This design comes from an exercise in tuning for small area, a short achievable clock period and few clock cycles on the open sky130 flow, not from production work.
RTL that was checked went through simulation tests only; none was proved equivalent to the original.
Not every run is shown, and edits may drop behaviour that the tests do not exercise.
The RTL of runs 3 and 4 was laid out without a check of its function.

<file path="flow/config.mk">
export PLATFORM = sky130hd
export DESIGN_NAME = rsa_encrypt
export DESIGN_NICKNAME = rsa_encrypt
export VERILOG_FILES = /design/flow/design.v
export SDC_FILE = /design/flow/constraint.sdc
export NUM_CORES = 4
export LEC_CHECK = 0
export CAP_MARGIN = 20
export CORE_MARGIN = 2
export CORE_UTILIZATION = 40
export SLEW_MARGIN = 20
</file>
<file path="flow/constraint.sdc">
create_clock -name core_clock -period 7.0 [get_ports {clk}]
set_input_delay 1.4000 -clock core_clock [delete_from_list [all_inputs] [get_ports {clk}]]
set_output_delay 1.4000 -clock core_clock [all_outputs]
set_load 0.01 [all_outputs]
</file>
<file path="flow/design.v">
module controller
(
  input wire clk                   ,
  input wire rst                   ,
  input wire [2:0] input_data_type ,
  input wire is_multiplication_done,
  input wire is_mod_done           ,
  output reg initialize            ,
  output reg en_multiply           ,
  output reg en_modulo             ,
  output reg update_e              ,
  output reg update_n              ,
  output reg done                  ,
  output wire ready
);
    localparam [2:0] WAITING=3'd0, INITIALIZE=3'd1, MULTIPLY=3'd2, MODULO=3'd3, DONE=3'd4, UPDATE_N_STATE=3'd5, UPDATE_E_STATE=3'd6;
    localparam [1:0] NONE=2'd0, INPUT_DATA_READY=2'd1, N_READY=2'd2, E_READY=2'd3;
    reg [2:0] current_state;
    reg [2:0] next_state;
    always @(posedge clk) begin
        if (rst)
            current_state <= WAITING;
        else
		    current_state <= next_state;
    end
    assign ready = (current_state == WAITING);
    always @(*) begin
        initialize = 0;
        en_multiply = 0;
        en_modulo = 0;
        update_e = 0;
        update_n = 0;
        done = 0;
        next_state = WAITING;
        case(current_state)
            WAITING: begin
                if (input_data_type == NONE) 
                    next_state = WAITING;
                else if(input_data_type == INPUT_DATA_READY)
                    next_state = INITIALIZE;
                else if (input_data_type == N_READY)
                    next_state = UPDATE_N_STATE;
                else if(input_data_type == E_READY)
                    next_state = UPDATE_E_STATE;
            end
            INITIALIZE: begin
                initialize = 1;
                next_state = MULTIPLY;
            end
            MULTIPLY: begin
                if (is_multiplication_done) 
                    next_state = DONE;
                else begin
                    en_multiply = 1;
                    next_state = MODULO;
                end
            end
            MODULO: begin
                if (is_mod_done)
                    next_state = MULTIPLY;
                else begin
                    en_modulo = 1;
                    next_state = MODULO;
                end
            end
            DONE: begin
                done = 1;
                next_state = WAITING;
            end
            UPDATE_N_STATE: begin
                update_n = 1;
                next_state = WAITING;
            end
            UPDATE_E_STATE: begin
                update_e = 1;
                next_state = WAITING;
            end
        endcase
    end
endmodule
module datapath
(
  input wire [12:0] data            ,
  input wire clk                   ,
  input wire rst                   ,
  input wire initialize            ,
  input wire en_multiply           ,
  input wire en_modulo             ,
  input wire update_e              ,
  input wire update_n              ,
  input wire done                  ,
  output wire is_multiplication_done,
  output wire is_mod_done           ,
  output reg [15:0] output_data
);
    reg [31:0] n;
    reg [31:0] e;
    reg [7:0] frozen_data;
    reg [31:0] arithmetic_temp;
    reg [31:0] iterations_left;
    always @(posedge clk) 
    begin
        if (initialize) begin
            frozen_data <= data[7:0];
            arithmetic_temp <= {24'b0, data[7:0]};
            iterations_left <= e;
        end
        if (en_multiply) begin
            arithmetic_temp <= arithmetic_temp * frozen_data;
            iterations_left <= iterations_left - 1;
        end
        if (en_modulo) begin
            if (arithmetic_temp >= n)
                arithmetic_temp <= arithmetic_temp - n;
        end
        if (done) 
            output_data <= arithmetic_temp[15:0];
        if (rst) begin
            e <= 32'd17;
            n <= 32'd3233;
        end else begin
            if (update_e)
                e <= {19'd0, data};
            if (update_n)
                n <= {19'd0, data};
        end
    end
    assign is_multiplication_done = (iterations_left == 1);
    assign is_mod_done = (n > arithmetic_temp);
endmodule
module rsa_encrypt
(
  input wire clk,
  input wire rst,
  input wire [12:0] data,
  input wire [2:0] input_data_type,
  output wire [15:0] output_data,
  output wire ready
);
    wire is_multiplication_done;
    wire is_mod_done;
    wire initialize;
    wire en_multiply;
    wire en_modulo;
    wire update_e;
    wire update_n;
    wire done;
    controller controller_inst(
      .clk(clk),
      .rst(rst),
      .input_data_type(input_data_type),
      .is_multiplication_done(is_multiplication_done),
      .is_mod_done(is_mod_done),
      .initialize(initialize),
      .en_multiply(en_multiply),
      .en_modulo(en_modulo),
      .update_e(update_e),
      .update_n(update_n),
      .done(done),
      .ready(ready)
    );
    datapath datapath_inst(
      .data(data),
      .clk(clk),
      .rst(rst),
      .initialize(initialize),
      .en_multiply(en_multiply),
      .en_modulo(en_modulo),
      .update_e(update_e),
      .update_n(update_n),
      .done(done),
      .is_multiplication_done(is_multiplication_done),
      .is_mod_done(is_mod_done),
      .output_data(output_data)
    );
endmodule
</file>
<file path="flow/run.sh">
#!/bin/bash
# synth_recipe.tcl (not shown) runs the flow's synth.tcl, then flattens the netlist and writes it again
# the make line also repeats each setting of config.mk as NAME=value (left out here)
make -C /OpenROAD-flow-scripts/flow DESIGN_CONFIG=/design/flow/config.mk WORK_HOME=/design/flow/orfs CLKGATE_MAP_FILE= SYNTH_SCRIPT=/design/flow/synth_recipe.tcl finish
</file>
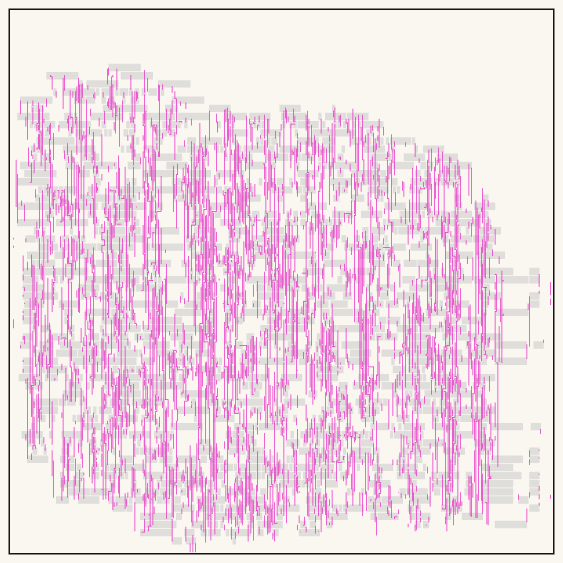
Figure 1: run 1, the metal 2 layer.
Drawn at 3 px/µm. Cells faint in the background.
wire length on this layer: 14800 µm
share of all routed wire: 48%
routed via count: 9598
met2 usage: 33.9%
drt total wl: 30800 µm

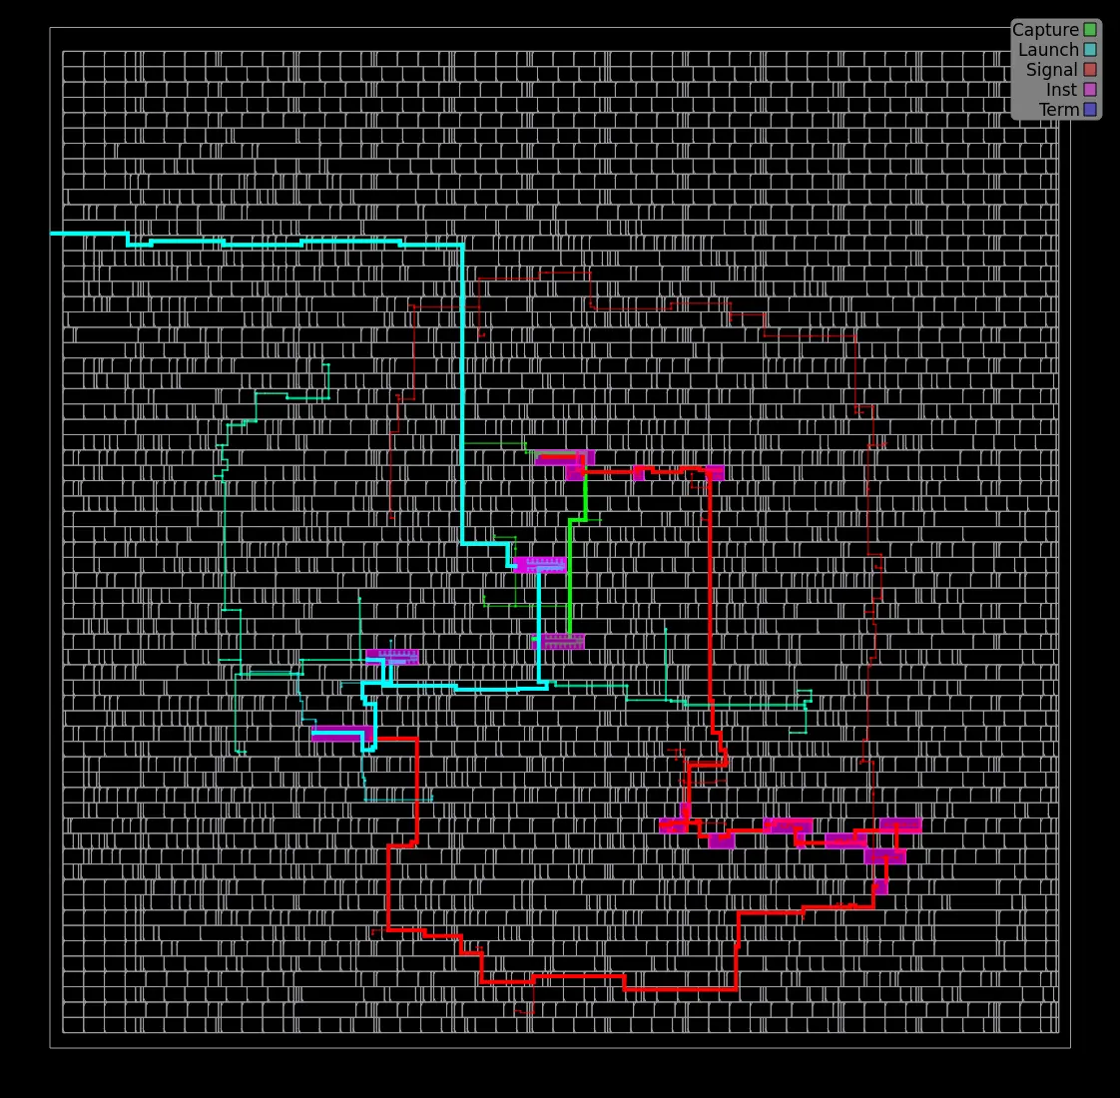
Figure 2: run 1, worst path highlighted.
fin util: 44.7%
Non-Filler Instances: 1792
Final min period: 5.75 ns
setup ws final: 1.25 ns
setup TNS: 0 ns

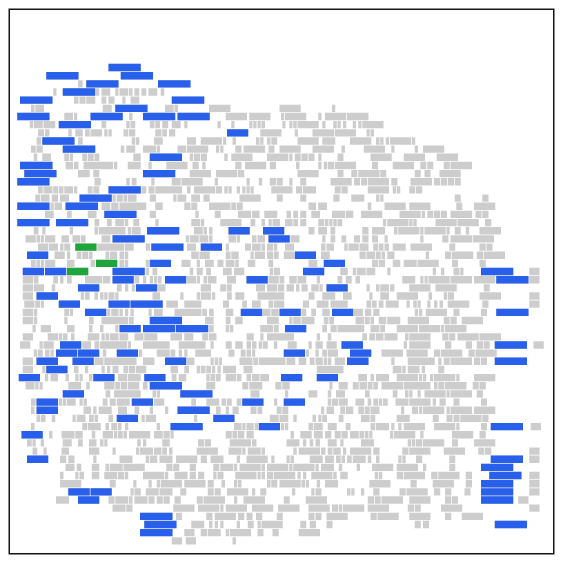
Figure 3: run 1, hierarchy map of the flops.
Drawn at 3 px/µm.
| scope | color | sequential cells |
|---|---|---|
| datapath_inst | blue | 114 |
| controller_inst | green | 3 |
die area: 32800 µm²

==> impl_metrics.ini, run 1 <==
[run_status]
status = timing/DRC/antenna clean

[synth]
yosysMostFrequentCell = and2_1
synthXorXnorAreaFrac_pct = 4.82
ys_seq_area_share_pct = 23.2
synth_top_family_by_area = adder cells
synthAdderAreaFrac_pct = 30.6
synth.area.mux_share_pct = 0.0799
synthTopCellsByArea = fa_1 25%, edfxtp_1 13%, dfxtp_1 9.7%
ys_types = 69
ys_top_cells_by_count = 178 x and2_1, 157 x fa_1, 157 x inv_1, 155 x nand2_1, 80 x nor2_1

[final_layout]
diodes = 0
dominant_cells = multi-input combinational cells
stdcell_area_um2 = 13800
num-nonclk-inverters = 158
seq_area_share_pct = 21.1
largestRegisters = datapath_inst.arithmetic_temp: 32 flops, datapath_inst.iterations_left: 32 flops, datapath_inst.output_data: 16 flops

[timing]
hold_ws_ns = 0.457
drv_slew = 0
worstMarginPinSlew_ns = 1.09
fin_skew_ns = 0.0292
setup_viol = 0

[clock_network]
numCtsBuffers = 17
cts-htree-levels = 4
clockBufferDepth = 2

[critical_path]
worstPathArrival_ns = 6.05
path_depth = 15
critPathTopFamily = adder cells
rr_worst_depth = 15

[global_route]
overflow = 0
grt_pass1_wl_um = 52300
use_met1_pct = 27.5
globalRouteTotalUtil_pct = 19.8
grt_max_degree = 44

[die]
taps = 396
start_util_pct = 40.8
num_rows = 64

[placement]
place_ws_ns = 1.34

[min_path]
hp-start = datapath_inst.n[2]$_SDFFE_PP0N_
min_to = datapath_inst.n[2]$_SDFFE_PP0N_
Testbench counts for the RTL of run 1, summed over its fixed seeds: cycles 13,466,695.
Figure 4. Cell density map (run 1).
Drawn at 2 px/µm. The die is cut into 18 by 18 equal tiles; white is low, dark blue is high, 0 to 100% covered.
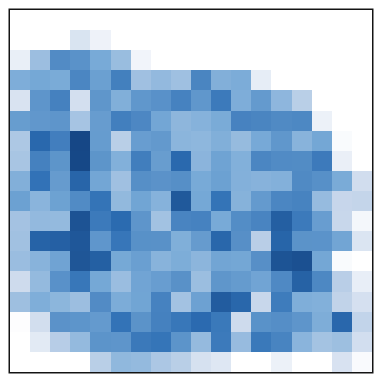

==> run 1 -> run 2 <==
==> flow/design.v (replaced) <==
module rsa_encrypt
(
  input wire clk,
  input wire rst,
  input wire [12:0] data,
  input wire [2:0] input_data_type,
  output wire [15:0] output_data,
  output wire ready
);
    reg [12:0] n;
    reg [12:0] e;
    reg [7:0]  m;
    reg [12:0] acc;
    reg [12:0] p;
    reg [3:0]  idx;
    reg [3:0]  eidx;
    reg        op_mul;
    reg        busy;
    reg        start;
    assign ready = ~busy;
    assign output_data = {3'b000, acc};
    function [3:0] msb13(input [12:0] w);
        integer i;
        begin
            msb13 = 4'd0;
            for (i = 1; i < 13; i = i + 1)
                if (w[i]) msb13 = i[3:0];
        end
    endfunction
    wire [3:0] msbn = msb13(n);
    wire [3:0] msbe = msb13(e);
    wire [3:0] msbm = msb13({5'b00000, m});
    wire [12:0] w   = op_mul ? {5'b00000, m} : acc;
    wire        bit_ = w[idx];
    wire [14:0] s   = {1'b0, p, 1'b0} + (bit_ ? {2'b00, acc} : 15'd0);
    wire [15:0] d1  = {1'b0, s} - {3'b000, n};
    wire [15:0] d2  = {1'b0, s} - {2'b00, n, 1'b0};
    wire [12:0] pn  = ~d2[15] ? d2[12:0] : (~d1[15] ? d1[12:0] : s[12:0]);
    wire accept = ready & (input_data_type == 3'd1);
    wire last   = (idx == 4'd0);
    wire next_mul = ~op_mul & e[eidx];
    always @(posedge clk) begin
        if (rst) begin
            n     <= 13'd3233;
            e     <= 13'd17;
            busy  <= 1'b0;
            start <= 1'b0;
        end else if (~busy) begin
            if (input_data_type == 3'd2) n <= data;
            if (input_data_type == 3'd3) e <= data;
            if (accept) begin
                busy  <= 1'b1;
                start <= 1'b1;
            end
        end else if (start) begin
            start <= 1'b0;
            if (msbe == 4'd0)
                busy <= 1'b0;
        end else if (last & ~next_mul & (eidx == 4'd0)) begin
            busy <= 1'b0;
        end
    end
    always @(posedge clk) begin
        if (~busy) begin
            if (accept) begin
                m   <= data[7:0];
                acc <= {5'b00000, data[7:0]};
            end
        end else if (start) begin
            if (msbe == 4'd0) begin
            end else if ({5'b00000, m} >= n) begin
                acc    <= 13'd1;
                p      <= 13'd0;
                idx    <= msbm;
                op_mul <= 1'b1;
                eidx   <= msbe;
            end else begin
                p      <= (msbn != 4'd0 && acc[msbn]) ? acc : 13'd0;
                idx    <= (msbn != 4'd0) ? msbn - 4'd1 : 4'd0;
                op_mul <= 1'b0;
                eidx   <= msbe - 4'd1;
            end
        end else if (~last) begin
            p   <= pn;
            idx <= idx - 4'd1;
        end else begin
            acc <= pn;
            if (next_mul) begin
                p      <= (msbm != 4'd0) ? pn : 13'd0;
                idx    <= (msbm != 4'd0) ? msbm - 4'd1 : 4'd0;
                op_mul <= 1'b1;
            end else begin
                p      <= (msbn != 4'd0 && pn[msbn]) ? pn : 13'd0;
                idx    <= (msbn != 4'd0) ? msbn - 4'd1 : 4'd0;
                op_mul <= 1'b0;
                eidx   <= eidx - 4'd1;
            end
        end
    end
endmodule
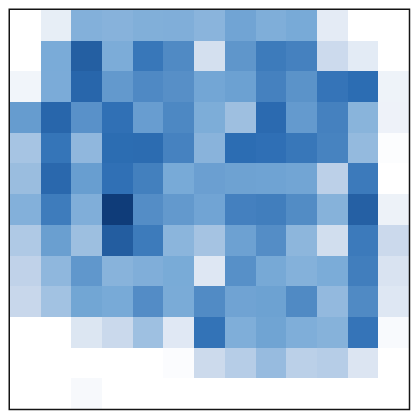
Figure 5: run 2, cell density map.
Drawn at 3 px/µm. The die is cut into 13 by 13 equal tiles; white is low, dark blue is high, 0 to 100% covered.
tiles over 75% full: 7.1%
mean over tiles: 42%
fullest tile: 95%
emptiest ninth of the die: lower left
nearly empty tiles: 17%
Starting Density: 40.5%
core area: 16400 µm²

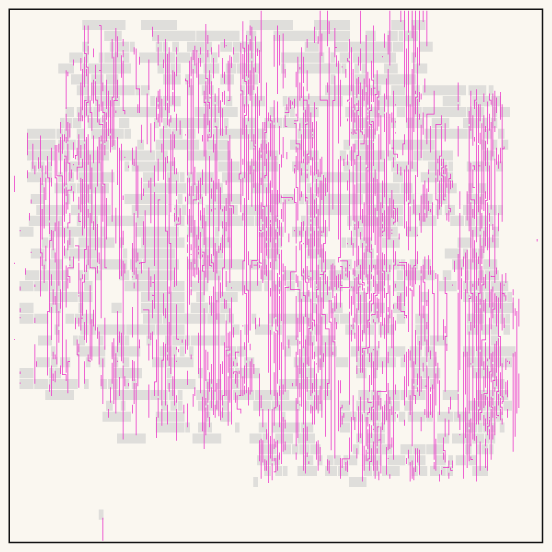
Figure 6: run 2, the metal 2 layer.
Drawn at 4 px/µm. Cells faint in the background.
main direction: vertical
nets with wire on the layer: 759
drt total wl: 21100 µm
met2 usage: 41.3%

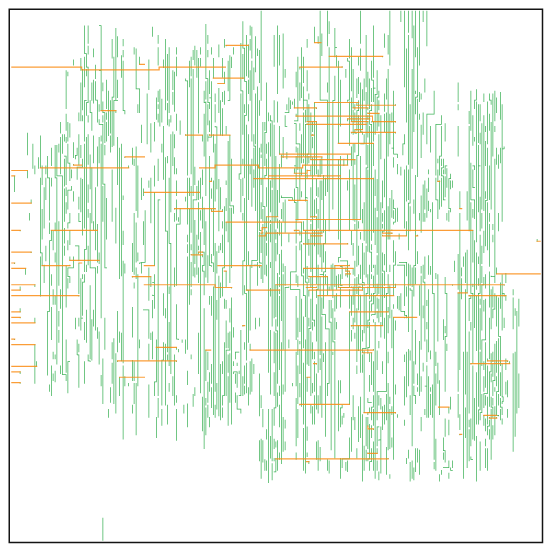
Figure 7: run 2, metal layers overlaid.
Drawn at 4 px/µm. Two of the layers only.
| layer | color | wire length |
|---|---|---|
| met3 | orange | 996 µm |
| met2 | green | 10300 µm |
routed len/inst: 20.3 µm
GR Util All Layers: 24.0%
routed via count: 6167

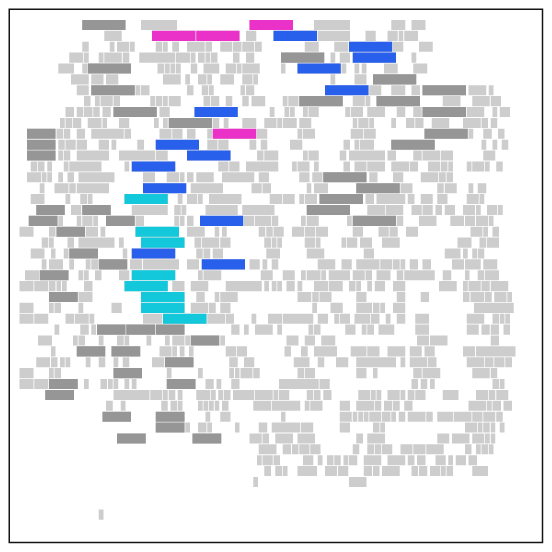
Figure 8: run 2, register map, names as in the netlist.
Drawn at 4 px/µm.
| name in the netlist | color | sequential cells |
|---|---|---|
| idx | magenta | 4 |
| acc | blue | 13 |
| m | cyan | 8 |
FF/Latch Area: 1850 µm²
fin util: 46.5%
Seq area share: 24.3%

==> run 2 against run 1 <==
  * Still clean
  * Die area decreased by 46%
  * Area after synthesis decreased by 47%
  * Clock-buffer cell count decreased by 3
  * Wire length decreased by 32%
==> impl_metrics.ini, run 2 <==
[run_status]
status = timing/DRC/antenna clean

[die]
num_rows = 47
fp.dieArea_um2 = 17700
taps = 220
die_y_um = 133

[final_layout]
stdcell_area_um2 = 7620
clock_buffers = 14
multi_input_area_um2 = 4500
dominant_cells = multi-input combinational cells
diodes = 0
num-nonclk-inverters = 49
finalNonFillerCells = 1036
fill_cells = 1582

[timing]
hold_ws_ns = 0.474
drv_slew = 0
setup_tns_ns = 0
fin_ws_ns = 0.474
worstMarginPinSlew_ns = 1.01
period_minus_slack_ns = 6.53
setup_viol = 0
fin_skew_ns = 0.00702

[synth]
yosysMostFrequentCell = nor2_1
synth.area.mux_share_pct = 7.17
ys_top_cells_by_count = 81 x nor2_1, 77 x nand2_1, 72 x a21oi_1, 52 x ha_1, 47 x inv_1
ys_types = 84
synthTopCellsByArea = edfxtp_1 19%, ha_1 9.8%, dfxtp_1 8.4%
synth-simple-area-share_pct = 19.9
ys_seq_area_share_pct = 27.8
synthXorXnorAreaFrac_pct = 3.95
synth_top_family_by_area = compound AO/OA/AOI/OAI gates
synthAdderAreaFrac_pct = 10.7
async_flop_share_pct = 0

[placement]
place_congestion = 0.936
place_ws_ns = -0.000371
dp_hpwl_um = 16800

[detailed_routing]
first_pass_iters = 5
drtIter0Drc = 534

[clock_network]
cts_hold_buf = 0
numCtsBuffers = 9
cts-htree-levels = 3
clockBufferDepth = 2

[global_route]
grt_pass1_wl_um = 33000
overflow = 0
grt_max_degree = 29
use_met1_pct = 30.4

[critical_path]
worstPathArrival_ns = 6.62
crit_top_cell = nor2_1
rr_worst_depth = 22
critPathTopFamily = compound AO/OA/AOI/OAI gates
path_depth = 22
r2r_slack_ns = 0.47

[min_path]
hp-start = e[0]$_SDFFE_PP1P_
min_to = e[0]$_SDFFE_PP1P_
Testbench counts for the RTL of run 2, summed over its fixed seeds: cycles 41,850.
Figure 9. Worst path highlighted (run 2).
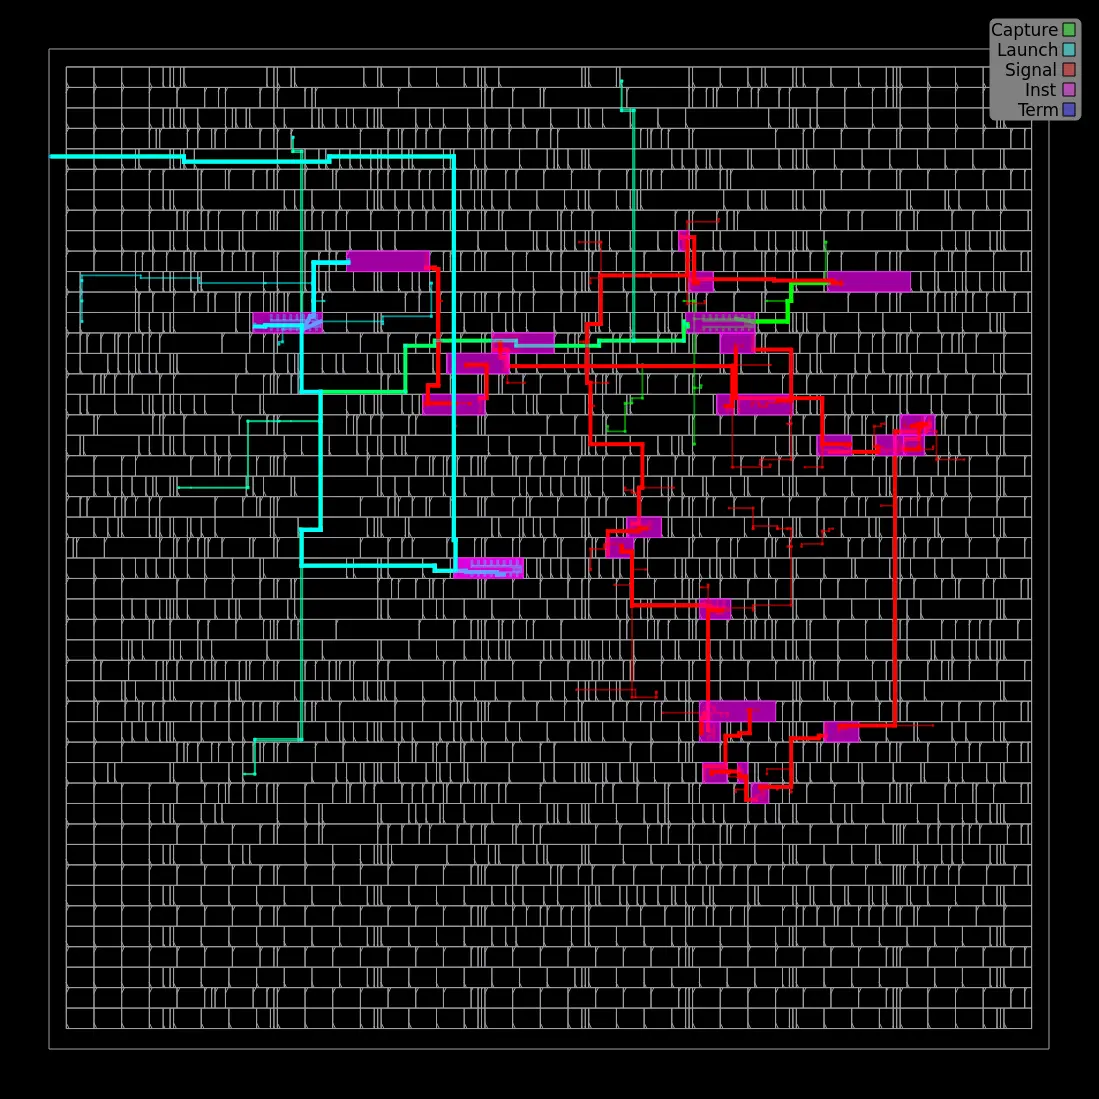

==> run 2 -> run 3 <==
--- a/flow/design.v
+++ b/flow/design.v
@@ -15,7 +15,9 @@
     reg [3:0]  idx;
     reg [3:0]  eidx;
+    reg        wbit;
     reg        op_mul;
     reg        busy;
     reg        start;
+    reg        prep;
     assign ready = ~busy;
     assign output_data = {3'b000, acc};
@@ -31,13 +33,27 @@
     wire [3:0] msbe = msb13(e);
     wire [3:0] msbm = msb13({5'b00000, m});
-    wire [12:0] w   = op_mul ? {5'b00000, m} : acc;
-    wire        bit_ = w[idx];
-    wire [14:0] s   = {1'b0, p, 1'b0} + (bit_ ? {2'b00, acc} : 15'd0);
-    wire [15:0] d1  = {1'b0, s} - {3'b000, n};
-    wire [15:0] d2  = {1'b0, s} - {2'b00, n, 1'b0};
-    wire [12:0] pn  = ~d2[15] ? d2[12:0] : (~d1[15] ? d1[12:0] : s[12:0]);
+    wire [3:0] msbn1 = msbn - 4'd1;
+    wire [3:0] msbm1 = msbm - 4'd1;
+    wire       n_gt1 = (msbn != 4'd0);
+    wire       m_gt1 = (msbm != 4'd0);
+    wire [15:0] a2  = {2'b00, p, 1'b0};
+    wire [15:0] ba  = wbit ? {3'b000, acc} : 16'd0;
+    wire [15:0] nn1 = ~{3'b000, n};
+    wire [15:0] nn2 = ~{2'b00, n, 1'b0};
+    wire [15:0] x1  = a2 ^ ba ^ nn1;
+    wire [15:0] c1  = (a2 & ba) | (a2 & nn1) | (ba & nn1);
+    wire [15:0] x2  = a2 ^ ba ^ nn2;
+    wire [15:0] c2  = (a2 & ba) | (a2 & nn2) | (ba & nn2);
+    wire [15:0] s   = a2 + ba;
+    wire [15:0] d1  = x1 + {c1[14:0], 1'b1};
+    wire [15:0] d2  = x2 + {c2[14:0], 1'b1};
+    wire        ge2 = ~d2[15];
+    wire        ge1 = ~d1[15];
+    wire [12:0] pn  = ge2 ? d2[12:0] : (ge1 ? d1[12:0] : s[12:0]);
     wire accept = ready & (input_data_type == 3'd1);
     wire last   = (idx == 4'd0);
     wire next_mul = ~op_mul & e[eidx];
+    wire [3:0]  idx1 = idx - 4'd1;
+    wire [12:0] w    = op_mul ? {5'b00000, m} : acc;
     always @(posedge clk) begin
         if (rst) begin
@@ -57,5 +73,5 @@
             if (msbe == 4'd0)
                 busy <= 1'b0;
-        end else if (last & ~next_mul & (eidx == 4'd0)) begin
+        end else if (~prep & last & ~next_mul & (eidx == 4'd0)) begin
             busy <= 1'b0;
         end
@@ -68,4 +84,5 @@
             end
         end else if (start) begin
+            prep <= 1'b0;
             if (msbe == 4'd0) begin
             end else if ({5'b00000, m} >= n) begin
@@ -73,24 +90,32 @@
                 p      <= 13'd0;
                 idx    <= msbm;
+                wbit   <= m[msbm];
                 op_mul <= 1'b1;
                 eidx   <= msbe;
             end else begin
-                p      <= (msbn != 4'd0 && acc[msbn]) ? acc : 13'd0;
-                idx    <= (msbn != 4'd0) ? msbn - 4'd1 : 4'd0;
+                p      <= (n_gt1 && acc[msbn]) ? acc : 13'd0;
+                idx    <= n_gt1 ? msbn1 : 4'd0;
+                wbit   <= n_gt1 ? acc[msbn1] : acc[0];
                 op_mul <= 1'b0;
                 eidx   <= msbe - 4'd1;
             end
+        end else if (prep) begin
+            prep <= 1'b0;
+            p    <= (n_gt1 && acc[msbn]) ? acc : 13'd0;
+            idx  <= n_gt1 ? msbn1 : 4'd0;
+            wbit <= n_gt1 ? acc[msbn1] : acc[0];
         end else if (~last) begin
-            p   <= pn;
-            idx <= idx - 4'd1;
+            p    <= pn;
+            idx  <= idx1;
+            wbit <= w[idx1];
         end else begin
             acc <= pn;
             if (next_mul) begin
-                p      <= (msbm != 4'd0) ? pn : 13'd0;
-                idx    <= (msbm != 4'd0) ? msbm - 4'd1 : 4'd0;
+                p      <= m_gt1 ? pn : 13'd0;
+                idx    <= m_gt1 ? msbm1 : 4'd0;
+                wbit   <= m_gt1 ? m[msbm1] : m[0];
                 op_mul <= 1'b1;
             end else begin
-                p      <= (msbn != 4'd0 && pn[msbn]) ? pn : 13'd0;
-                idx    <= (msbn != 4'd0) ? msbn - 4'd1 : 4'd0;
+                prep   <= 1'b1;
                 op_mul <= 1'b0;
                 eidx   <= eidx - 4'd1;
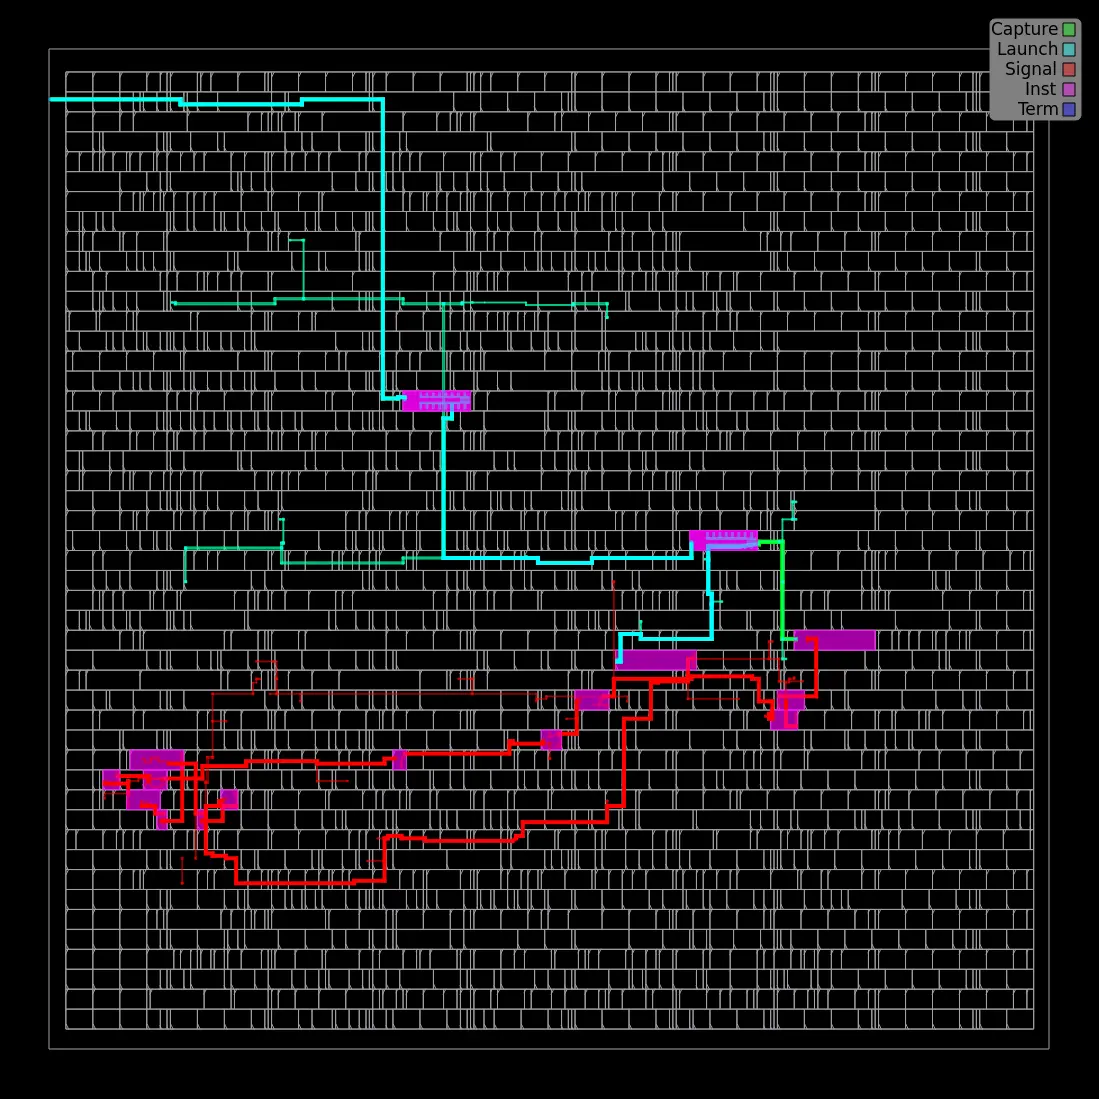
Figure 10: run 3, worst path highlighted.
setup ws final: 2.70 ns
fin util: 45.7%

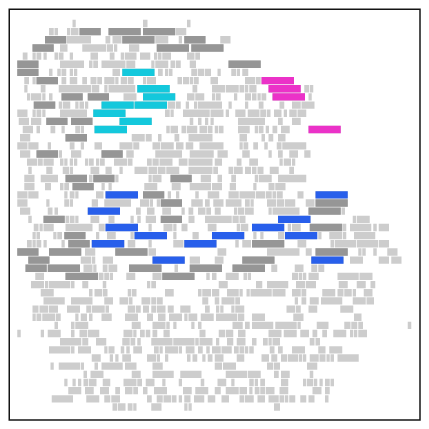
Figure 11: run 3, register map, names as in the netlist.
Drawn at 3 px/µm.
| name in the netlist | color | sequential cells |
|---|---|---|
| m | cyan | 8 |
| idx | magenta | 4 |
| acc | blue | 13 |
not colored: 48
Seq area share: 24.3%

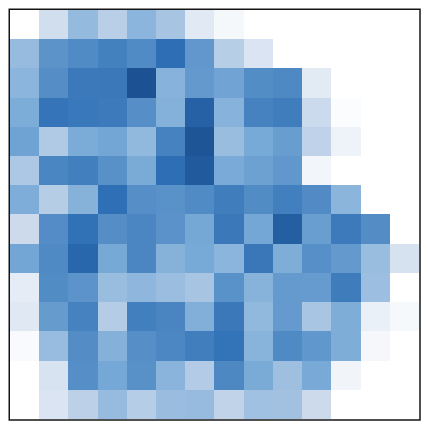
Figure 12: run 3, cell density map.
Drawn at 3 px/µm. The die is cut into 14 by 14 equal tiles; white is low, dark blue is high, 0 to 100% covered.
mean over tiles: 41%
nearly empty tiles: 18%
tiles over 75% full: 3.1%
emptiest ninth of the die: upper right
fullest tile: 87%
Starting Density: 40.7%
core area: 17200 µm²

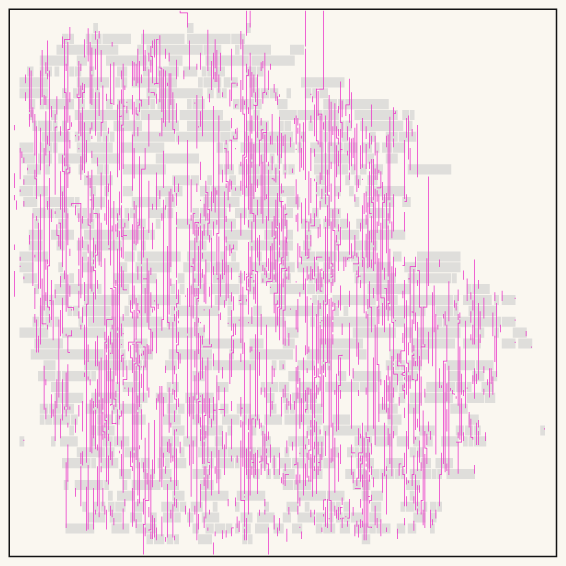
Figure 13: run 3, the metal 2 layer.
Drawn at 4 px/µm. Cells faint in the background.
nets with wire on the layer: 756
share of all routed wire: 45%
wire length on this layer: 8940 µm
drt total wl: 20000 µm
met2 usage: 35.8%
routed via count: 6101

==> run 3 against run 2 <==
  * Critical endpoint is now p[11]$_DFFE_PP_
  * Critical path depth fell by 10
  * Clock-buffer cell count is 5 lower
==> impl_metrics.ini, run 3 <==
[synth]
synth-simple-area-share_pct = 17.4
yosysMostFrequentCell = nand2_1
ys_seq_area_share_pct = 27.3
synthAdderAreaFrac_pct = 16.8
synthTopCellsByArea = edfxtp_1 19%, ha_1 9.6%, dfxtp_1 8.0%
synthXorXnorAreaFrac_pct = 4.37
ys_top_cells_by_count = 82 x nand2_1, 72 x inv_1, 66 x nor2_1, 59 x a21oi_1, 54 x ha_1
ys_types = 78
async_flop_share_pct = 0

[critical_path]
critPathTopFamily = compound AO/OA/AOI/OAI gates
worstPathArrival_ns = 4.38

[detailed_routing]
routedWlPerCell_um = 19.0

[final_layout]
num-nonclk-inverters = 76
stdcell_area_um2 = 7870
fill_cells = 1684
finalNonFillerCells = 1052
clock_buffers = 9

[timing]
setup_tns_ns = 0
fin_skew_ns = 0.00642
setup_viol = 0
drv_slew = 0
period_minus_slack_ns = 4.30

[run_status]
status = timing/DRC/antenna clean

[global_route]
grt_pass1_wl_um = 32600

[clock_network]
cts-htree-levels = 3

[placement]
place_congestion = 0.889
Figure 14. Metal layers overlaid (run 3).
Drawn at 4 px/µm. Two of the layers only.
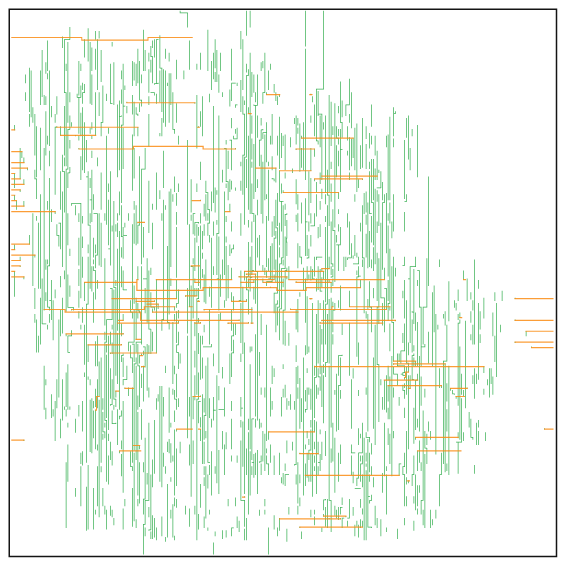

==> run 3 -> run 4 <==
--- a/flow/config.mk
+++ b/flow/config.mk
@@ -9,3 +9,4 @@
 export CORE_MARGIN = 2
 export CORE_UTILIZATION = 40
+export SETUP_SLACK_MARGIN = 3.6
 export SLEW_MARGIN = 20
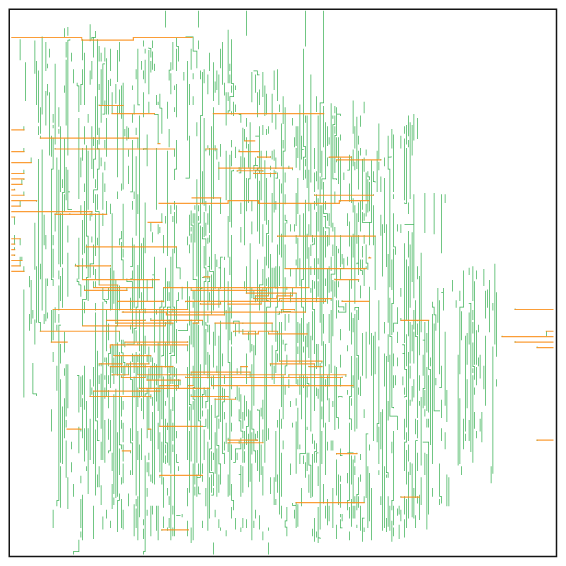
Figure 15: run 4, metal layers overlaid.
Drawn at 4 px/µm. Two of the layers only.
| layer | color | wire length |
|---|---|---|
| met3 | orange | 1320 µm |
| met2 | green | 9780 µm |
drt total wl: 21400 µm
routed len/inst: 19.6 µm
GR Util All Layers: 23.8%
routed via count: 6285

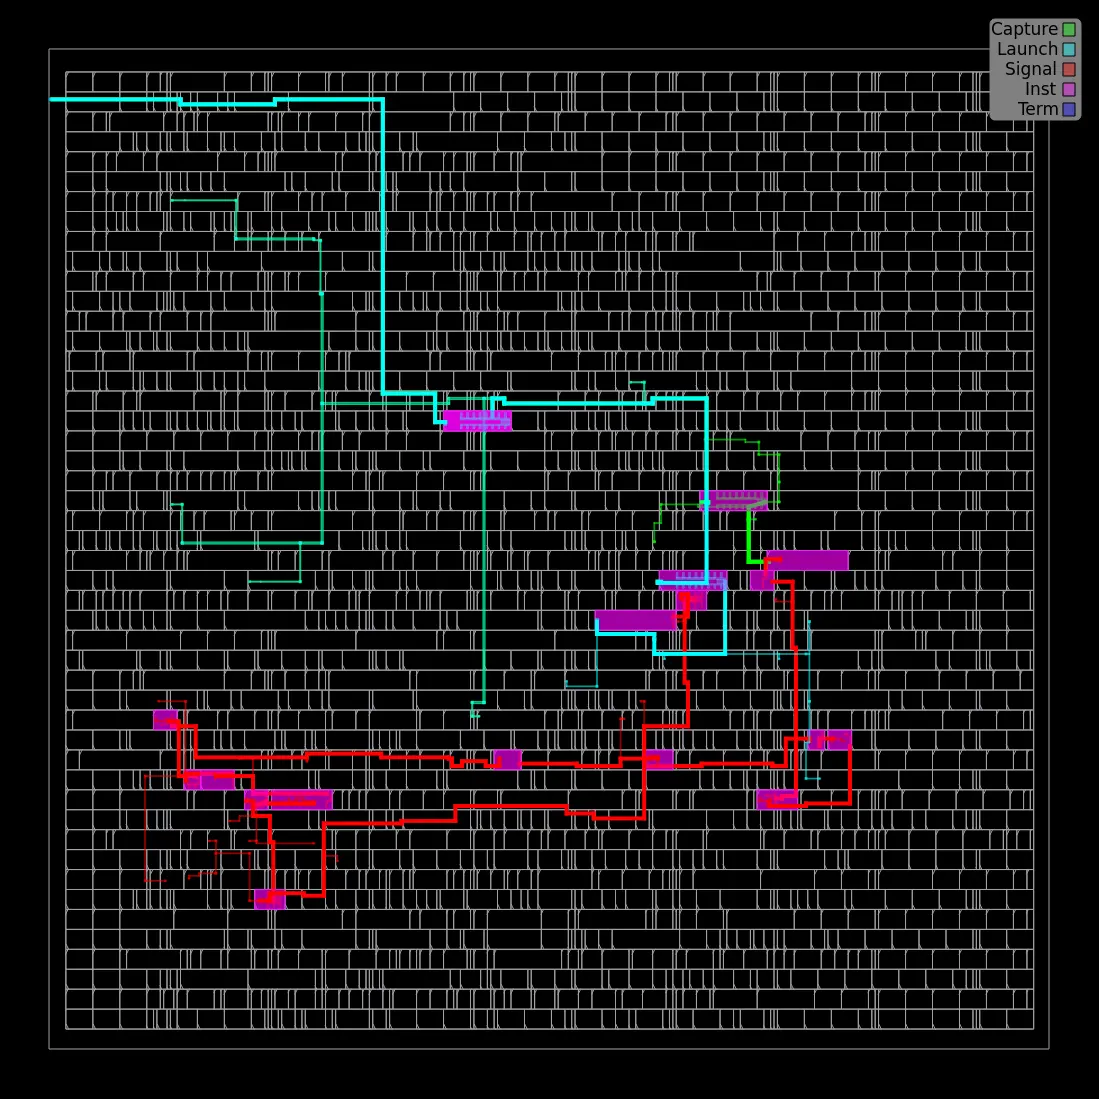
Figure 16: run 4, worst path highlighted.
Final min period: 3.47 ns
Non-Filler Instances: 1096

==> run 4 against run 3 <==
  * Still clean on timing, DRC and antenna
  * Wire length grew 7.0%
  * Area after synthesis is the same
  * Register-to-register slack gained 0.83 ns
  * Clock skew grew 0.0037 ns
  * Hold slack gained 0.0030 ns
  * Critical path depth grew 1
  * Critical path type unchanged
==> impl_metrics.ini, run 4 <==
[die]
fp.dieArea_um2 = 18600
core_area_um2 = 17200
taps = 225
die_y_um = 136
num_rows = 48

[global_route]
grt_pass1_wl_um = 33800
grt_max_degree = 29
overflow = 0
use_met1_pct = 34.3

[synth]
synth-simple-area-share_pct = 17.4
async_flop_share_pct = 0
synth.area.mux_share_pct = 7.30
yosysMostFrequentCell = nand2_1
ys_seq_area_share_pct = 27.3
ys_types = 78
synth_top_family_by_area = compound AO/OA/AOI/OAI gates

[clock_network]
numCtsBuffers = 9
clockBufferDepth = 2
cts-htree-levels = 3

[placement]
dp_hpwl_um = 15700
place_ws_ns = 2.91
place_congestion = 0.905

[final_layout]
regArea_um2 = 1910
seq_area_share_pct = 21.9
clock_buffers = 10
dominant_cells = multi-input combinational cells
multi_input_area_um2 = 5250
fill_cells = 1593
stdcell_area_um2 = 8730

[run_status]
status = timing/DRC/antenna clean

[min_path]
min_to = e[1]$_SDFFE_PP0P_

[critical_path]
crit_top_cell = buf_6
r2r_slack_ns = 3.53
worstPathArrival_ns = 3.55

[timing]
setup_tns_ns = 0
worstMarginPinSlew_ns = 0.963
fin_ws_ns = 3.53

[detailed_routing]
drtIter0Drc = 483
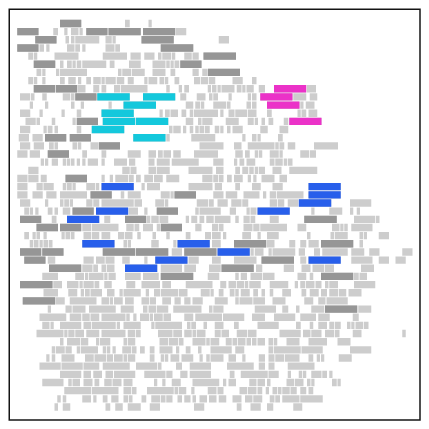
Figure 17: run 4, register map, names as in the netlist.
Drawn at 3 px/µm.
| name in the netlist | color | sequential cells |
|---|---|---|
| m | cyan | 8 |
| acc | blue | 13 |
| idx | magenta | 4 |
fin util: 50.7%

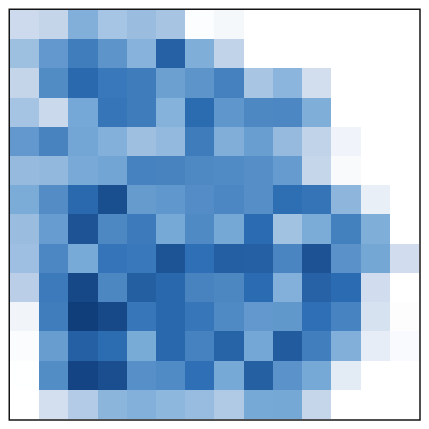
Figure 18: run 4, cell density map.
Drawn at 3 px/µm. The die is cut into 14 by 14 equal tiles; white is low, dark blue is high, 0 to 100% covered.
fullest tile: 94%
mean over tiles: 45%
tiles over 75% full: 14%
nearly empty tiles: 17%
emptiest ninth of the die: upper right

Figure 19. The metal 2 layer (run 4).
Drawn at 4 px/µm. Cells faint in the background.
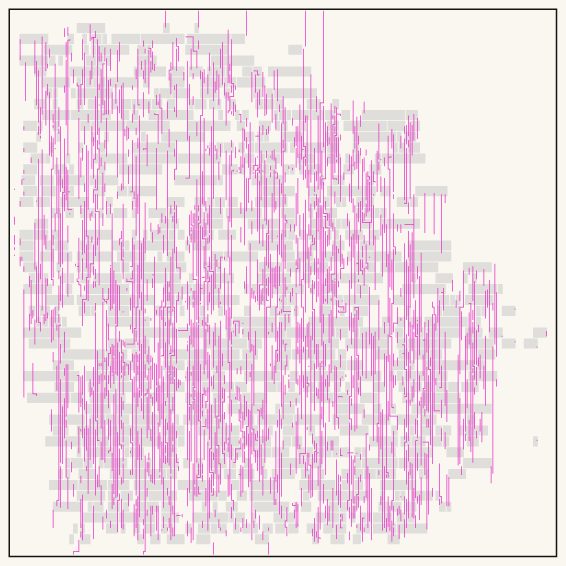

==> run 4 -> run 5 <==
--- a/flow/design.v
+++ b/flow/design.v
@@ -18,6 +18,6 @@
     reg        op_mul;
     reg        busy;
-    reg        start;
-    reg        prep;
+    reg        start;    
+    reg        prep;     
     assign ready = ~busy;
     assign output_data = {3'b000, acc};
@@ -30,11 +30,11 @@
         end
     endfunction
-    wire [3:0] msbn = msb13(n);
-    wire [3:0] msbe = msb13(e);
-    wire [3:0] msbm = msb13({5'b00000, m});
-    wire [3:0] msbn1 = msbn - 4'd1;
+    wire [3:0] msbe  = msb13(e);
+    wire [3:0] msbm  = msb13({5'b00000, m});
+    wire [3:0] msba  = msb13(acc);
     wire [3:0] msbm1 = msbm - 4'd1;
-    wire       n_gt1 = (msbn != 4'd0);
+    wire [3:0] msba1 = msba - 4'd1;
     wire       m_gt1 = (msbm != 4'd0);
+    wire       a_gt1 = (msba != 4'd0);
     wire [15:0] a2  = {2'b00, p, 1'b0};
     wire [15:0] ba  = wbit ? {3'b000, acc} : 16'd0;
@@ -51,9 +51,12 @@
     wire        ge1 = ~d1[15];
     wire [12:0] pn  = ge2 ? d2[12:0] : (ge1 ? d1[12:0] : s[12:0]);
-    wire accept = ready & (input_data_type == 3'd1);
-    wire last   = (idx == 4'd0);
+    wire accept   = ready & (input_data_type == 3'd1);
+    wire last     = (idx == 4'd0);
     wire next_mul = ~op_mul & e[eidx];
     wire [3:0]  idx1 = idx - 4'd1;
     wire [12:0] w    = op_mul ? {5'b00000, m} : acc;
+    wire e_one    = (msbe == 4'd0);
+    wire reduce   = ({5'b00000, m} >= n);
+    wire sq_setup = prep | (start & ~e_one & ~reduce);
     always @(posedge clk) begin
         if (rst) begin
@@ -62,4 +65,5 @@
             busy  <= 1'b0;
             start <= 1'b0;
+            prep  <= 1'b0;
         end else if (~busy) begin
             if (input_data_type == 3'd2) n <= data;
@@ -71,8 +75,13 @@
         end else if (start) begin
             start <= 1'b0;
-            if (msbe == 4'd0)
+            if (e_one)
                 busy <= 1'b0;
-        end else if (~prep & last & ~next_mul & (eidx == 4'd0)) begin
-            busy <= 1'b0;
+        end else if (prep) begin
+            prep <= 1'b0;
+        end else if (last) begin
+            if (~next_mul & (eidx == 4'd0))
+                busy <= 1'b0;
+            else if (~next_mul)
+                prep <= 1'b1;
         end
     end
@@ -83,8 +92,13 @@
                 acc <= {5'b00000, data[7:0]};
             end
+        end else if (sq_setup) begin
+            p      <= a_gt1 ? acc : 13'd0;
+            idx    <= a_gt1 ? msba1 : 4'd0;
+            wbit   <= a_gt1 ? acc[msba1] : acc[0];
+            op_mul <= 1'b0;
+            if (start)
+                eidx <= msbe - 4'd1;
         end else if (start) begin
-            prep <= 1'b0;
-            if (msbe == 4'd0) begin
-            end else if ({5'b00000, m} >= n) begin
+            if (~e_one) begin
                 acc    <= 13'd1;
                 p      <= 13'd0;
@@ -93,16 +107,5 @@
                 op_mul <= 1'b1;
                 eidx   <= msbe;
-            end else begin
-                p      <= (n_gt1 && acc[msbn]) ? acc : 13'd0;
-                idx    <= n_gt1 ? msbn1 : 4'd0;
-                wbit   <= n_gt1 ? acc[msbn1] : acc[0];
-                op_mul <= 1'b0;
-                eidx   <= msbe - 4'd1;
             end
-        end else if (prep) begin
-            prep <= 1'b0;
-            p    <= (n_gt1 && acc[msbn]) ? acc : 13'd0;
-            idx  <= n_gt1 ? msbn1 : 4'd0;
-            wbit <= n_gt1 ? acc[msbn1] : acc[0];
         end else if (~last) begin
             p    <= pn;
@@ -117,5 +120,4 @@
                 op_mul <= 1'b1;
             end else begin
-                prep   <= 1'b1;
                 op_mul <= 1'b0;
                 eidx   <= eidx - 4'd1;
--- a/flow/config.mk
+++ b/flow/config.mk
@@ -9,4 +9,4 @@
 export CORE_MARGIN = 2
 export CORE_UTILIZATION = 40
-export SETUP_SLACK_MARGIN = 3.6
+export SETUP_SLACK_MARGIN = 4.2
 export SLEW_MARGIN = 20
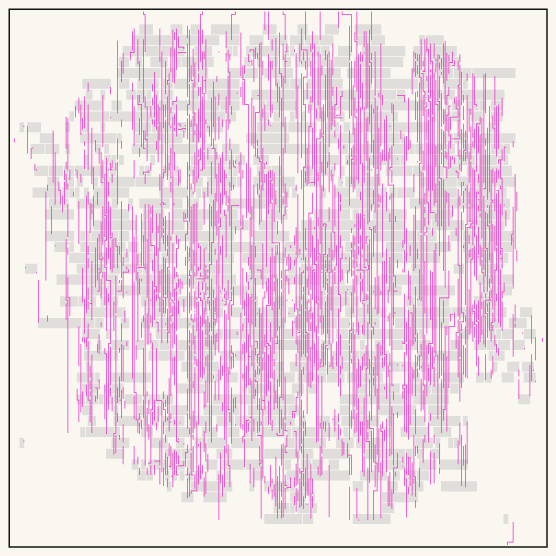
Figure 20: run 5, the metal 2 layer.
Drawn at 4 px/µm. Cells faint in the background.
share of all routed wire: 49%
nets with wire on the layer: 858
routed via count: 6558
met2 usage: 41.8%
drt total wl: 22800 µm

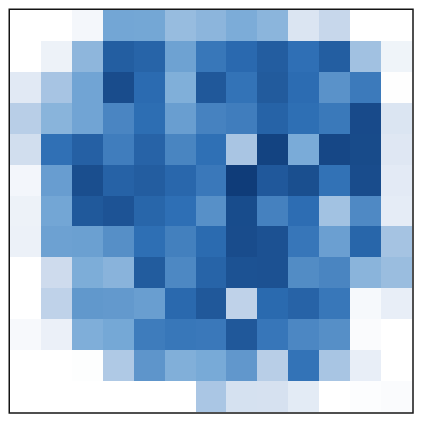
Figure 21: run 5, cell density map.
Drawn at 3 px/µm. The die is cut into 13 by 13 equal tiles; white is low, dark blue is high, 0 to 100% covered.
nearly empty tiles: 12%
fullest tile: 95%
mean over tiles: 49%
Starting Density: 40.8%
fin util: 55.2%
core area: 16600 µm²

==> run 5 against run 4 <==
  * Still clean on timing, DRC and antenna
  * Final area increased by 4.8%
  * Fmax increased by 1.4%
  * Critical path depth increased by 1
  * Area after synthesis decreased by 3.5%
  * Highest routed layer unchanged
==> impl_metrics.ini, run 5 <==
[run_status]
status = timing/DRC/antenna clean

[final_layout]
clock_buffers = 13
regArea_um2 = 1910
stdcell_area_um2 = 9150
finalNonFillerCells = 1092
multi_input_area_um2 = 5270

[die]
fp.dieArea_um2 = 18000
num_rows = 47
die_y_um = 134

[synth]
yosysMostFrequentCell = nand2_1
synth_top_family_by_area = compound AO/OA/AOI/OAI gates
synth.area.mux_share_pct = 5.68
synth-simple-area-share_pct = 17.6

[global_route]
grt_max_degree = 30
overflow = 0
grt_pass1_wl_um = 34000
use_met1_pct = 32.5

[clock_network]
cts_hold_buf = 0
clockBufferDepth = 2
cts-htree-levels = 3

[placement]
dp_hpwl_um = 15600
place_congestion = 0.927

[min_path]
min_to = n[3]$_SDFFE_PP0P_
hp-start = n[3]$_SDFFE_PP0P_

[timing]
setup_tns_ns = 0
worstMarginPinSlew_ns = 1.08
hold_ws_ns = 0.457
setup_viol = 0
drv_slew = 0
fin_skew_ns = 0.00922
fin_ws_ns = 3.58

[critical_path]
rr_worst_depth = 14
r2r_slack_ns = 3.58
crit_top_cell = buf_6
path_depth = 14

[detailed_routing]
first_pass_iters = 5
Testbench counts for the RTL of run 5, summed over its fixed seeds: cycles 37,587.
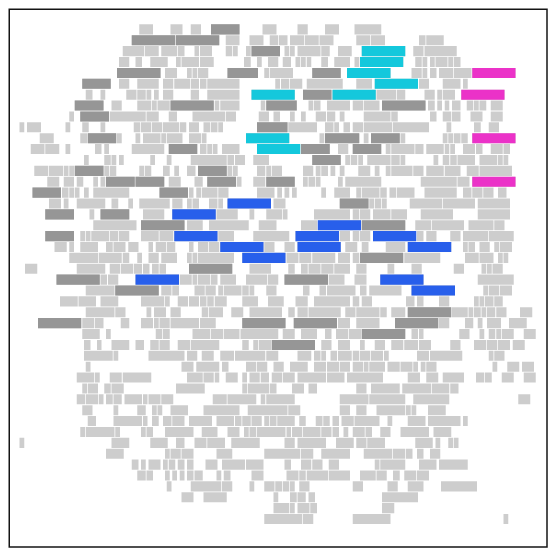
Figure 22: run 5, register map, names as in the netlist.
Drawn at 4 px/µm.
| name in the netlist | color | sequential cells |
|---|---|---|
| idx | magenta | 4 |
| m | cyan | 8 |
| acc | blue | 13 |
not colored: 48
Seq area share: 20.9%

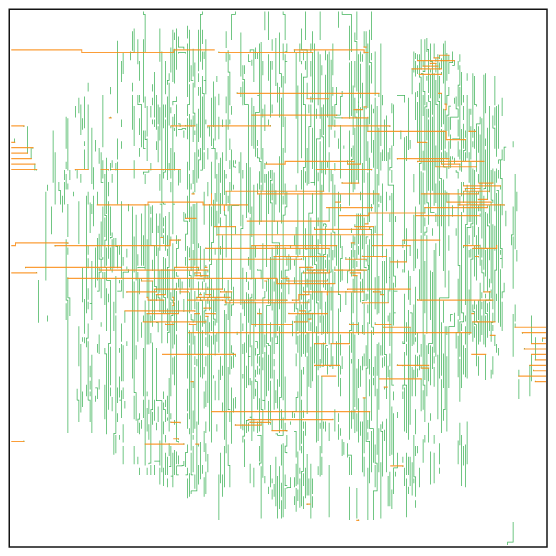
Figure 23: run 5, metal layers overlaid.
Drawn at 4 px/µm. Two of the layers only.
| layer | color | wire length |
|---|---|---|
| met3 | orange | 1610 µm |
| met2 | green | 11200 µm |
routed len/inst: 20.9 µm
GR Util All Layers: 24.5%

Figure 24. Worst path highlighted (run 5).
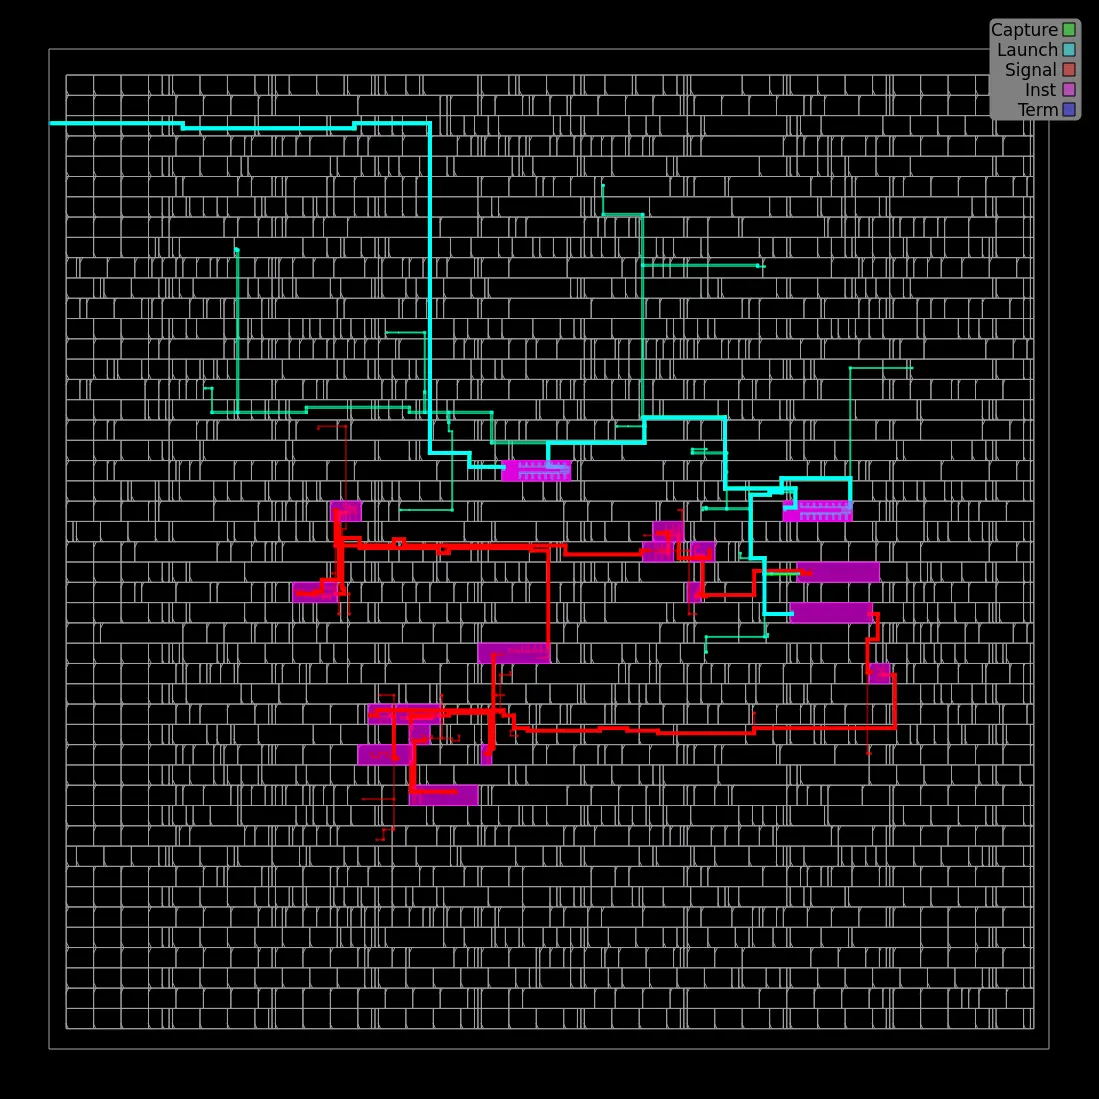

==> run 5 -> run 6 <==
--- a/flow/config.mk
+++ b/flow/config.mk
@@ -8,5 +8,5 @@
 export CAP_MARGIN = 20
 export CORE_MARGIN = 2
-export CORE_UTILIZATION = 40
-export SETUP_SLACK_MARGIN = 4.2
+export CORE_UTILIZATION = 65
+export SETUP_SLACK_MARGIN = 3.6
 export SLEW_MARGIN = 20
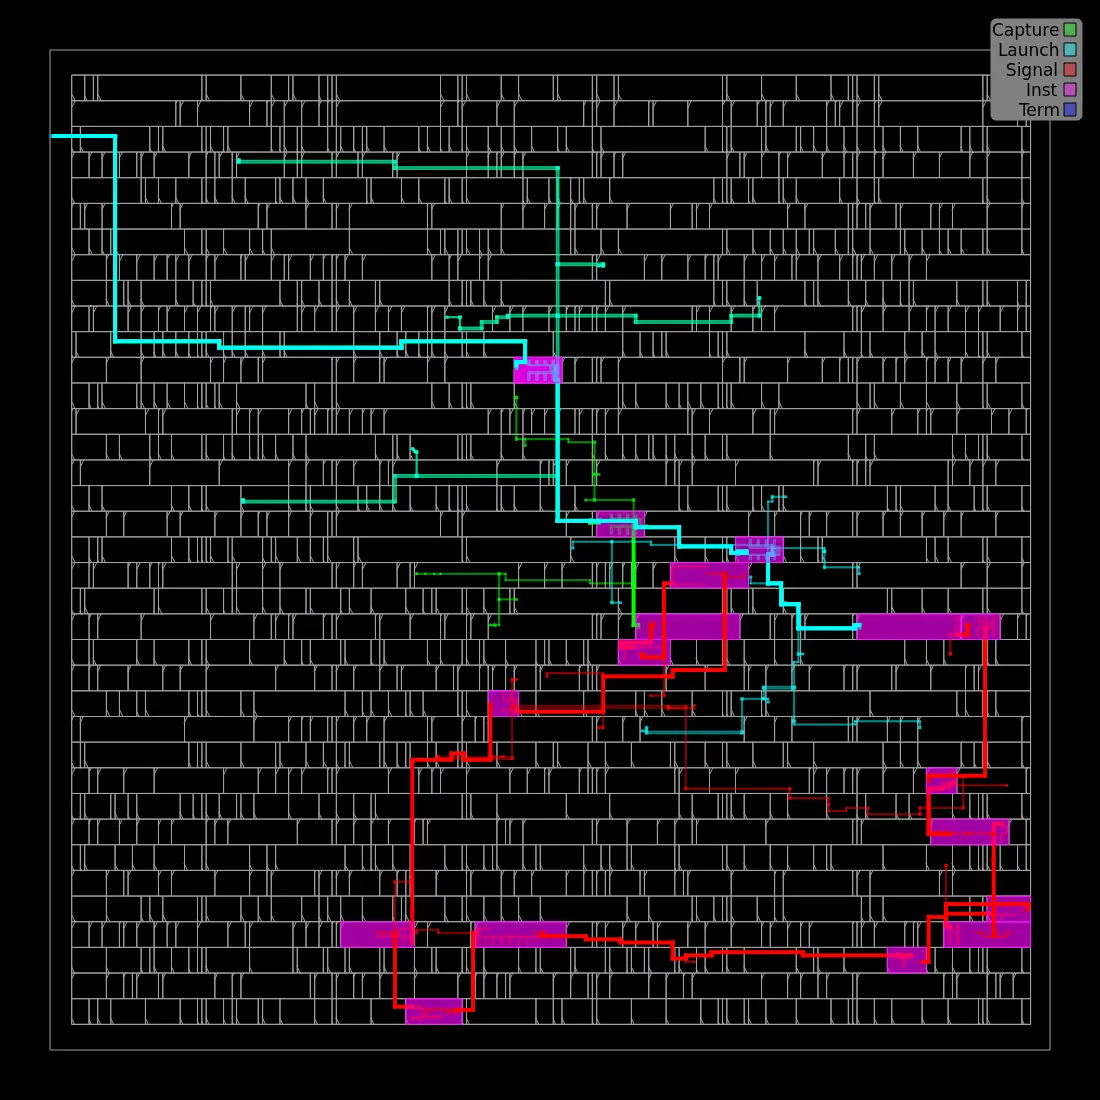
Figure 25: run 6, worst path highlighted.
Final min period: 3.45 ns
fin util: 78.4%
Non-Filler Instances: 960

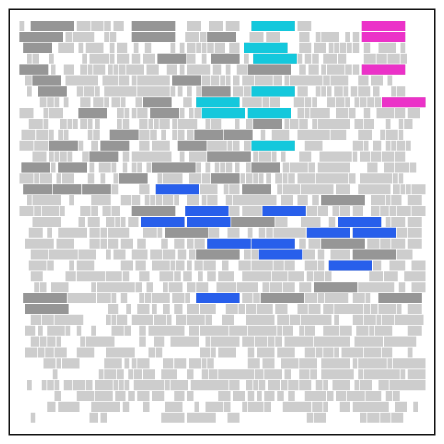
Figure 26: run 6, register map, names as in the netlist.
Drawn at 4 px/µm.
| name in the netlist | color | sequential cells |
|---|---|---|
| m | cyan | 8 |
| acc | blue | 13 |
| idx | magenta | 4 |
not colored: 48
FF/Latch Area: 1900 µm²
Seq area share: 23.7%

==> run 6 against run 5 <==
  * Final cell count down 12%
  * First-iteration DRC count up 19%
  * Hold slack better by 0.0043 ns
  * Wire length down 11%
  * Global-route usage up 12 points
  * Sequential share of layout area up 2.8 points
  * Area after synthesis unchanged
  * Register-to-register slack worse by 0.03 ns
  * Clock-buffer cell count down 3
  * Synthesized cell count unchanged
  * Fmax down 0.89%
  * Non-clock buffer count down 47
  * Critical endpoint is now acc[5]$_DFFE_PP_
==> impl_metrics.ini, run 6 <==
[clock_network]
numCtsBuffers = 9
cts_hold_buf = 0
clockBufferDepth = 2

[synth]
synthXorXnorAreaFrac_pct = 4.01
synth.area.mux_share_pct = 5.68
ys_types = 76
yosysMostFrequentCell = nand2_1
synthAdderAreaFrac_pct = 18.0
ys_seq_area_share_pct = 28.1
synth-simple-area-share_pct = 17.6
synth_top_family_by_area = compound AO/OA/AOI/OAI gates

[placement]
place_ws_ns = 3.11
dp_hpwl_um = 14700

[detailed_routing]
first_pass_iters = 5

[critical_path]
rr_worst_depth = 12
critPathTopFamily = compound AO/OA/AOI/OAI gates
worstPathArrival_ns = 3.54

[die]
core_area_um2 = 10200
taps = 136
die_y_um = 106
fp.dieArea_um2 = 11200

[final_layout]
multi_input_area_um2 = 4850
num-nonclk-inverters = 57

[timing]
fin_skew_ns = 0.0162
drv_slew = 0

[global_route]
grt_pass1_wl_um = 32000
grt_max_degree = 30

[run_status]
status = timing/DRC/antenna clean
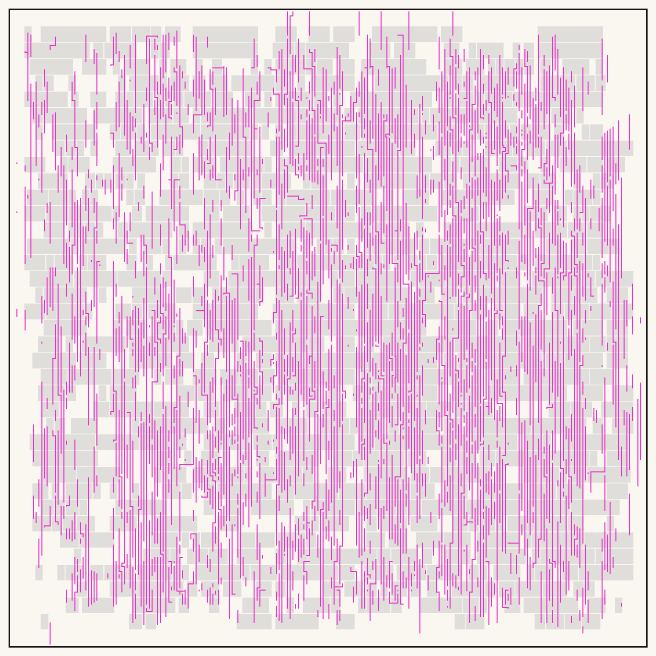
Figure 27: run 6, the metal 2 layer.
Drawn at 6 px/µm. Cells faint in the background.
main direction: vertical
nets with wire on the layer: 805
drt total wl: 20400 µm
met2 usage: 60.8%
routed via count: 6440

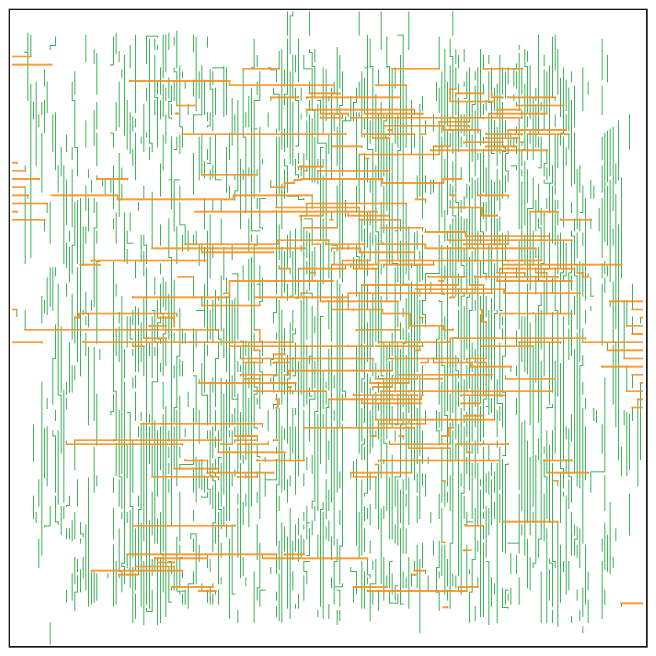
Figure 28: run 6, metal layers overlaid.
Drawn at 6 px/µm. Two of the layers only.
| layer | color | wire length |
|---|---|---|
| met3 | orange | 2000 µm |
| met2 | green | 9570 µm |
GR Util All Layers: 36.7%
routed len/inst: 21.2 µm

Figure 29. Cell density map (run 6).
Drawn at 4 px/µm. The die is cut into 11 by 11 equal tiles; white is low, dark blue is high, 0 to 100% covered.
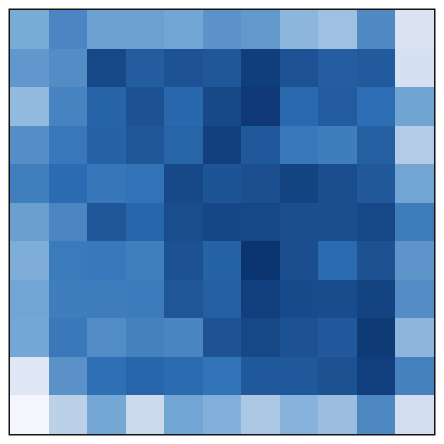

==> run 6 -> run 7 <==
--- a/flow/config.mk
+++ b/flow/config.mk
@@ -8,5 +8,6 @@
 export CAP_MARGIN = 20
 export CORE_MARGIN = 2
-export CORE_UTILIZATION = 65
+export CORE_UTILIZATION = 40
+export CTS_BUF_LIST = sky130_fd_sc_hd__clkbuf_4 sky130_fd_sc_hd__clkbuf_8
 export SETUP_SLACK_MARGIN = 3.6
 export SLEW_MARGIN = 20
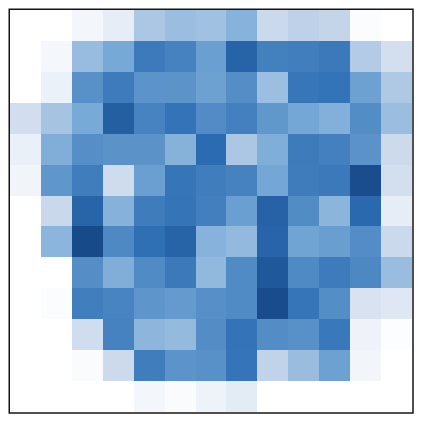
Figure 30: run 7, cell density map.
Drawn at 3 px/µm. The die is cut into 13 by 13 equal tiles; white is low, dark blue is high, 0 to 100% covered.
emptiest ninth of the die: lower left
tiles over 75% full: 7.1%
densest ninth of the die: center
fullest tile: 90%
mean over tiles: 43%
fin util: 48.2%

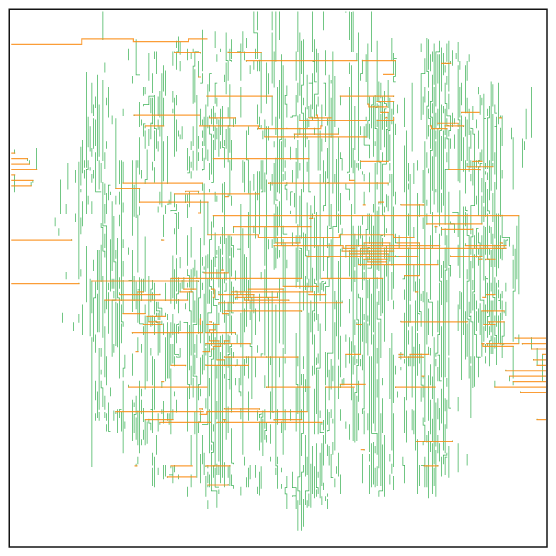
Figure 31: run 7, metal layers overlaid.
Drawn at 4 px/µm. Two of the layers only.
| layer | color | wire length |
|---|---|---|
| met2 | green | 9920 µm |
| met3 | orange | 1560 µm |
drt total wl: 21100 µm
routed via count: 6186
GR Util All Layers: 23.2%
routed len/inst: 20.4 µm

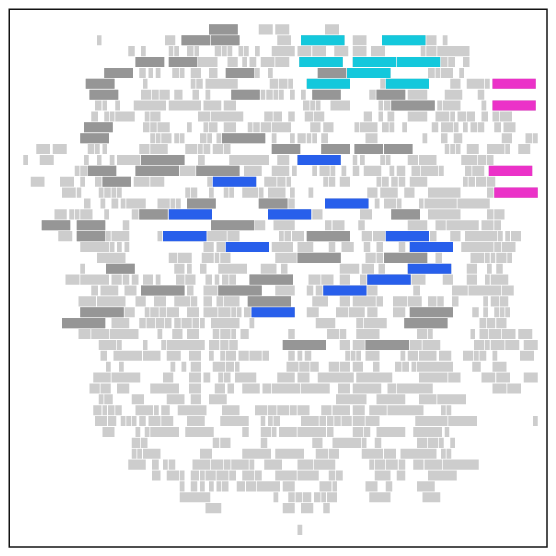
Figure 32: run 7, register map, names as in the netlist.
Drawn at 4 px/µm.
| name in the netlist | color | sequential cells |
|---|---|---|
| idx | magenta | 4 |
| m | cyan | 8 |
| acc | blue | 13 |
not colored: 48
Seq area share: 23.8%

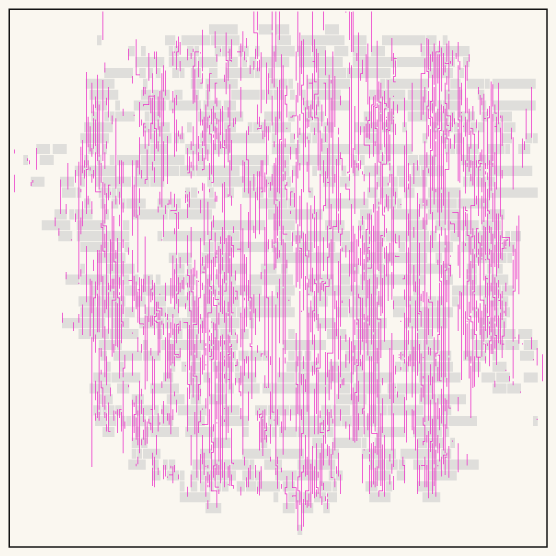
Figure 33: run 7, the metal 2 layer.
Drawn at 4 px/µm. Cells faint in the background.
longest straight run: 70.0 µm
nets with wire on the layer: 779
main direction: vertical
share of all routed wire: 47%
wire length on this layer: 9920 µm
met2 usage: 37.4%

==> run 7 against run 6 <==
  * Still clean
  * Sequential share of layout area grew 0.085 points
  * Final cell count grew 7.5%
  * Synthesized cell count is the same
  * Utilization shrank 30 points
  * Critical path type unchanged
==> impl_metrics.ini, run 7 <==
[die]
taps = 220
fp.dieArea_um2 = 18000
num_rows = 47
die_y_um = 134
start_util_pct = 40.8
core_area_um2 = 16600

[global_route]
grt-busiest-layer = met2
grt_pass1_wl_um = 31900
use_met1_pct = 30.0
grt_max_degree = 32

[synth]
ys_seq_area_share_pct = 28.1
ys_types = 76
ys_top_cells_by_count = 83 x nand2_1, 58 x a21oi_1, 58 x nor2_1, 56 x inv_1, 54 x ha_1
async_flop_share_pct = 0
synthAdderAreaFrac_pct = 18.0
synthXorXnorAreaFrac_pct = 4.01

[final_layout]
clock_buffers = 12
stdcell_area_um2 = 8000
multi_input_area_um2 = 4830
fill_cells = 1586
finalNonFillerCells = 1032
num-nonclk-inverters = 57
dominant_cells = multi-input combinational cells
regArea_um2 = 1900
diodes = 0

[detailed_routing]
post-route-drc-count = 0
drtIter0Drc = 679
first_pass_iters = 5

[placement]
dp_hpwl_um = 15700
place_congestion = 0.925
place_ws_ns = 3.07

[critical_path]
r2r_slack_ns = 3.57
worstPathArrival_ns = 3.53
rr_worst_depth = 13
critPathTopFamily = compound AO/OA/AOI/OAI gates
path_depth = 13

[clock_network]
clockBufferDepth = 2
cts_hold_buf = 0
numCtsBuffers = 9
cts-htree-levels = 3

[timing]
max_slew_margin_pct = 24.0
period_minus_slack_ns = 3.43
fmax_mhz = 291
setup_viol = 0
fin_ws_ns = 3.57
fin_skew_ns = 0.0146
setup_tns_ns = 0

[min_path]
hp-start = n[3]$_SDFFE_PP0P_
min_to = n[3]$_SDFFE_PP0P_

[run_status]
status = timing/DRC/antenna clean
Figure 34. Worst path highlighted (run 7).
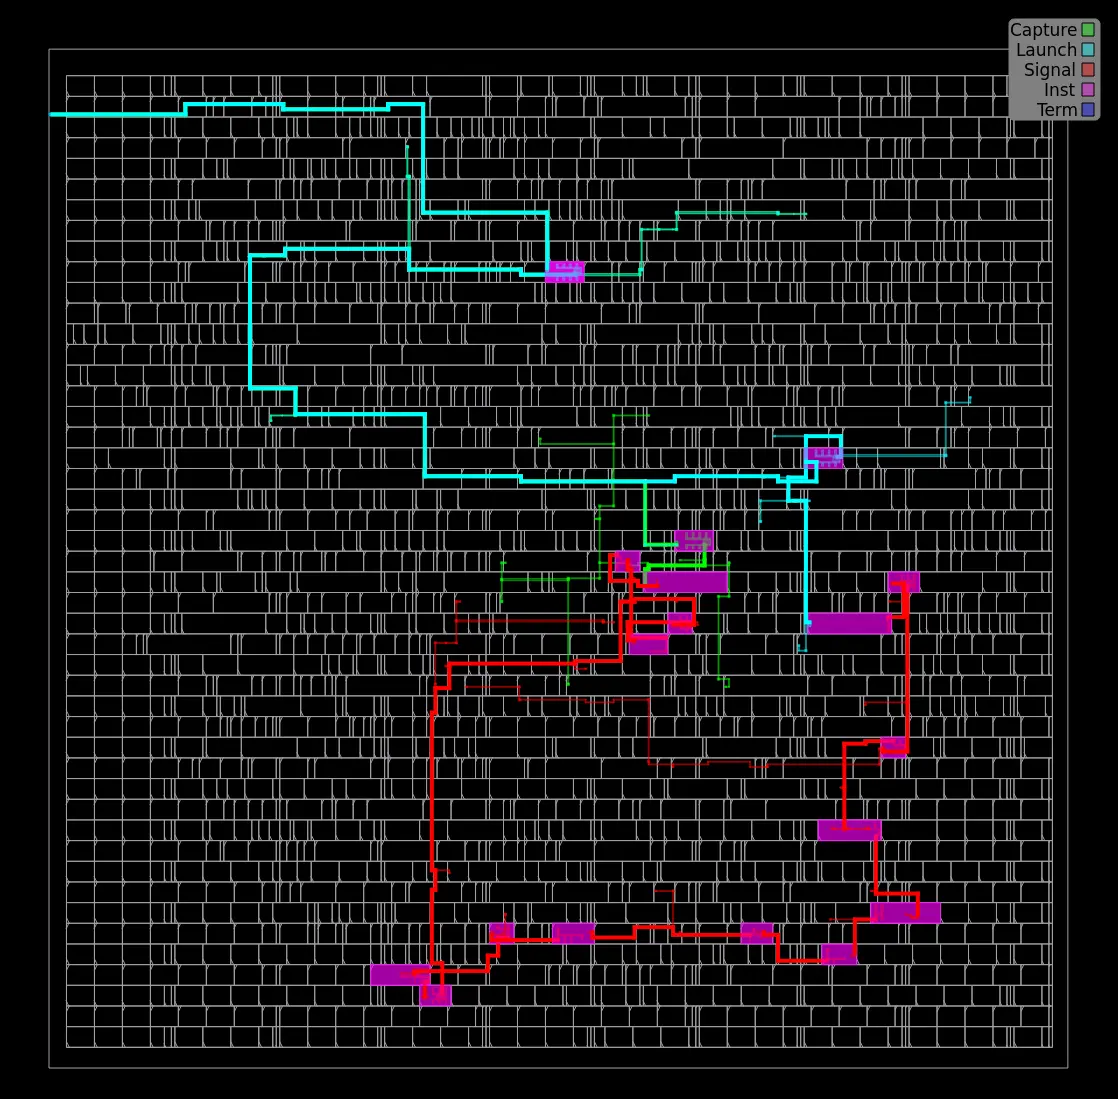

==> run 7 -> run 8 <==
--- a/flow/config.mk
+++ b/flow/config.mk
@@ -9,5 +9,4 @@
 export CORE_MARGIN = 2
 export CORE_UTILIZATION = 40
-export CTS_BUF_LIST = sky130_fd_sc_hd__clkbuf_4 sky130_fd_sc_hd__clkbuf_8
 export SETUP_SLACK_MARGIN = 3.6
 export SLEW_MARGIN = 20
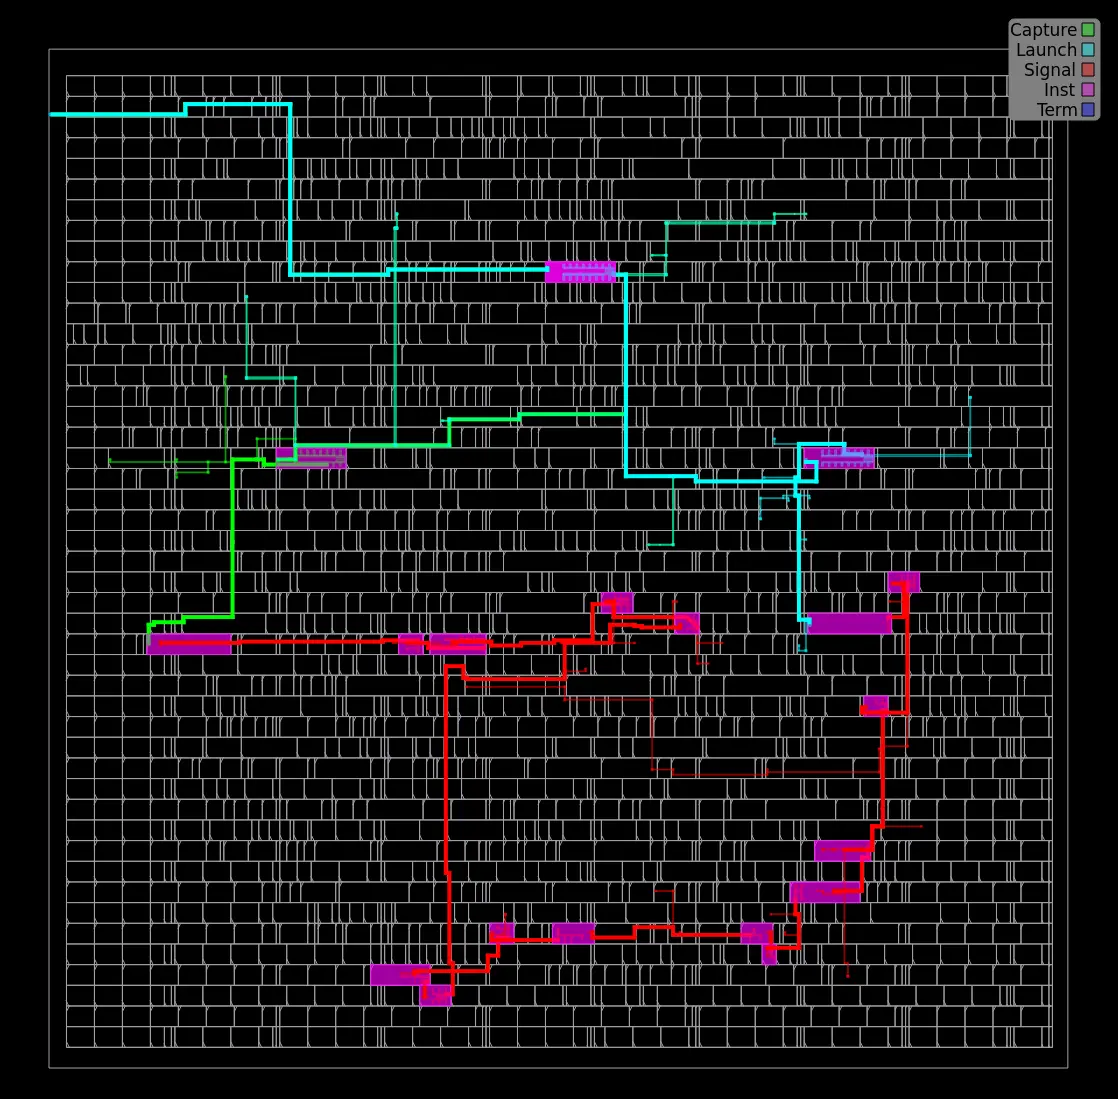
Figure 35: run 8, worst path highlighted.
setup ws final: 3.60 ns
fin util: 48.7%
Final min period: 3.40 ns
Non-Filler Instances: 1031

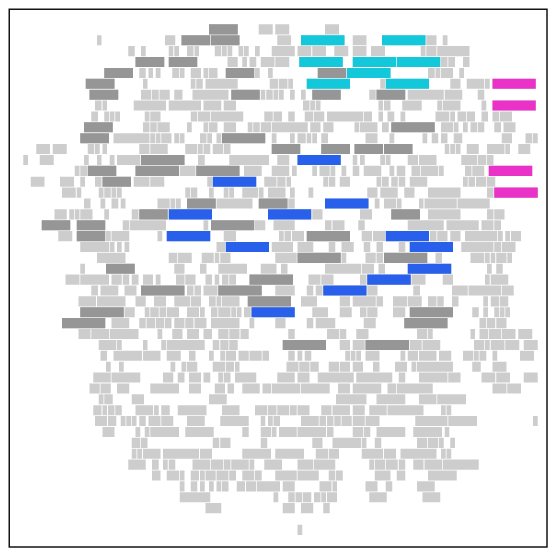
Figure 36: run 8, register map, names as in the netlist.
Drawn at 4 px/µm.
| name in the netlist | color | sequential cells |
|---|---|---|
| idx | magenta | 4 |
| m | cyan | 8 |
| acc | blue | 13 |
not colored: 48
Seq area share: 23.6%

==> run 8 against run 7 <==
  * Clock-buffer cell count did not move
  * Fmax rose by 0.98%
  * Final area rose by 1.0%
  * First-iteration DRC count rose by 17%
  * Worst setup slack improved by 0.033 ns
  * Die area did not move
  * Synthesized cell count did not move
  * Highest routed layer unchanged
  * Still clean
  * Critical path depth rose by 1
  * Area after synthesis did not move
  * Clock skew fell by 0.0059 ns
  * Critical endpoint is now p[9]$_DFFE_PP_
==> impl_metrics.ini, run 8 <==
[timing]
max_slew_margin_pct = 26.5
worstMarginPinSlew_ns = 1.10
fin_skew_ns = 0.00868
fmax_mhz = 294
drv_slew = 0
hold_ws_ns = 0.462
setup_viol = 0

[critical_path]
critPathTopFamily = compound AO/OA/AOI/OAI gates
path_depth = 14
worstPathArrival_ns = 3.48
rr_worst_depth = 14
crit_top_cell = buf_6
r2r_slack_ns = 3.60

[run_status]
status = timing/DRC/antenna clean

[global_route]
grt_pass1_wl_um = 31900
grt_max_degree = 32
use_met1_pct = 29.9
grt-busiest-layer = met2
overflow = 0

[detailed_routing]
first_pass_iters = 5
drtIter0Drc = 796
post-route-drc-count = 0

[placement]
place_ws_ns = 3.07
place_congestion = 0.925
dp_hpwl_um = 15700

[min_path]
hp-start = n[6]$_SDFFE_PP0P_
min_to = n[6]$_SDFFE_PP0P_

[clock_network]
clockBufferDepth = 2
cts.sinks = 73
cts_hold_buf = 0

[die]
core_area_um2 = 16600
num_rows = 47
die_y_um = 134
taps = 220
start_util_pct = 40.8

[synth]
ys_top_cells_by_count = 83 x nand2_1, 58 x a21oi_1, 58 x nor2_1, 56 x inv_1, 54 x ha_1
yosysMostFrequentCell = nand2_1
synthAdderAreaFrac_pct = 18.0
synth_compound_area_share_pct = 21.2
synth.area.mux_share_pct = 5.68
synth_top_family_by_area = compound AO/OA/AOI/OAI gates
synthXorXnorAreaFrac_pct = 4.01
synthTopCellsByArea = edfxtp_1 20%, ha_1 10%, dfxtp_1 8.6%
async_flop_share_pct = 0

[final_layout]
diodes = 0
multi_input_area_um2 = 4840
regArea_um2 = 1900
clock_buffers = 12
n_all_buffers = 63
stdcell_area_um2 = 8080
dominant_cells = multi-input combinational cells
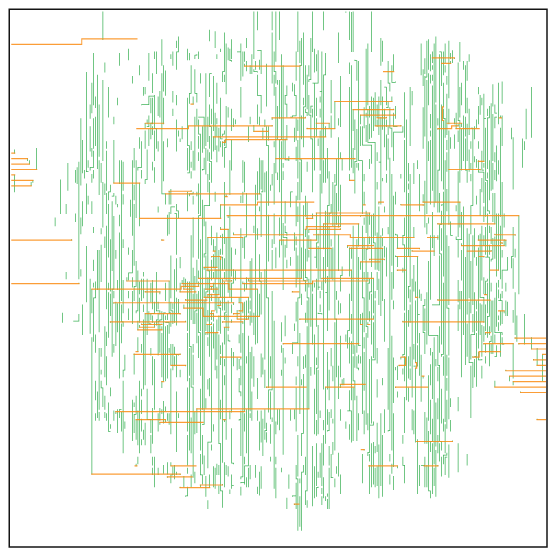
Figure 37: run 8, metal layers overlaid.
Drawn at 4 px/µm. Two of the layers only.
| layer | color | wire length |
|---|---|---|
| met2 | green | 9970 µm |
| met3 | orange | 1380 µm |
drt total wl: 21200 µm
routed via count: 6196

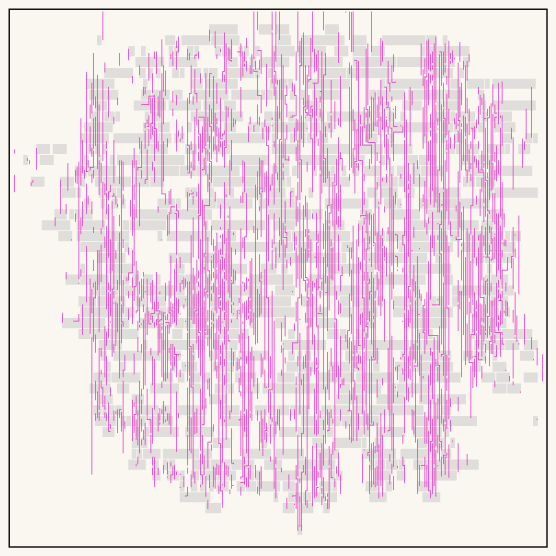
Figure 38: run 8, the metal 2 layer.
Drawn at 4 px/µm. Cells faint in the background.
share of all routed wire: 47%
nets with wire on the layer: 783
longest straight run: 70.0 µm
wire length on this layer: 9970 µm
met2 usage: 37.5%

Figure 39. Cell density map (run 8).
Drawn at 3 px/µm. The die is cut into 13 by 13 equal tiles; white is low, dark blue is high, 0 to 100% covered.
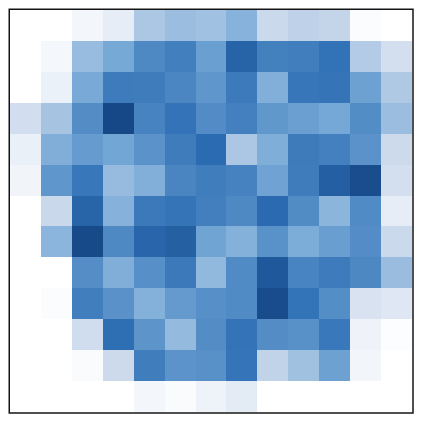

==> run 8 -> run 9 <==
--- a/flow/config.mk
+++ b/flow/config.mk
@@ -9,4 +9,4 @@
 export CORE_MARGIN = 2
 export CORE_UTILIZATION = 40
-export SETUP_SLACK_MARGIN = 3.6
+export SETUP_SLACK_MARGIN = 3.85
 export SLEW_MARGIN = 20
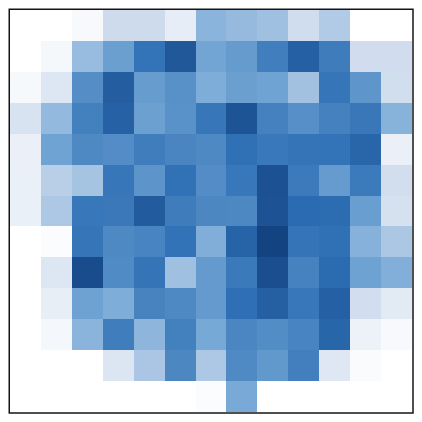
Figure 40: run 9, cell density map.
Drawn at 3 px/µm. The die is cut into 13 by 13 equal tiles; white is low, dark blue is high, 0 to 100% covered.
densest ninth of the die: center
fullest tile: 92%
nearly empty tiles: 15%
fin util: 50.4%

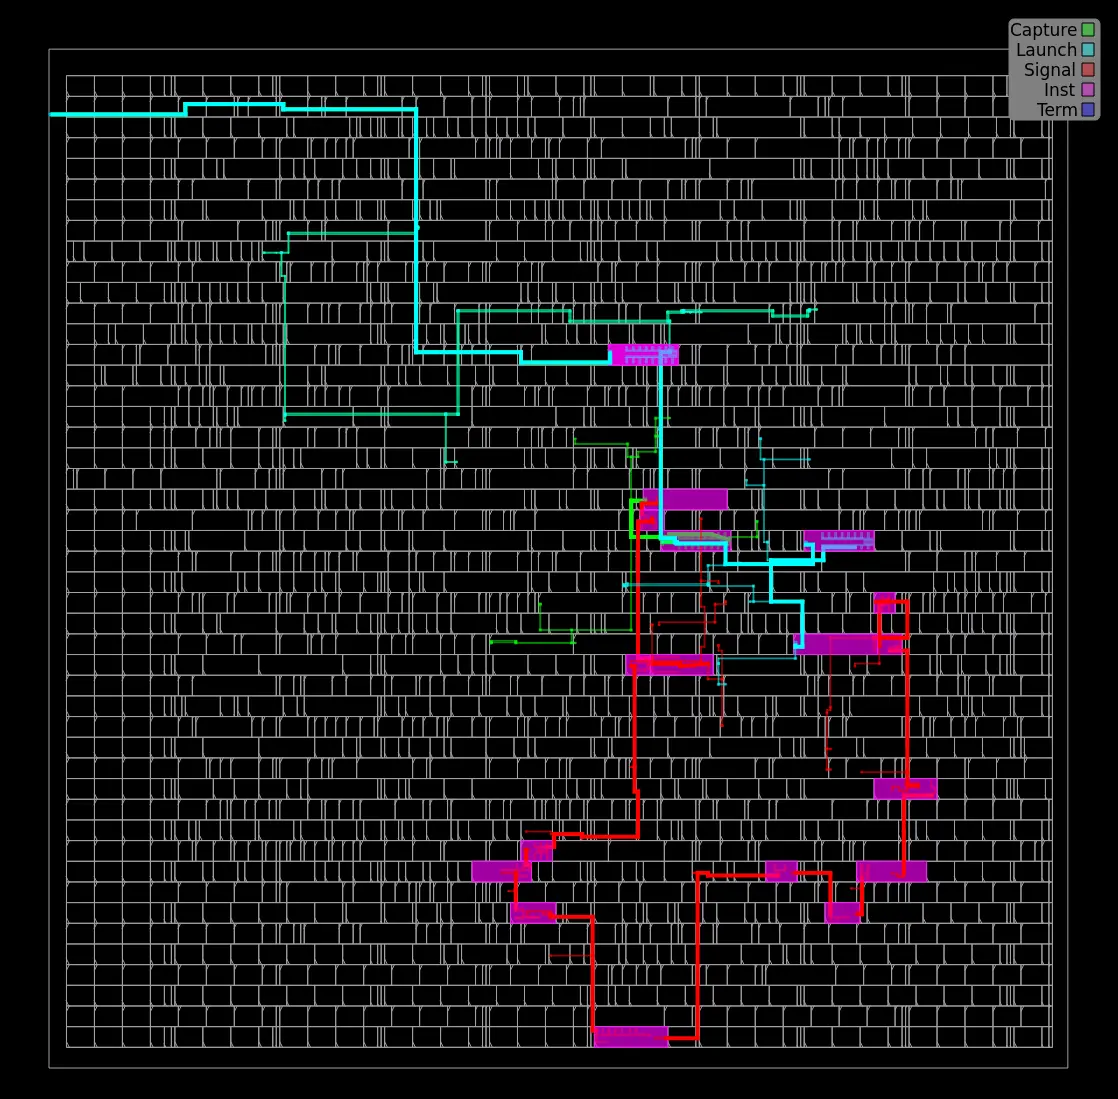
Figure 41: run 9, worst path highlighted.
setup ws final: 3.56 ns
Final min period: 3.44 ns
Non-Filler Instances: 1053

==> run 9 against run 8 <==
  * Largest cell class unchanged
  * Area after synthesis is the same
  * Die area unchanged
  * Hold slack lost 0.0075 ns
  * Sequential share of layout area decreased by 0.77 points
==> impl_metrics.ini, run 9 <==
[run_status]
status = timing/DRC/antenna clean

[synth]
synth_compound_area_share_pct = 21.2
synthAdderAreaFrac_pct = 18.0
ys_seq_area_share_pct = 28.1
synthTopCellsByArea = edfxtp_1 20%, ha_1 10%, dfxtp_1 8.6%
synthXorXnorAreaFrac_pct = 4.01
synth_top_family_by_area = compound AO/OA/AOI/OAI gates
synth.area.mux_share_pct = 5.68
ys_types = 76
ys_top_cells_by_count = 83 x nand2_1, 58 x a21oi_1, 58 x nor2_1, 56 x inv_1, 54 x ha_1
yosysMostFrequentCell = nand2_1

[final_layout]
dominant_cells = multi-input combinational cells
fill_cells = 1553
seq_area_share_pct = 22.8
stdcell_area_um2 = 8360
clock_buffers = 16
num-nonclk-inverters = 57
n_all_buffers = 86
regArea_um2 = 1900
diodes = 0

[critical_path]
critPathTopFamily = compound AO/OA/AOI/OAI gates
rr_worst_depth = 13
r2r_slack_ns = 3.56
crit_top_cell = and2_4
worstPathArrival_ns = 3.51
path_depth = 13

[min_path]
min_to = n[1]$_SDFFE_PP0P_
hp-start = n[1]$_SDFFE_PP0P_

[placement]
place_congestion = 0.919
place_ws_ns = 3.11
dp_hpwl_um = 15700

[die]
start_util_pct = 40.8
num_rows = 47
core_area_um2 = 16600

[timing]
hold_ws_ns = 0.455
setup_tns_ns = 0
max_slew_margin_pct = 37.1
fin_skew_ns = 0.00534
fmax_mhz = 291
worstMarginPinSlew_ns = 0.940
drv_slew = 0

[detailed_routing]
first_pass_iters = 5
drtIter0Drc = 753
post-route-drc-count = 0

[global_route]
overflow = 0
grt_pass1_wl_um = 33400
grt_max_degree = 30
grt-busiest-layer = met2
use_met1_pct = 31.6

[clock_network]
cts.sinks = 73
clockBufferDepth = 2
cts-htree-levels = 3
numCtsBuffers = 9
cts_hold_buf = 0
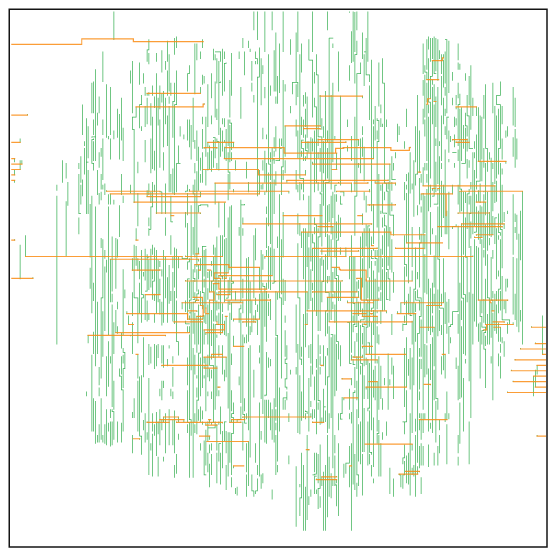
Figure 42: run 9, metal layers overlaid.
Drawn at 4 px/µm. Two of the layers only.
| layer | color | wire length |
|---|---|---|
| met2 | green | 10200 µm |
| met3 | orange | 1500 µm |
GR Util All Layers: 24.0%
routed via count: 6307
drt total wl: 21400 µm
routed len/inst: 20.3 µm

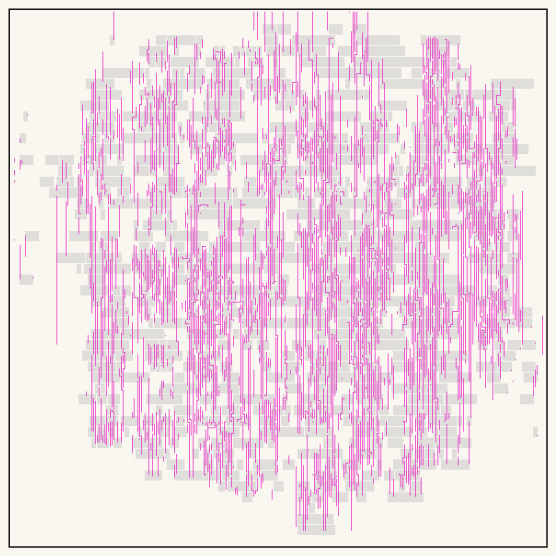
Figure 43: run 9, the metal 2 layer.
Drawn at 4 px/µm. Cells faint in the background.
main direction: vertical
share of all routed wire: 48%
nets with wire on the layer: 791
longest straight run: 54.1 µm
met2 usage: 40.0%

Figure 44. Register map, names as in the netlist (run 9).
Drawn at 4 px/µm.
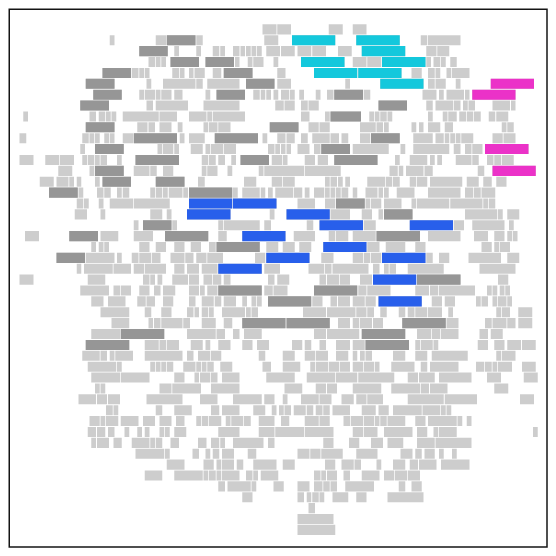

==> run 9 -> run 10 <==
--- a/flow/config.mk
+++ b/flow/config.mk
@@ -7,6 +7,10 @@
 export LEC_CHECK = 0
 export CAP_MARGIN = 20
+export CELL_PAD_IN_SITES_DETAIL_PLACEMENT = 0
+export CELL_PAD_IN_SITES_GLOBAL_PLACEMENT = 0
 export CORE_MARGIN = 2
 export CORE_UTILIZATION = 40
-export SETUP_SLACK_MARGIN = 3.85
+export CTS_BUF_LIST = sky130_fd_sc_hd__clkbuf_4 sky130_fd_sc_hd__clkbuf_8
+export PLACE_DENSITY = 0.85
+export SETUP_SLACK_MARGIN = 3.6
 export SLEW_MARGIN = 20
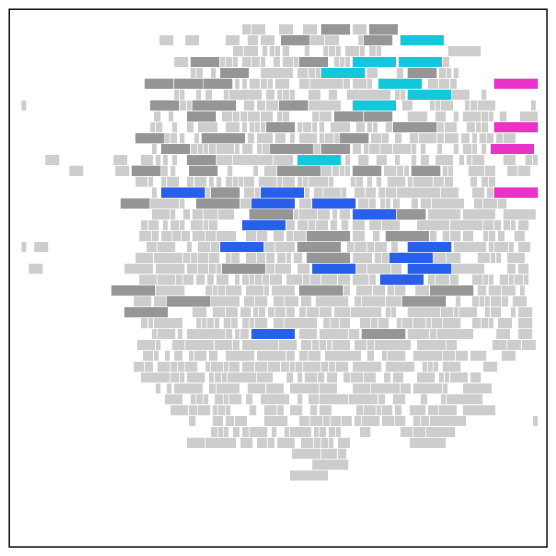
Figure 45: run 10, register map, names as in the netlist.
Drawn at 4 px/µm.
| name in the netlist | color | sequential cells |
|---|---|---|
| acc | blue | 13 |
| m | cyan | 8 |
| idx | magenta | 4 |
not colored: 48
fin util: 49.0%
Seq area share: 23.4%

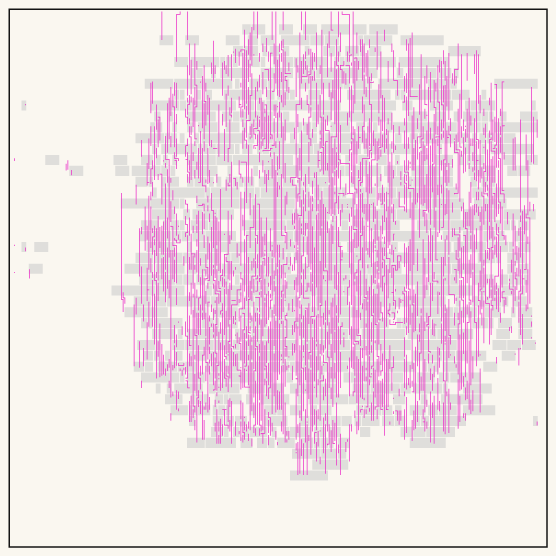
Figure 46: run 10, the metal 2 layer.
Drawn at 4 px/µm. Cells faint in the background.
main direction: vertical
nets with wire on the layer: 787
share of all routed wire: 46%
longest straight run: 38.1 µm
wire length on this layer: 9430 µm
routed via count: 6486
drt total wl: 20500 µm
met2 usage: 35.3%

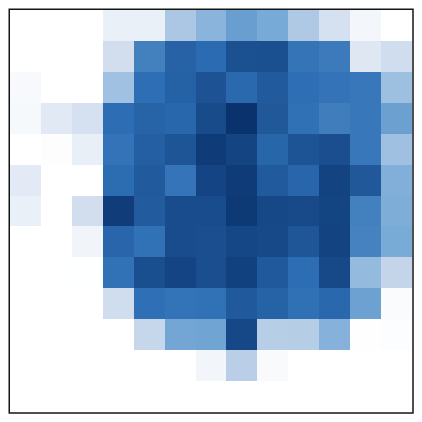
Figure 47: run 10, cell density map.
Drawn at 3 px/µm. The die is cut into 13 by 13 equal tiles; white is low, dark blue is high, 0 to 100% covered.
mean over tiles: 44%
fullest tile: 99%
densest ninth of the die: center
emptiest ninth of the die: lower left
nearly empty tiles: 30%
tiles over 75% full: 34%

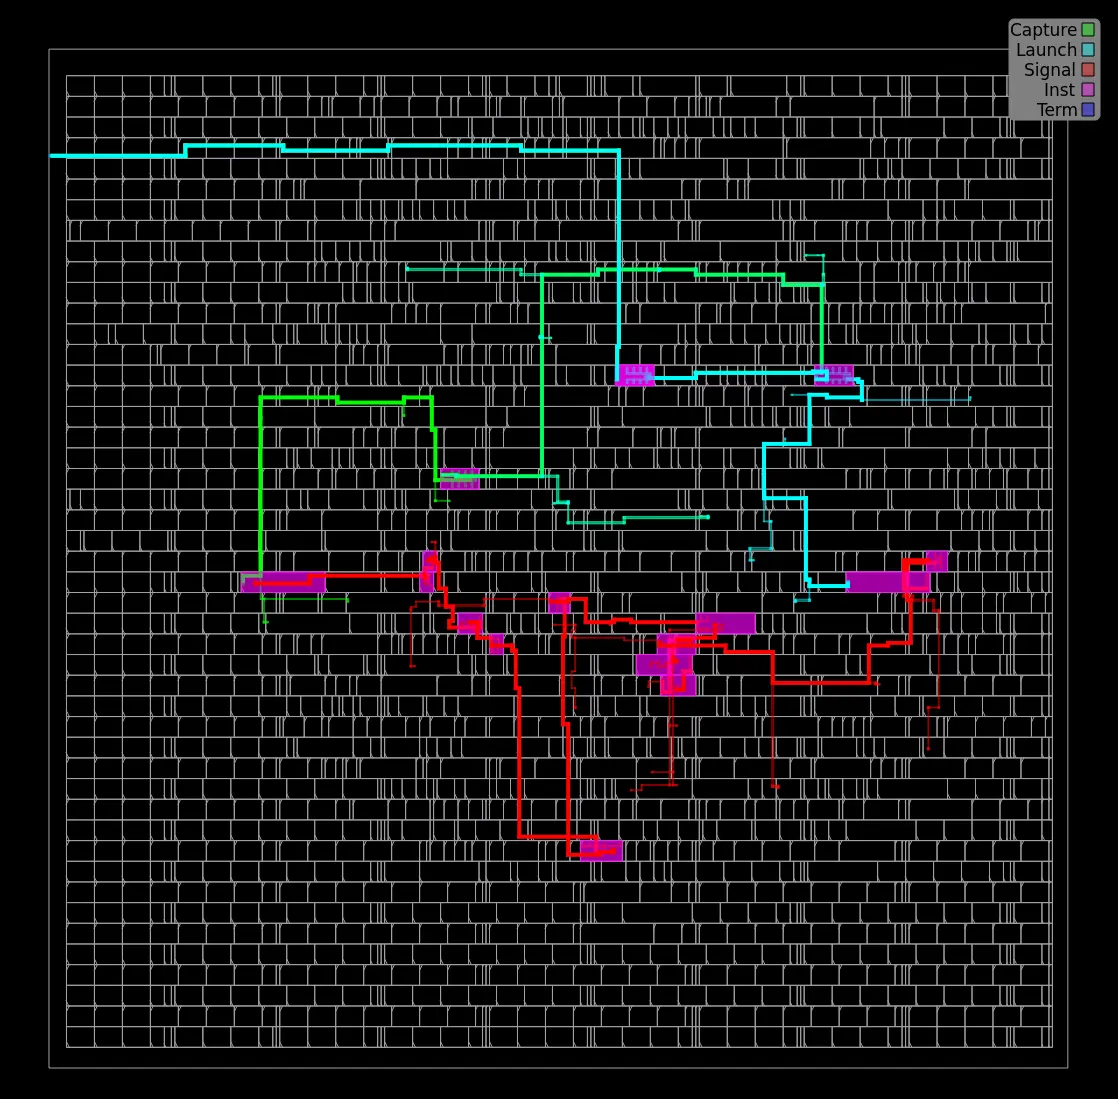
Figure 48: run 10, worst path highlighted.
Non-Filler Instances: 1043
Final min period: 3.54 ns
setup ws final: 3.46 ns

==> run 10 against run 9 <==
  * Still clean on timing, DRC and antenna
  * Final cell count is 0.95% lower
  * Fmax is 2.7% lower
  * Hold slack better by 0.0030 ns
  * Critical path type unchanged
  * Critical endpoint is now p[9]$_DFFE_PP_
  * Largest cell class unchanged
==> impl_metrics.ini, run 10 <==
[synth]
yosysMostFrequentCell = nand2_1
async_flop_share_pct = 0
ys_top_cells_by_count = 83 x nand2_1, 58 x a21oi_1, 58 x nor2_1, 56 x inv_1, 54 x ha_1
synth-simple-area-share_pct = 17.6

[final_layout]
clock_buffers = 10
fill_cells = 1446
multi_input_area_um2 = 4840
num-nonclk-inverters = 57
regArea_um2 = 1900
dominant_cells = multi-input combinational cells
diodes = 0

[critical_path]
critPathTopFamily = compound AO/OA/AOI/OAI gates
r2r_slack_ns = 3.46
rr_worst_depth = 12
worstPathArrival_ns = 3.64

[clock_network]
cts.sinks = 73
numCtsBuffers = 9
cts-htree-levels = 3

[global_route]
use_met1_pct = 28.6
globalRouteTotalUtil_pct = 22.1
grt-busiest-layer = met2

[timing]
max_slew_margin_pct = 26.2
hold_ws_ns = 0.458
setup_viol = 0
fin_skew_ns = 0.00783

[placement]
dp_hpwl_um = 14300
place_ws_ns = 3.10
place_congestion = 0.912

[detailed_routing]
drtIter0Drc = 943
routedWlPerCell_um = 19.7
post-route-drc-count = 0

[run_status]
status = timing/DRC/antenna clean

[min_path]
min_to = n[3]$_SDFFE_PP0P_
hp-start = n[3]$_SDFFE_PP0P_

[die]
fp.dieArea_um2 = 18000
core_area_um2 = 16600
Figure 49. Metal layers overlaid (run 10).
Drawn at 4 px/µm. Two of the layers only.
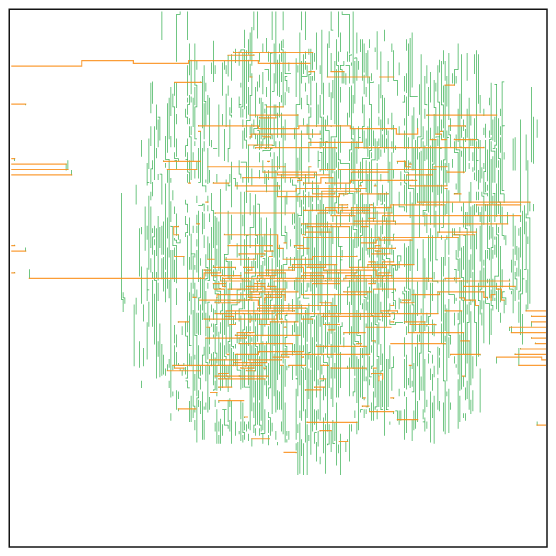

==> run 10 -> run 11 <==
==> flow/config.mk (replaced) <==
export PLATFORM = sky130hd
export DESIGN_NAME = rsa_encrypt
export DESIGN_NICKNAME = rsa_encrypt
export VERILOG_FILES = /design/flow/design.v
export SDC_FILE = /design/flow/constraint.sdc
export NUM_CORES = 4
export LEC_CHECK = 0
export CAP_MARGIN = 5
export CORE_MARGIN = 2
export CORE_UTILIZATION = 40
export CTS_BUF_LIST = sky130_fd_sc_hd__clkbuf_4 sky130_fd_sc_hd__clkbuf_8
export SETUP_SLACK_MARGIN = 3.6
export SLEW_MARGIN = 5
export TNS_END_PERCENT = 100
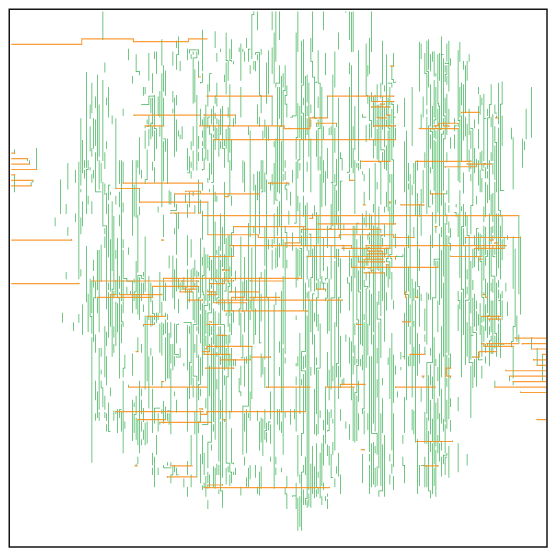
Figure 50: run 11, metal layers overlaid.
Drawn at 4 px/µm. Two of the layers only.
| layer | color | wire length |
|---|---|---|
| met3 | orange | 1360 µm |
| met2 | green | 9900 µm |
routed len/inst: 20.4 µm
drt total wl: 21000 µm
routed via count: 6201
GR Util All Layers: 23.2%

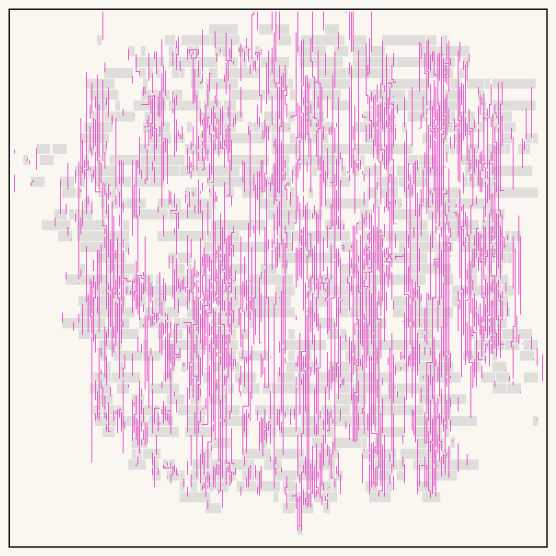
Figure 51: run 11, the metal 2 layer.
Drawn at 4 px/µm. Cells faint in the background.
main direction: vertical
wire length on this layer: 9900 µm
nets with wire on the layer: 783
share of all routed wire: 47%
met2 usage: 37.4%

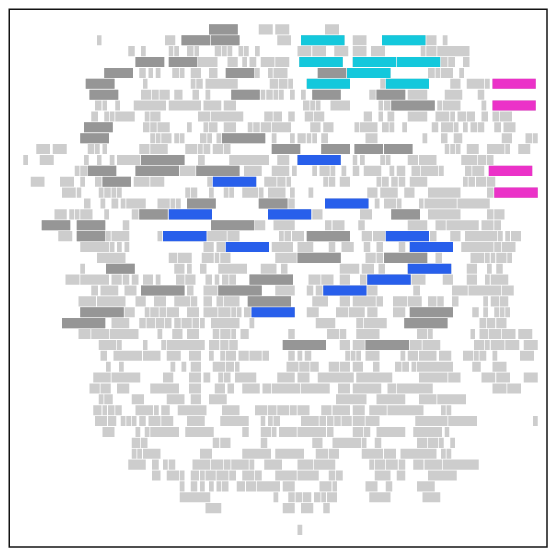
Figure 52: run 11, register map, names as in the netlist.
Drawn at 4 px/µm.
| name in the netlist | color | sequential cells |
|---|---|---|
| acc | blue | 13 |
| m | cyan | 8 |
| idx | magenta | 4 |
not colored: 48
fin util: 48.2%
Seq area share: 23.8%

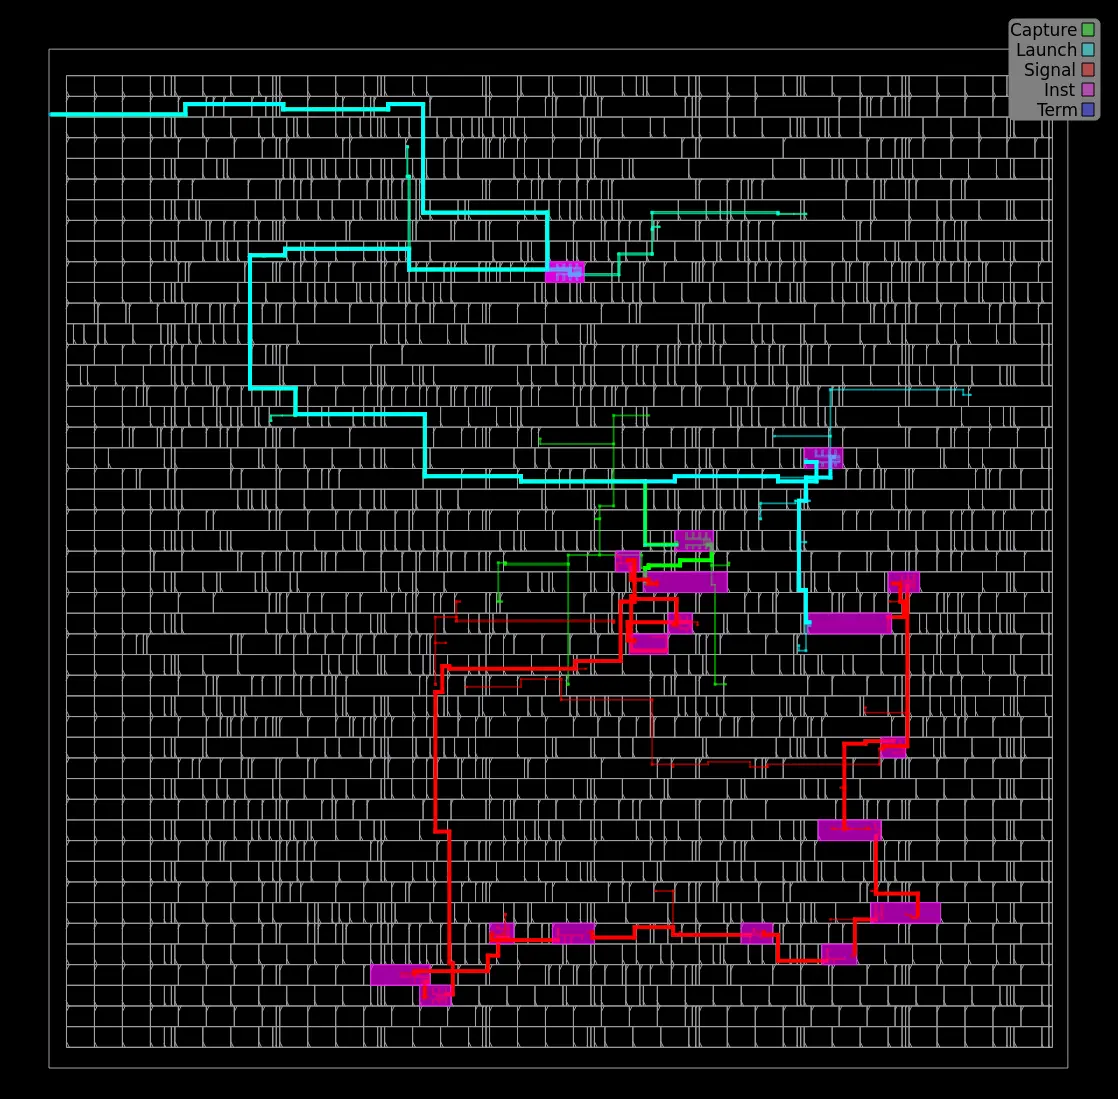
Figure 53: run 11, worst path highlighted.
Final min period: 3.43 ns
setup ws final: 3.57 ns
Non-Filler Instances: 1032

==> run 11 against run 10 <==
  * Critical path type unchanged
  * Die area unchanged
  * Area after synthesis stayed put
  * Wire length increased by 2.5%
  * Sequential share of layout area increased by 0.41 points
  * Largest cell class unchanged
  * Critical path depth grew 1
  * Via count decreased by 4.4%
  * Hold slack better by 0.011 ns
  * Clock-buffer cell count up 2
  * Final area is 1.7% lower
==> impl_metrics.ini, run 11 <==
[run_status]
status = timing/DRC/antenna clean

[final_layout]
multi_input_area_um2 = 4820
n_all_buffers = 65
stdcell_area_um2 = 7990
fill_cells = 1587
num-nonclk-inverters = 57
diodes = 0

[synth]
synth_top_family_by_area = compound AO/OA/AOI/OAI gates
ys_types = 76
synth-simple-area-share_pct = 17.6
synthXorXnorAreaFrac_pct = 4.01
async_flop_share_pct = 0
ys_seq_area_share_pct = 28.1

[global_route]
grt_pass1_wl_um = 31900
grt_max_degree = 32
overflow = 0
grt-busiest-layer = met2

[die]
num_rows = 47
core_area_um2 = 16600
fp.dieArea_um2 = 18000
die_y_um = 134
taps = 220

[critical_path]
path_depth = 13
rr_worst_depth = 13

[timing]
hold_ws_ns = 0.469
worstMarginPinSlew_ns = 1.18
max_slew_margin_pct = 21.0

[detailed_routing]
post-route-drc-count = 0

[placement]
dp_hpwl_um = 15700
place_ws_ns = 3.07

[clock_network]
clockBufferDepth = 2
cts-htree-levels = 3

[min_path]
hp-start = n[4]$_SDFFE_PP0P_

[re-timing with driven ports]
No port has a modelled driver above. Below, the same layouts with a new extraction and two added sets of constraints.
Step 1: set_driving_cell puts a clkbuf_16 on clk and a buf_2 on each other input, an assumption about the parent block.
Step 2 adds t to the input delays and takes it off the output delays; t is the mean of the earliest and latest rising clock arrival at the registers after step 1. Input paths then give back, and output paths get back, about the clock's delay inside the block.
a / b / c = ideal / step 1 / step 2; a / b = the first two.
run	shift t [ns]	slack for setup (ns)	worst setup path after step 2	clock arrival spread, ns	slew at the worst register clock pin (ns)
run 1	0.465	1.250 / 1.250 / 1.250	register to register	0.030 / 0.030	0.08 / 0.08
run 2	0.383	0.474 / 0.474 / 0.474	register to register	0.007 / 0.007	0.06 / 0.06
run 3	0.372	2.702 / 2.702 / 2.702	register to register	0.006 / 0.006	0.06 / 0.06
run 4	0.381	3.533 / 3.533 / 3.511	input to register	0.010 / 0.010	0.06 / 0.06
run 5	0.380	3.581 / 3.581 / 3.581	register to register	0.009 / 0.009	0.06 / 0.06
run 6	0.388	3.550 / 3.550 / 3.550	register to register	0.016 / 0.017	0.09 / 0.09
run 7	0.392	3.567 / 3.567 / 3.567	register to register	0.015 / 0.015	0.08 / 0.08
run 8	0.373	3.600 / 3.600 / 3.600	register to register	0.008 / 0.008	0.06 / 0.06
run 9	0.373	3.562 / 3.562 / 3.562	register to register	0.005 / 0.005	0.06 / 0.06
run 10	0.391	3.465 / 3.465 / 3.465	register to register	0.008 / 0.008	0.09 / 0.09
run 11	0.392	3.574 / 3.574 / 3.533	input to register	0.016 / 0.015	0.08 / 0.08
After both steps setup and hold are still met in every run listed. The setup slack of run 11, which loses most, moves by 0.000 ns with the drivers and by -0.041 ns with both steps.
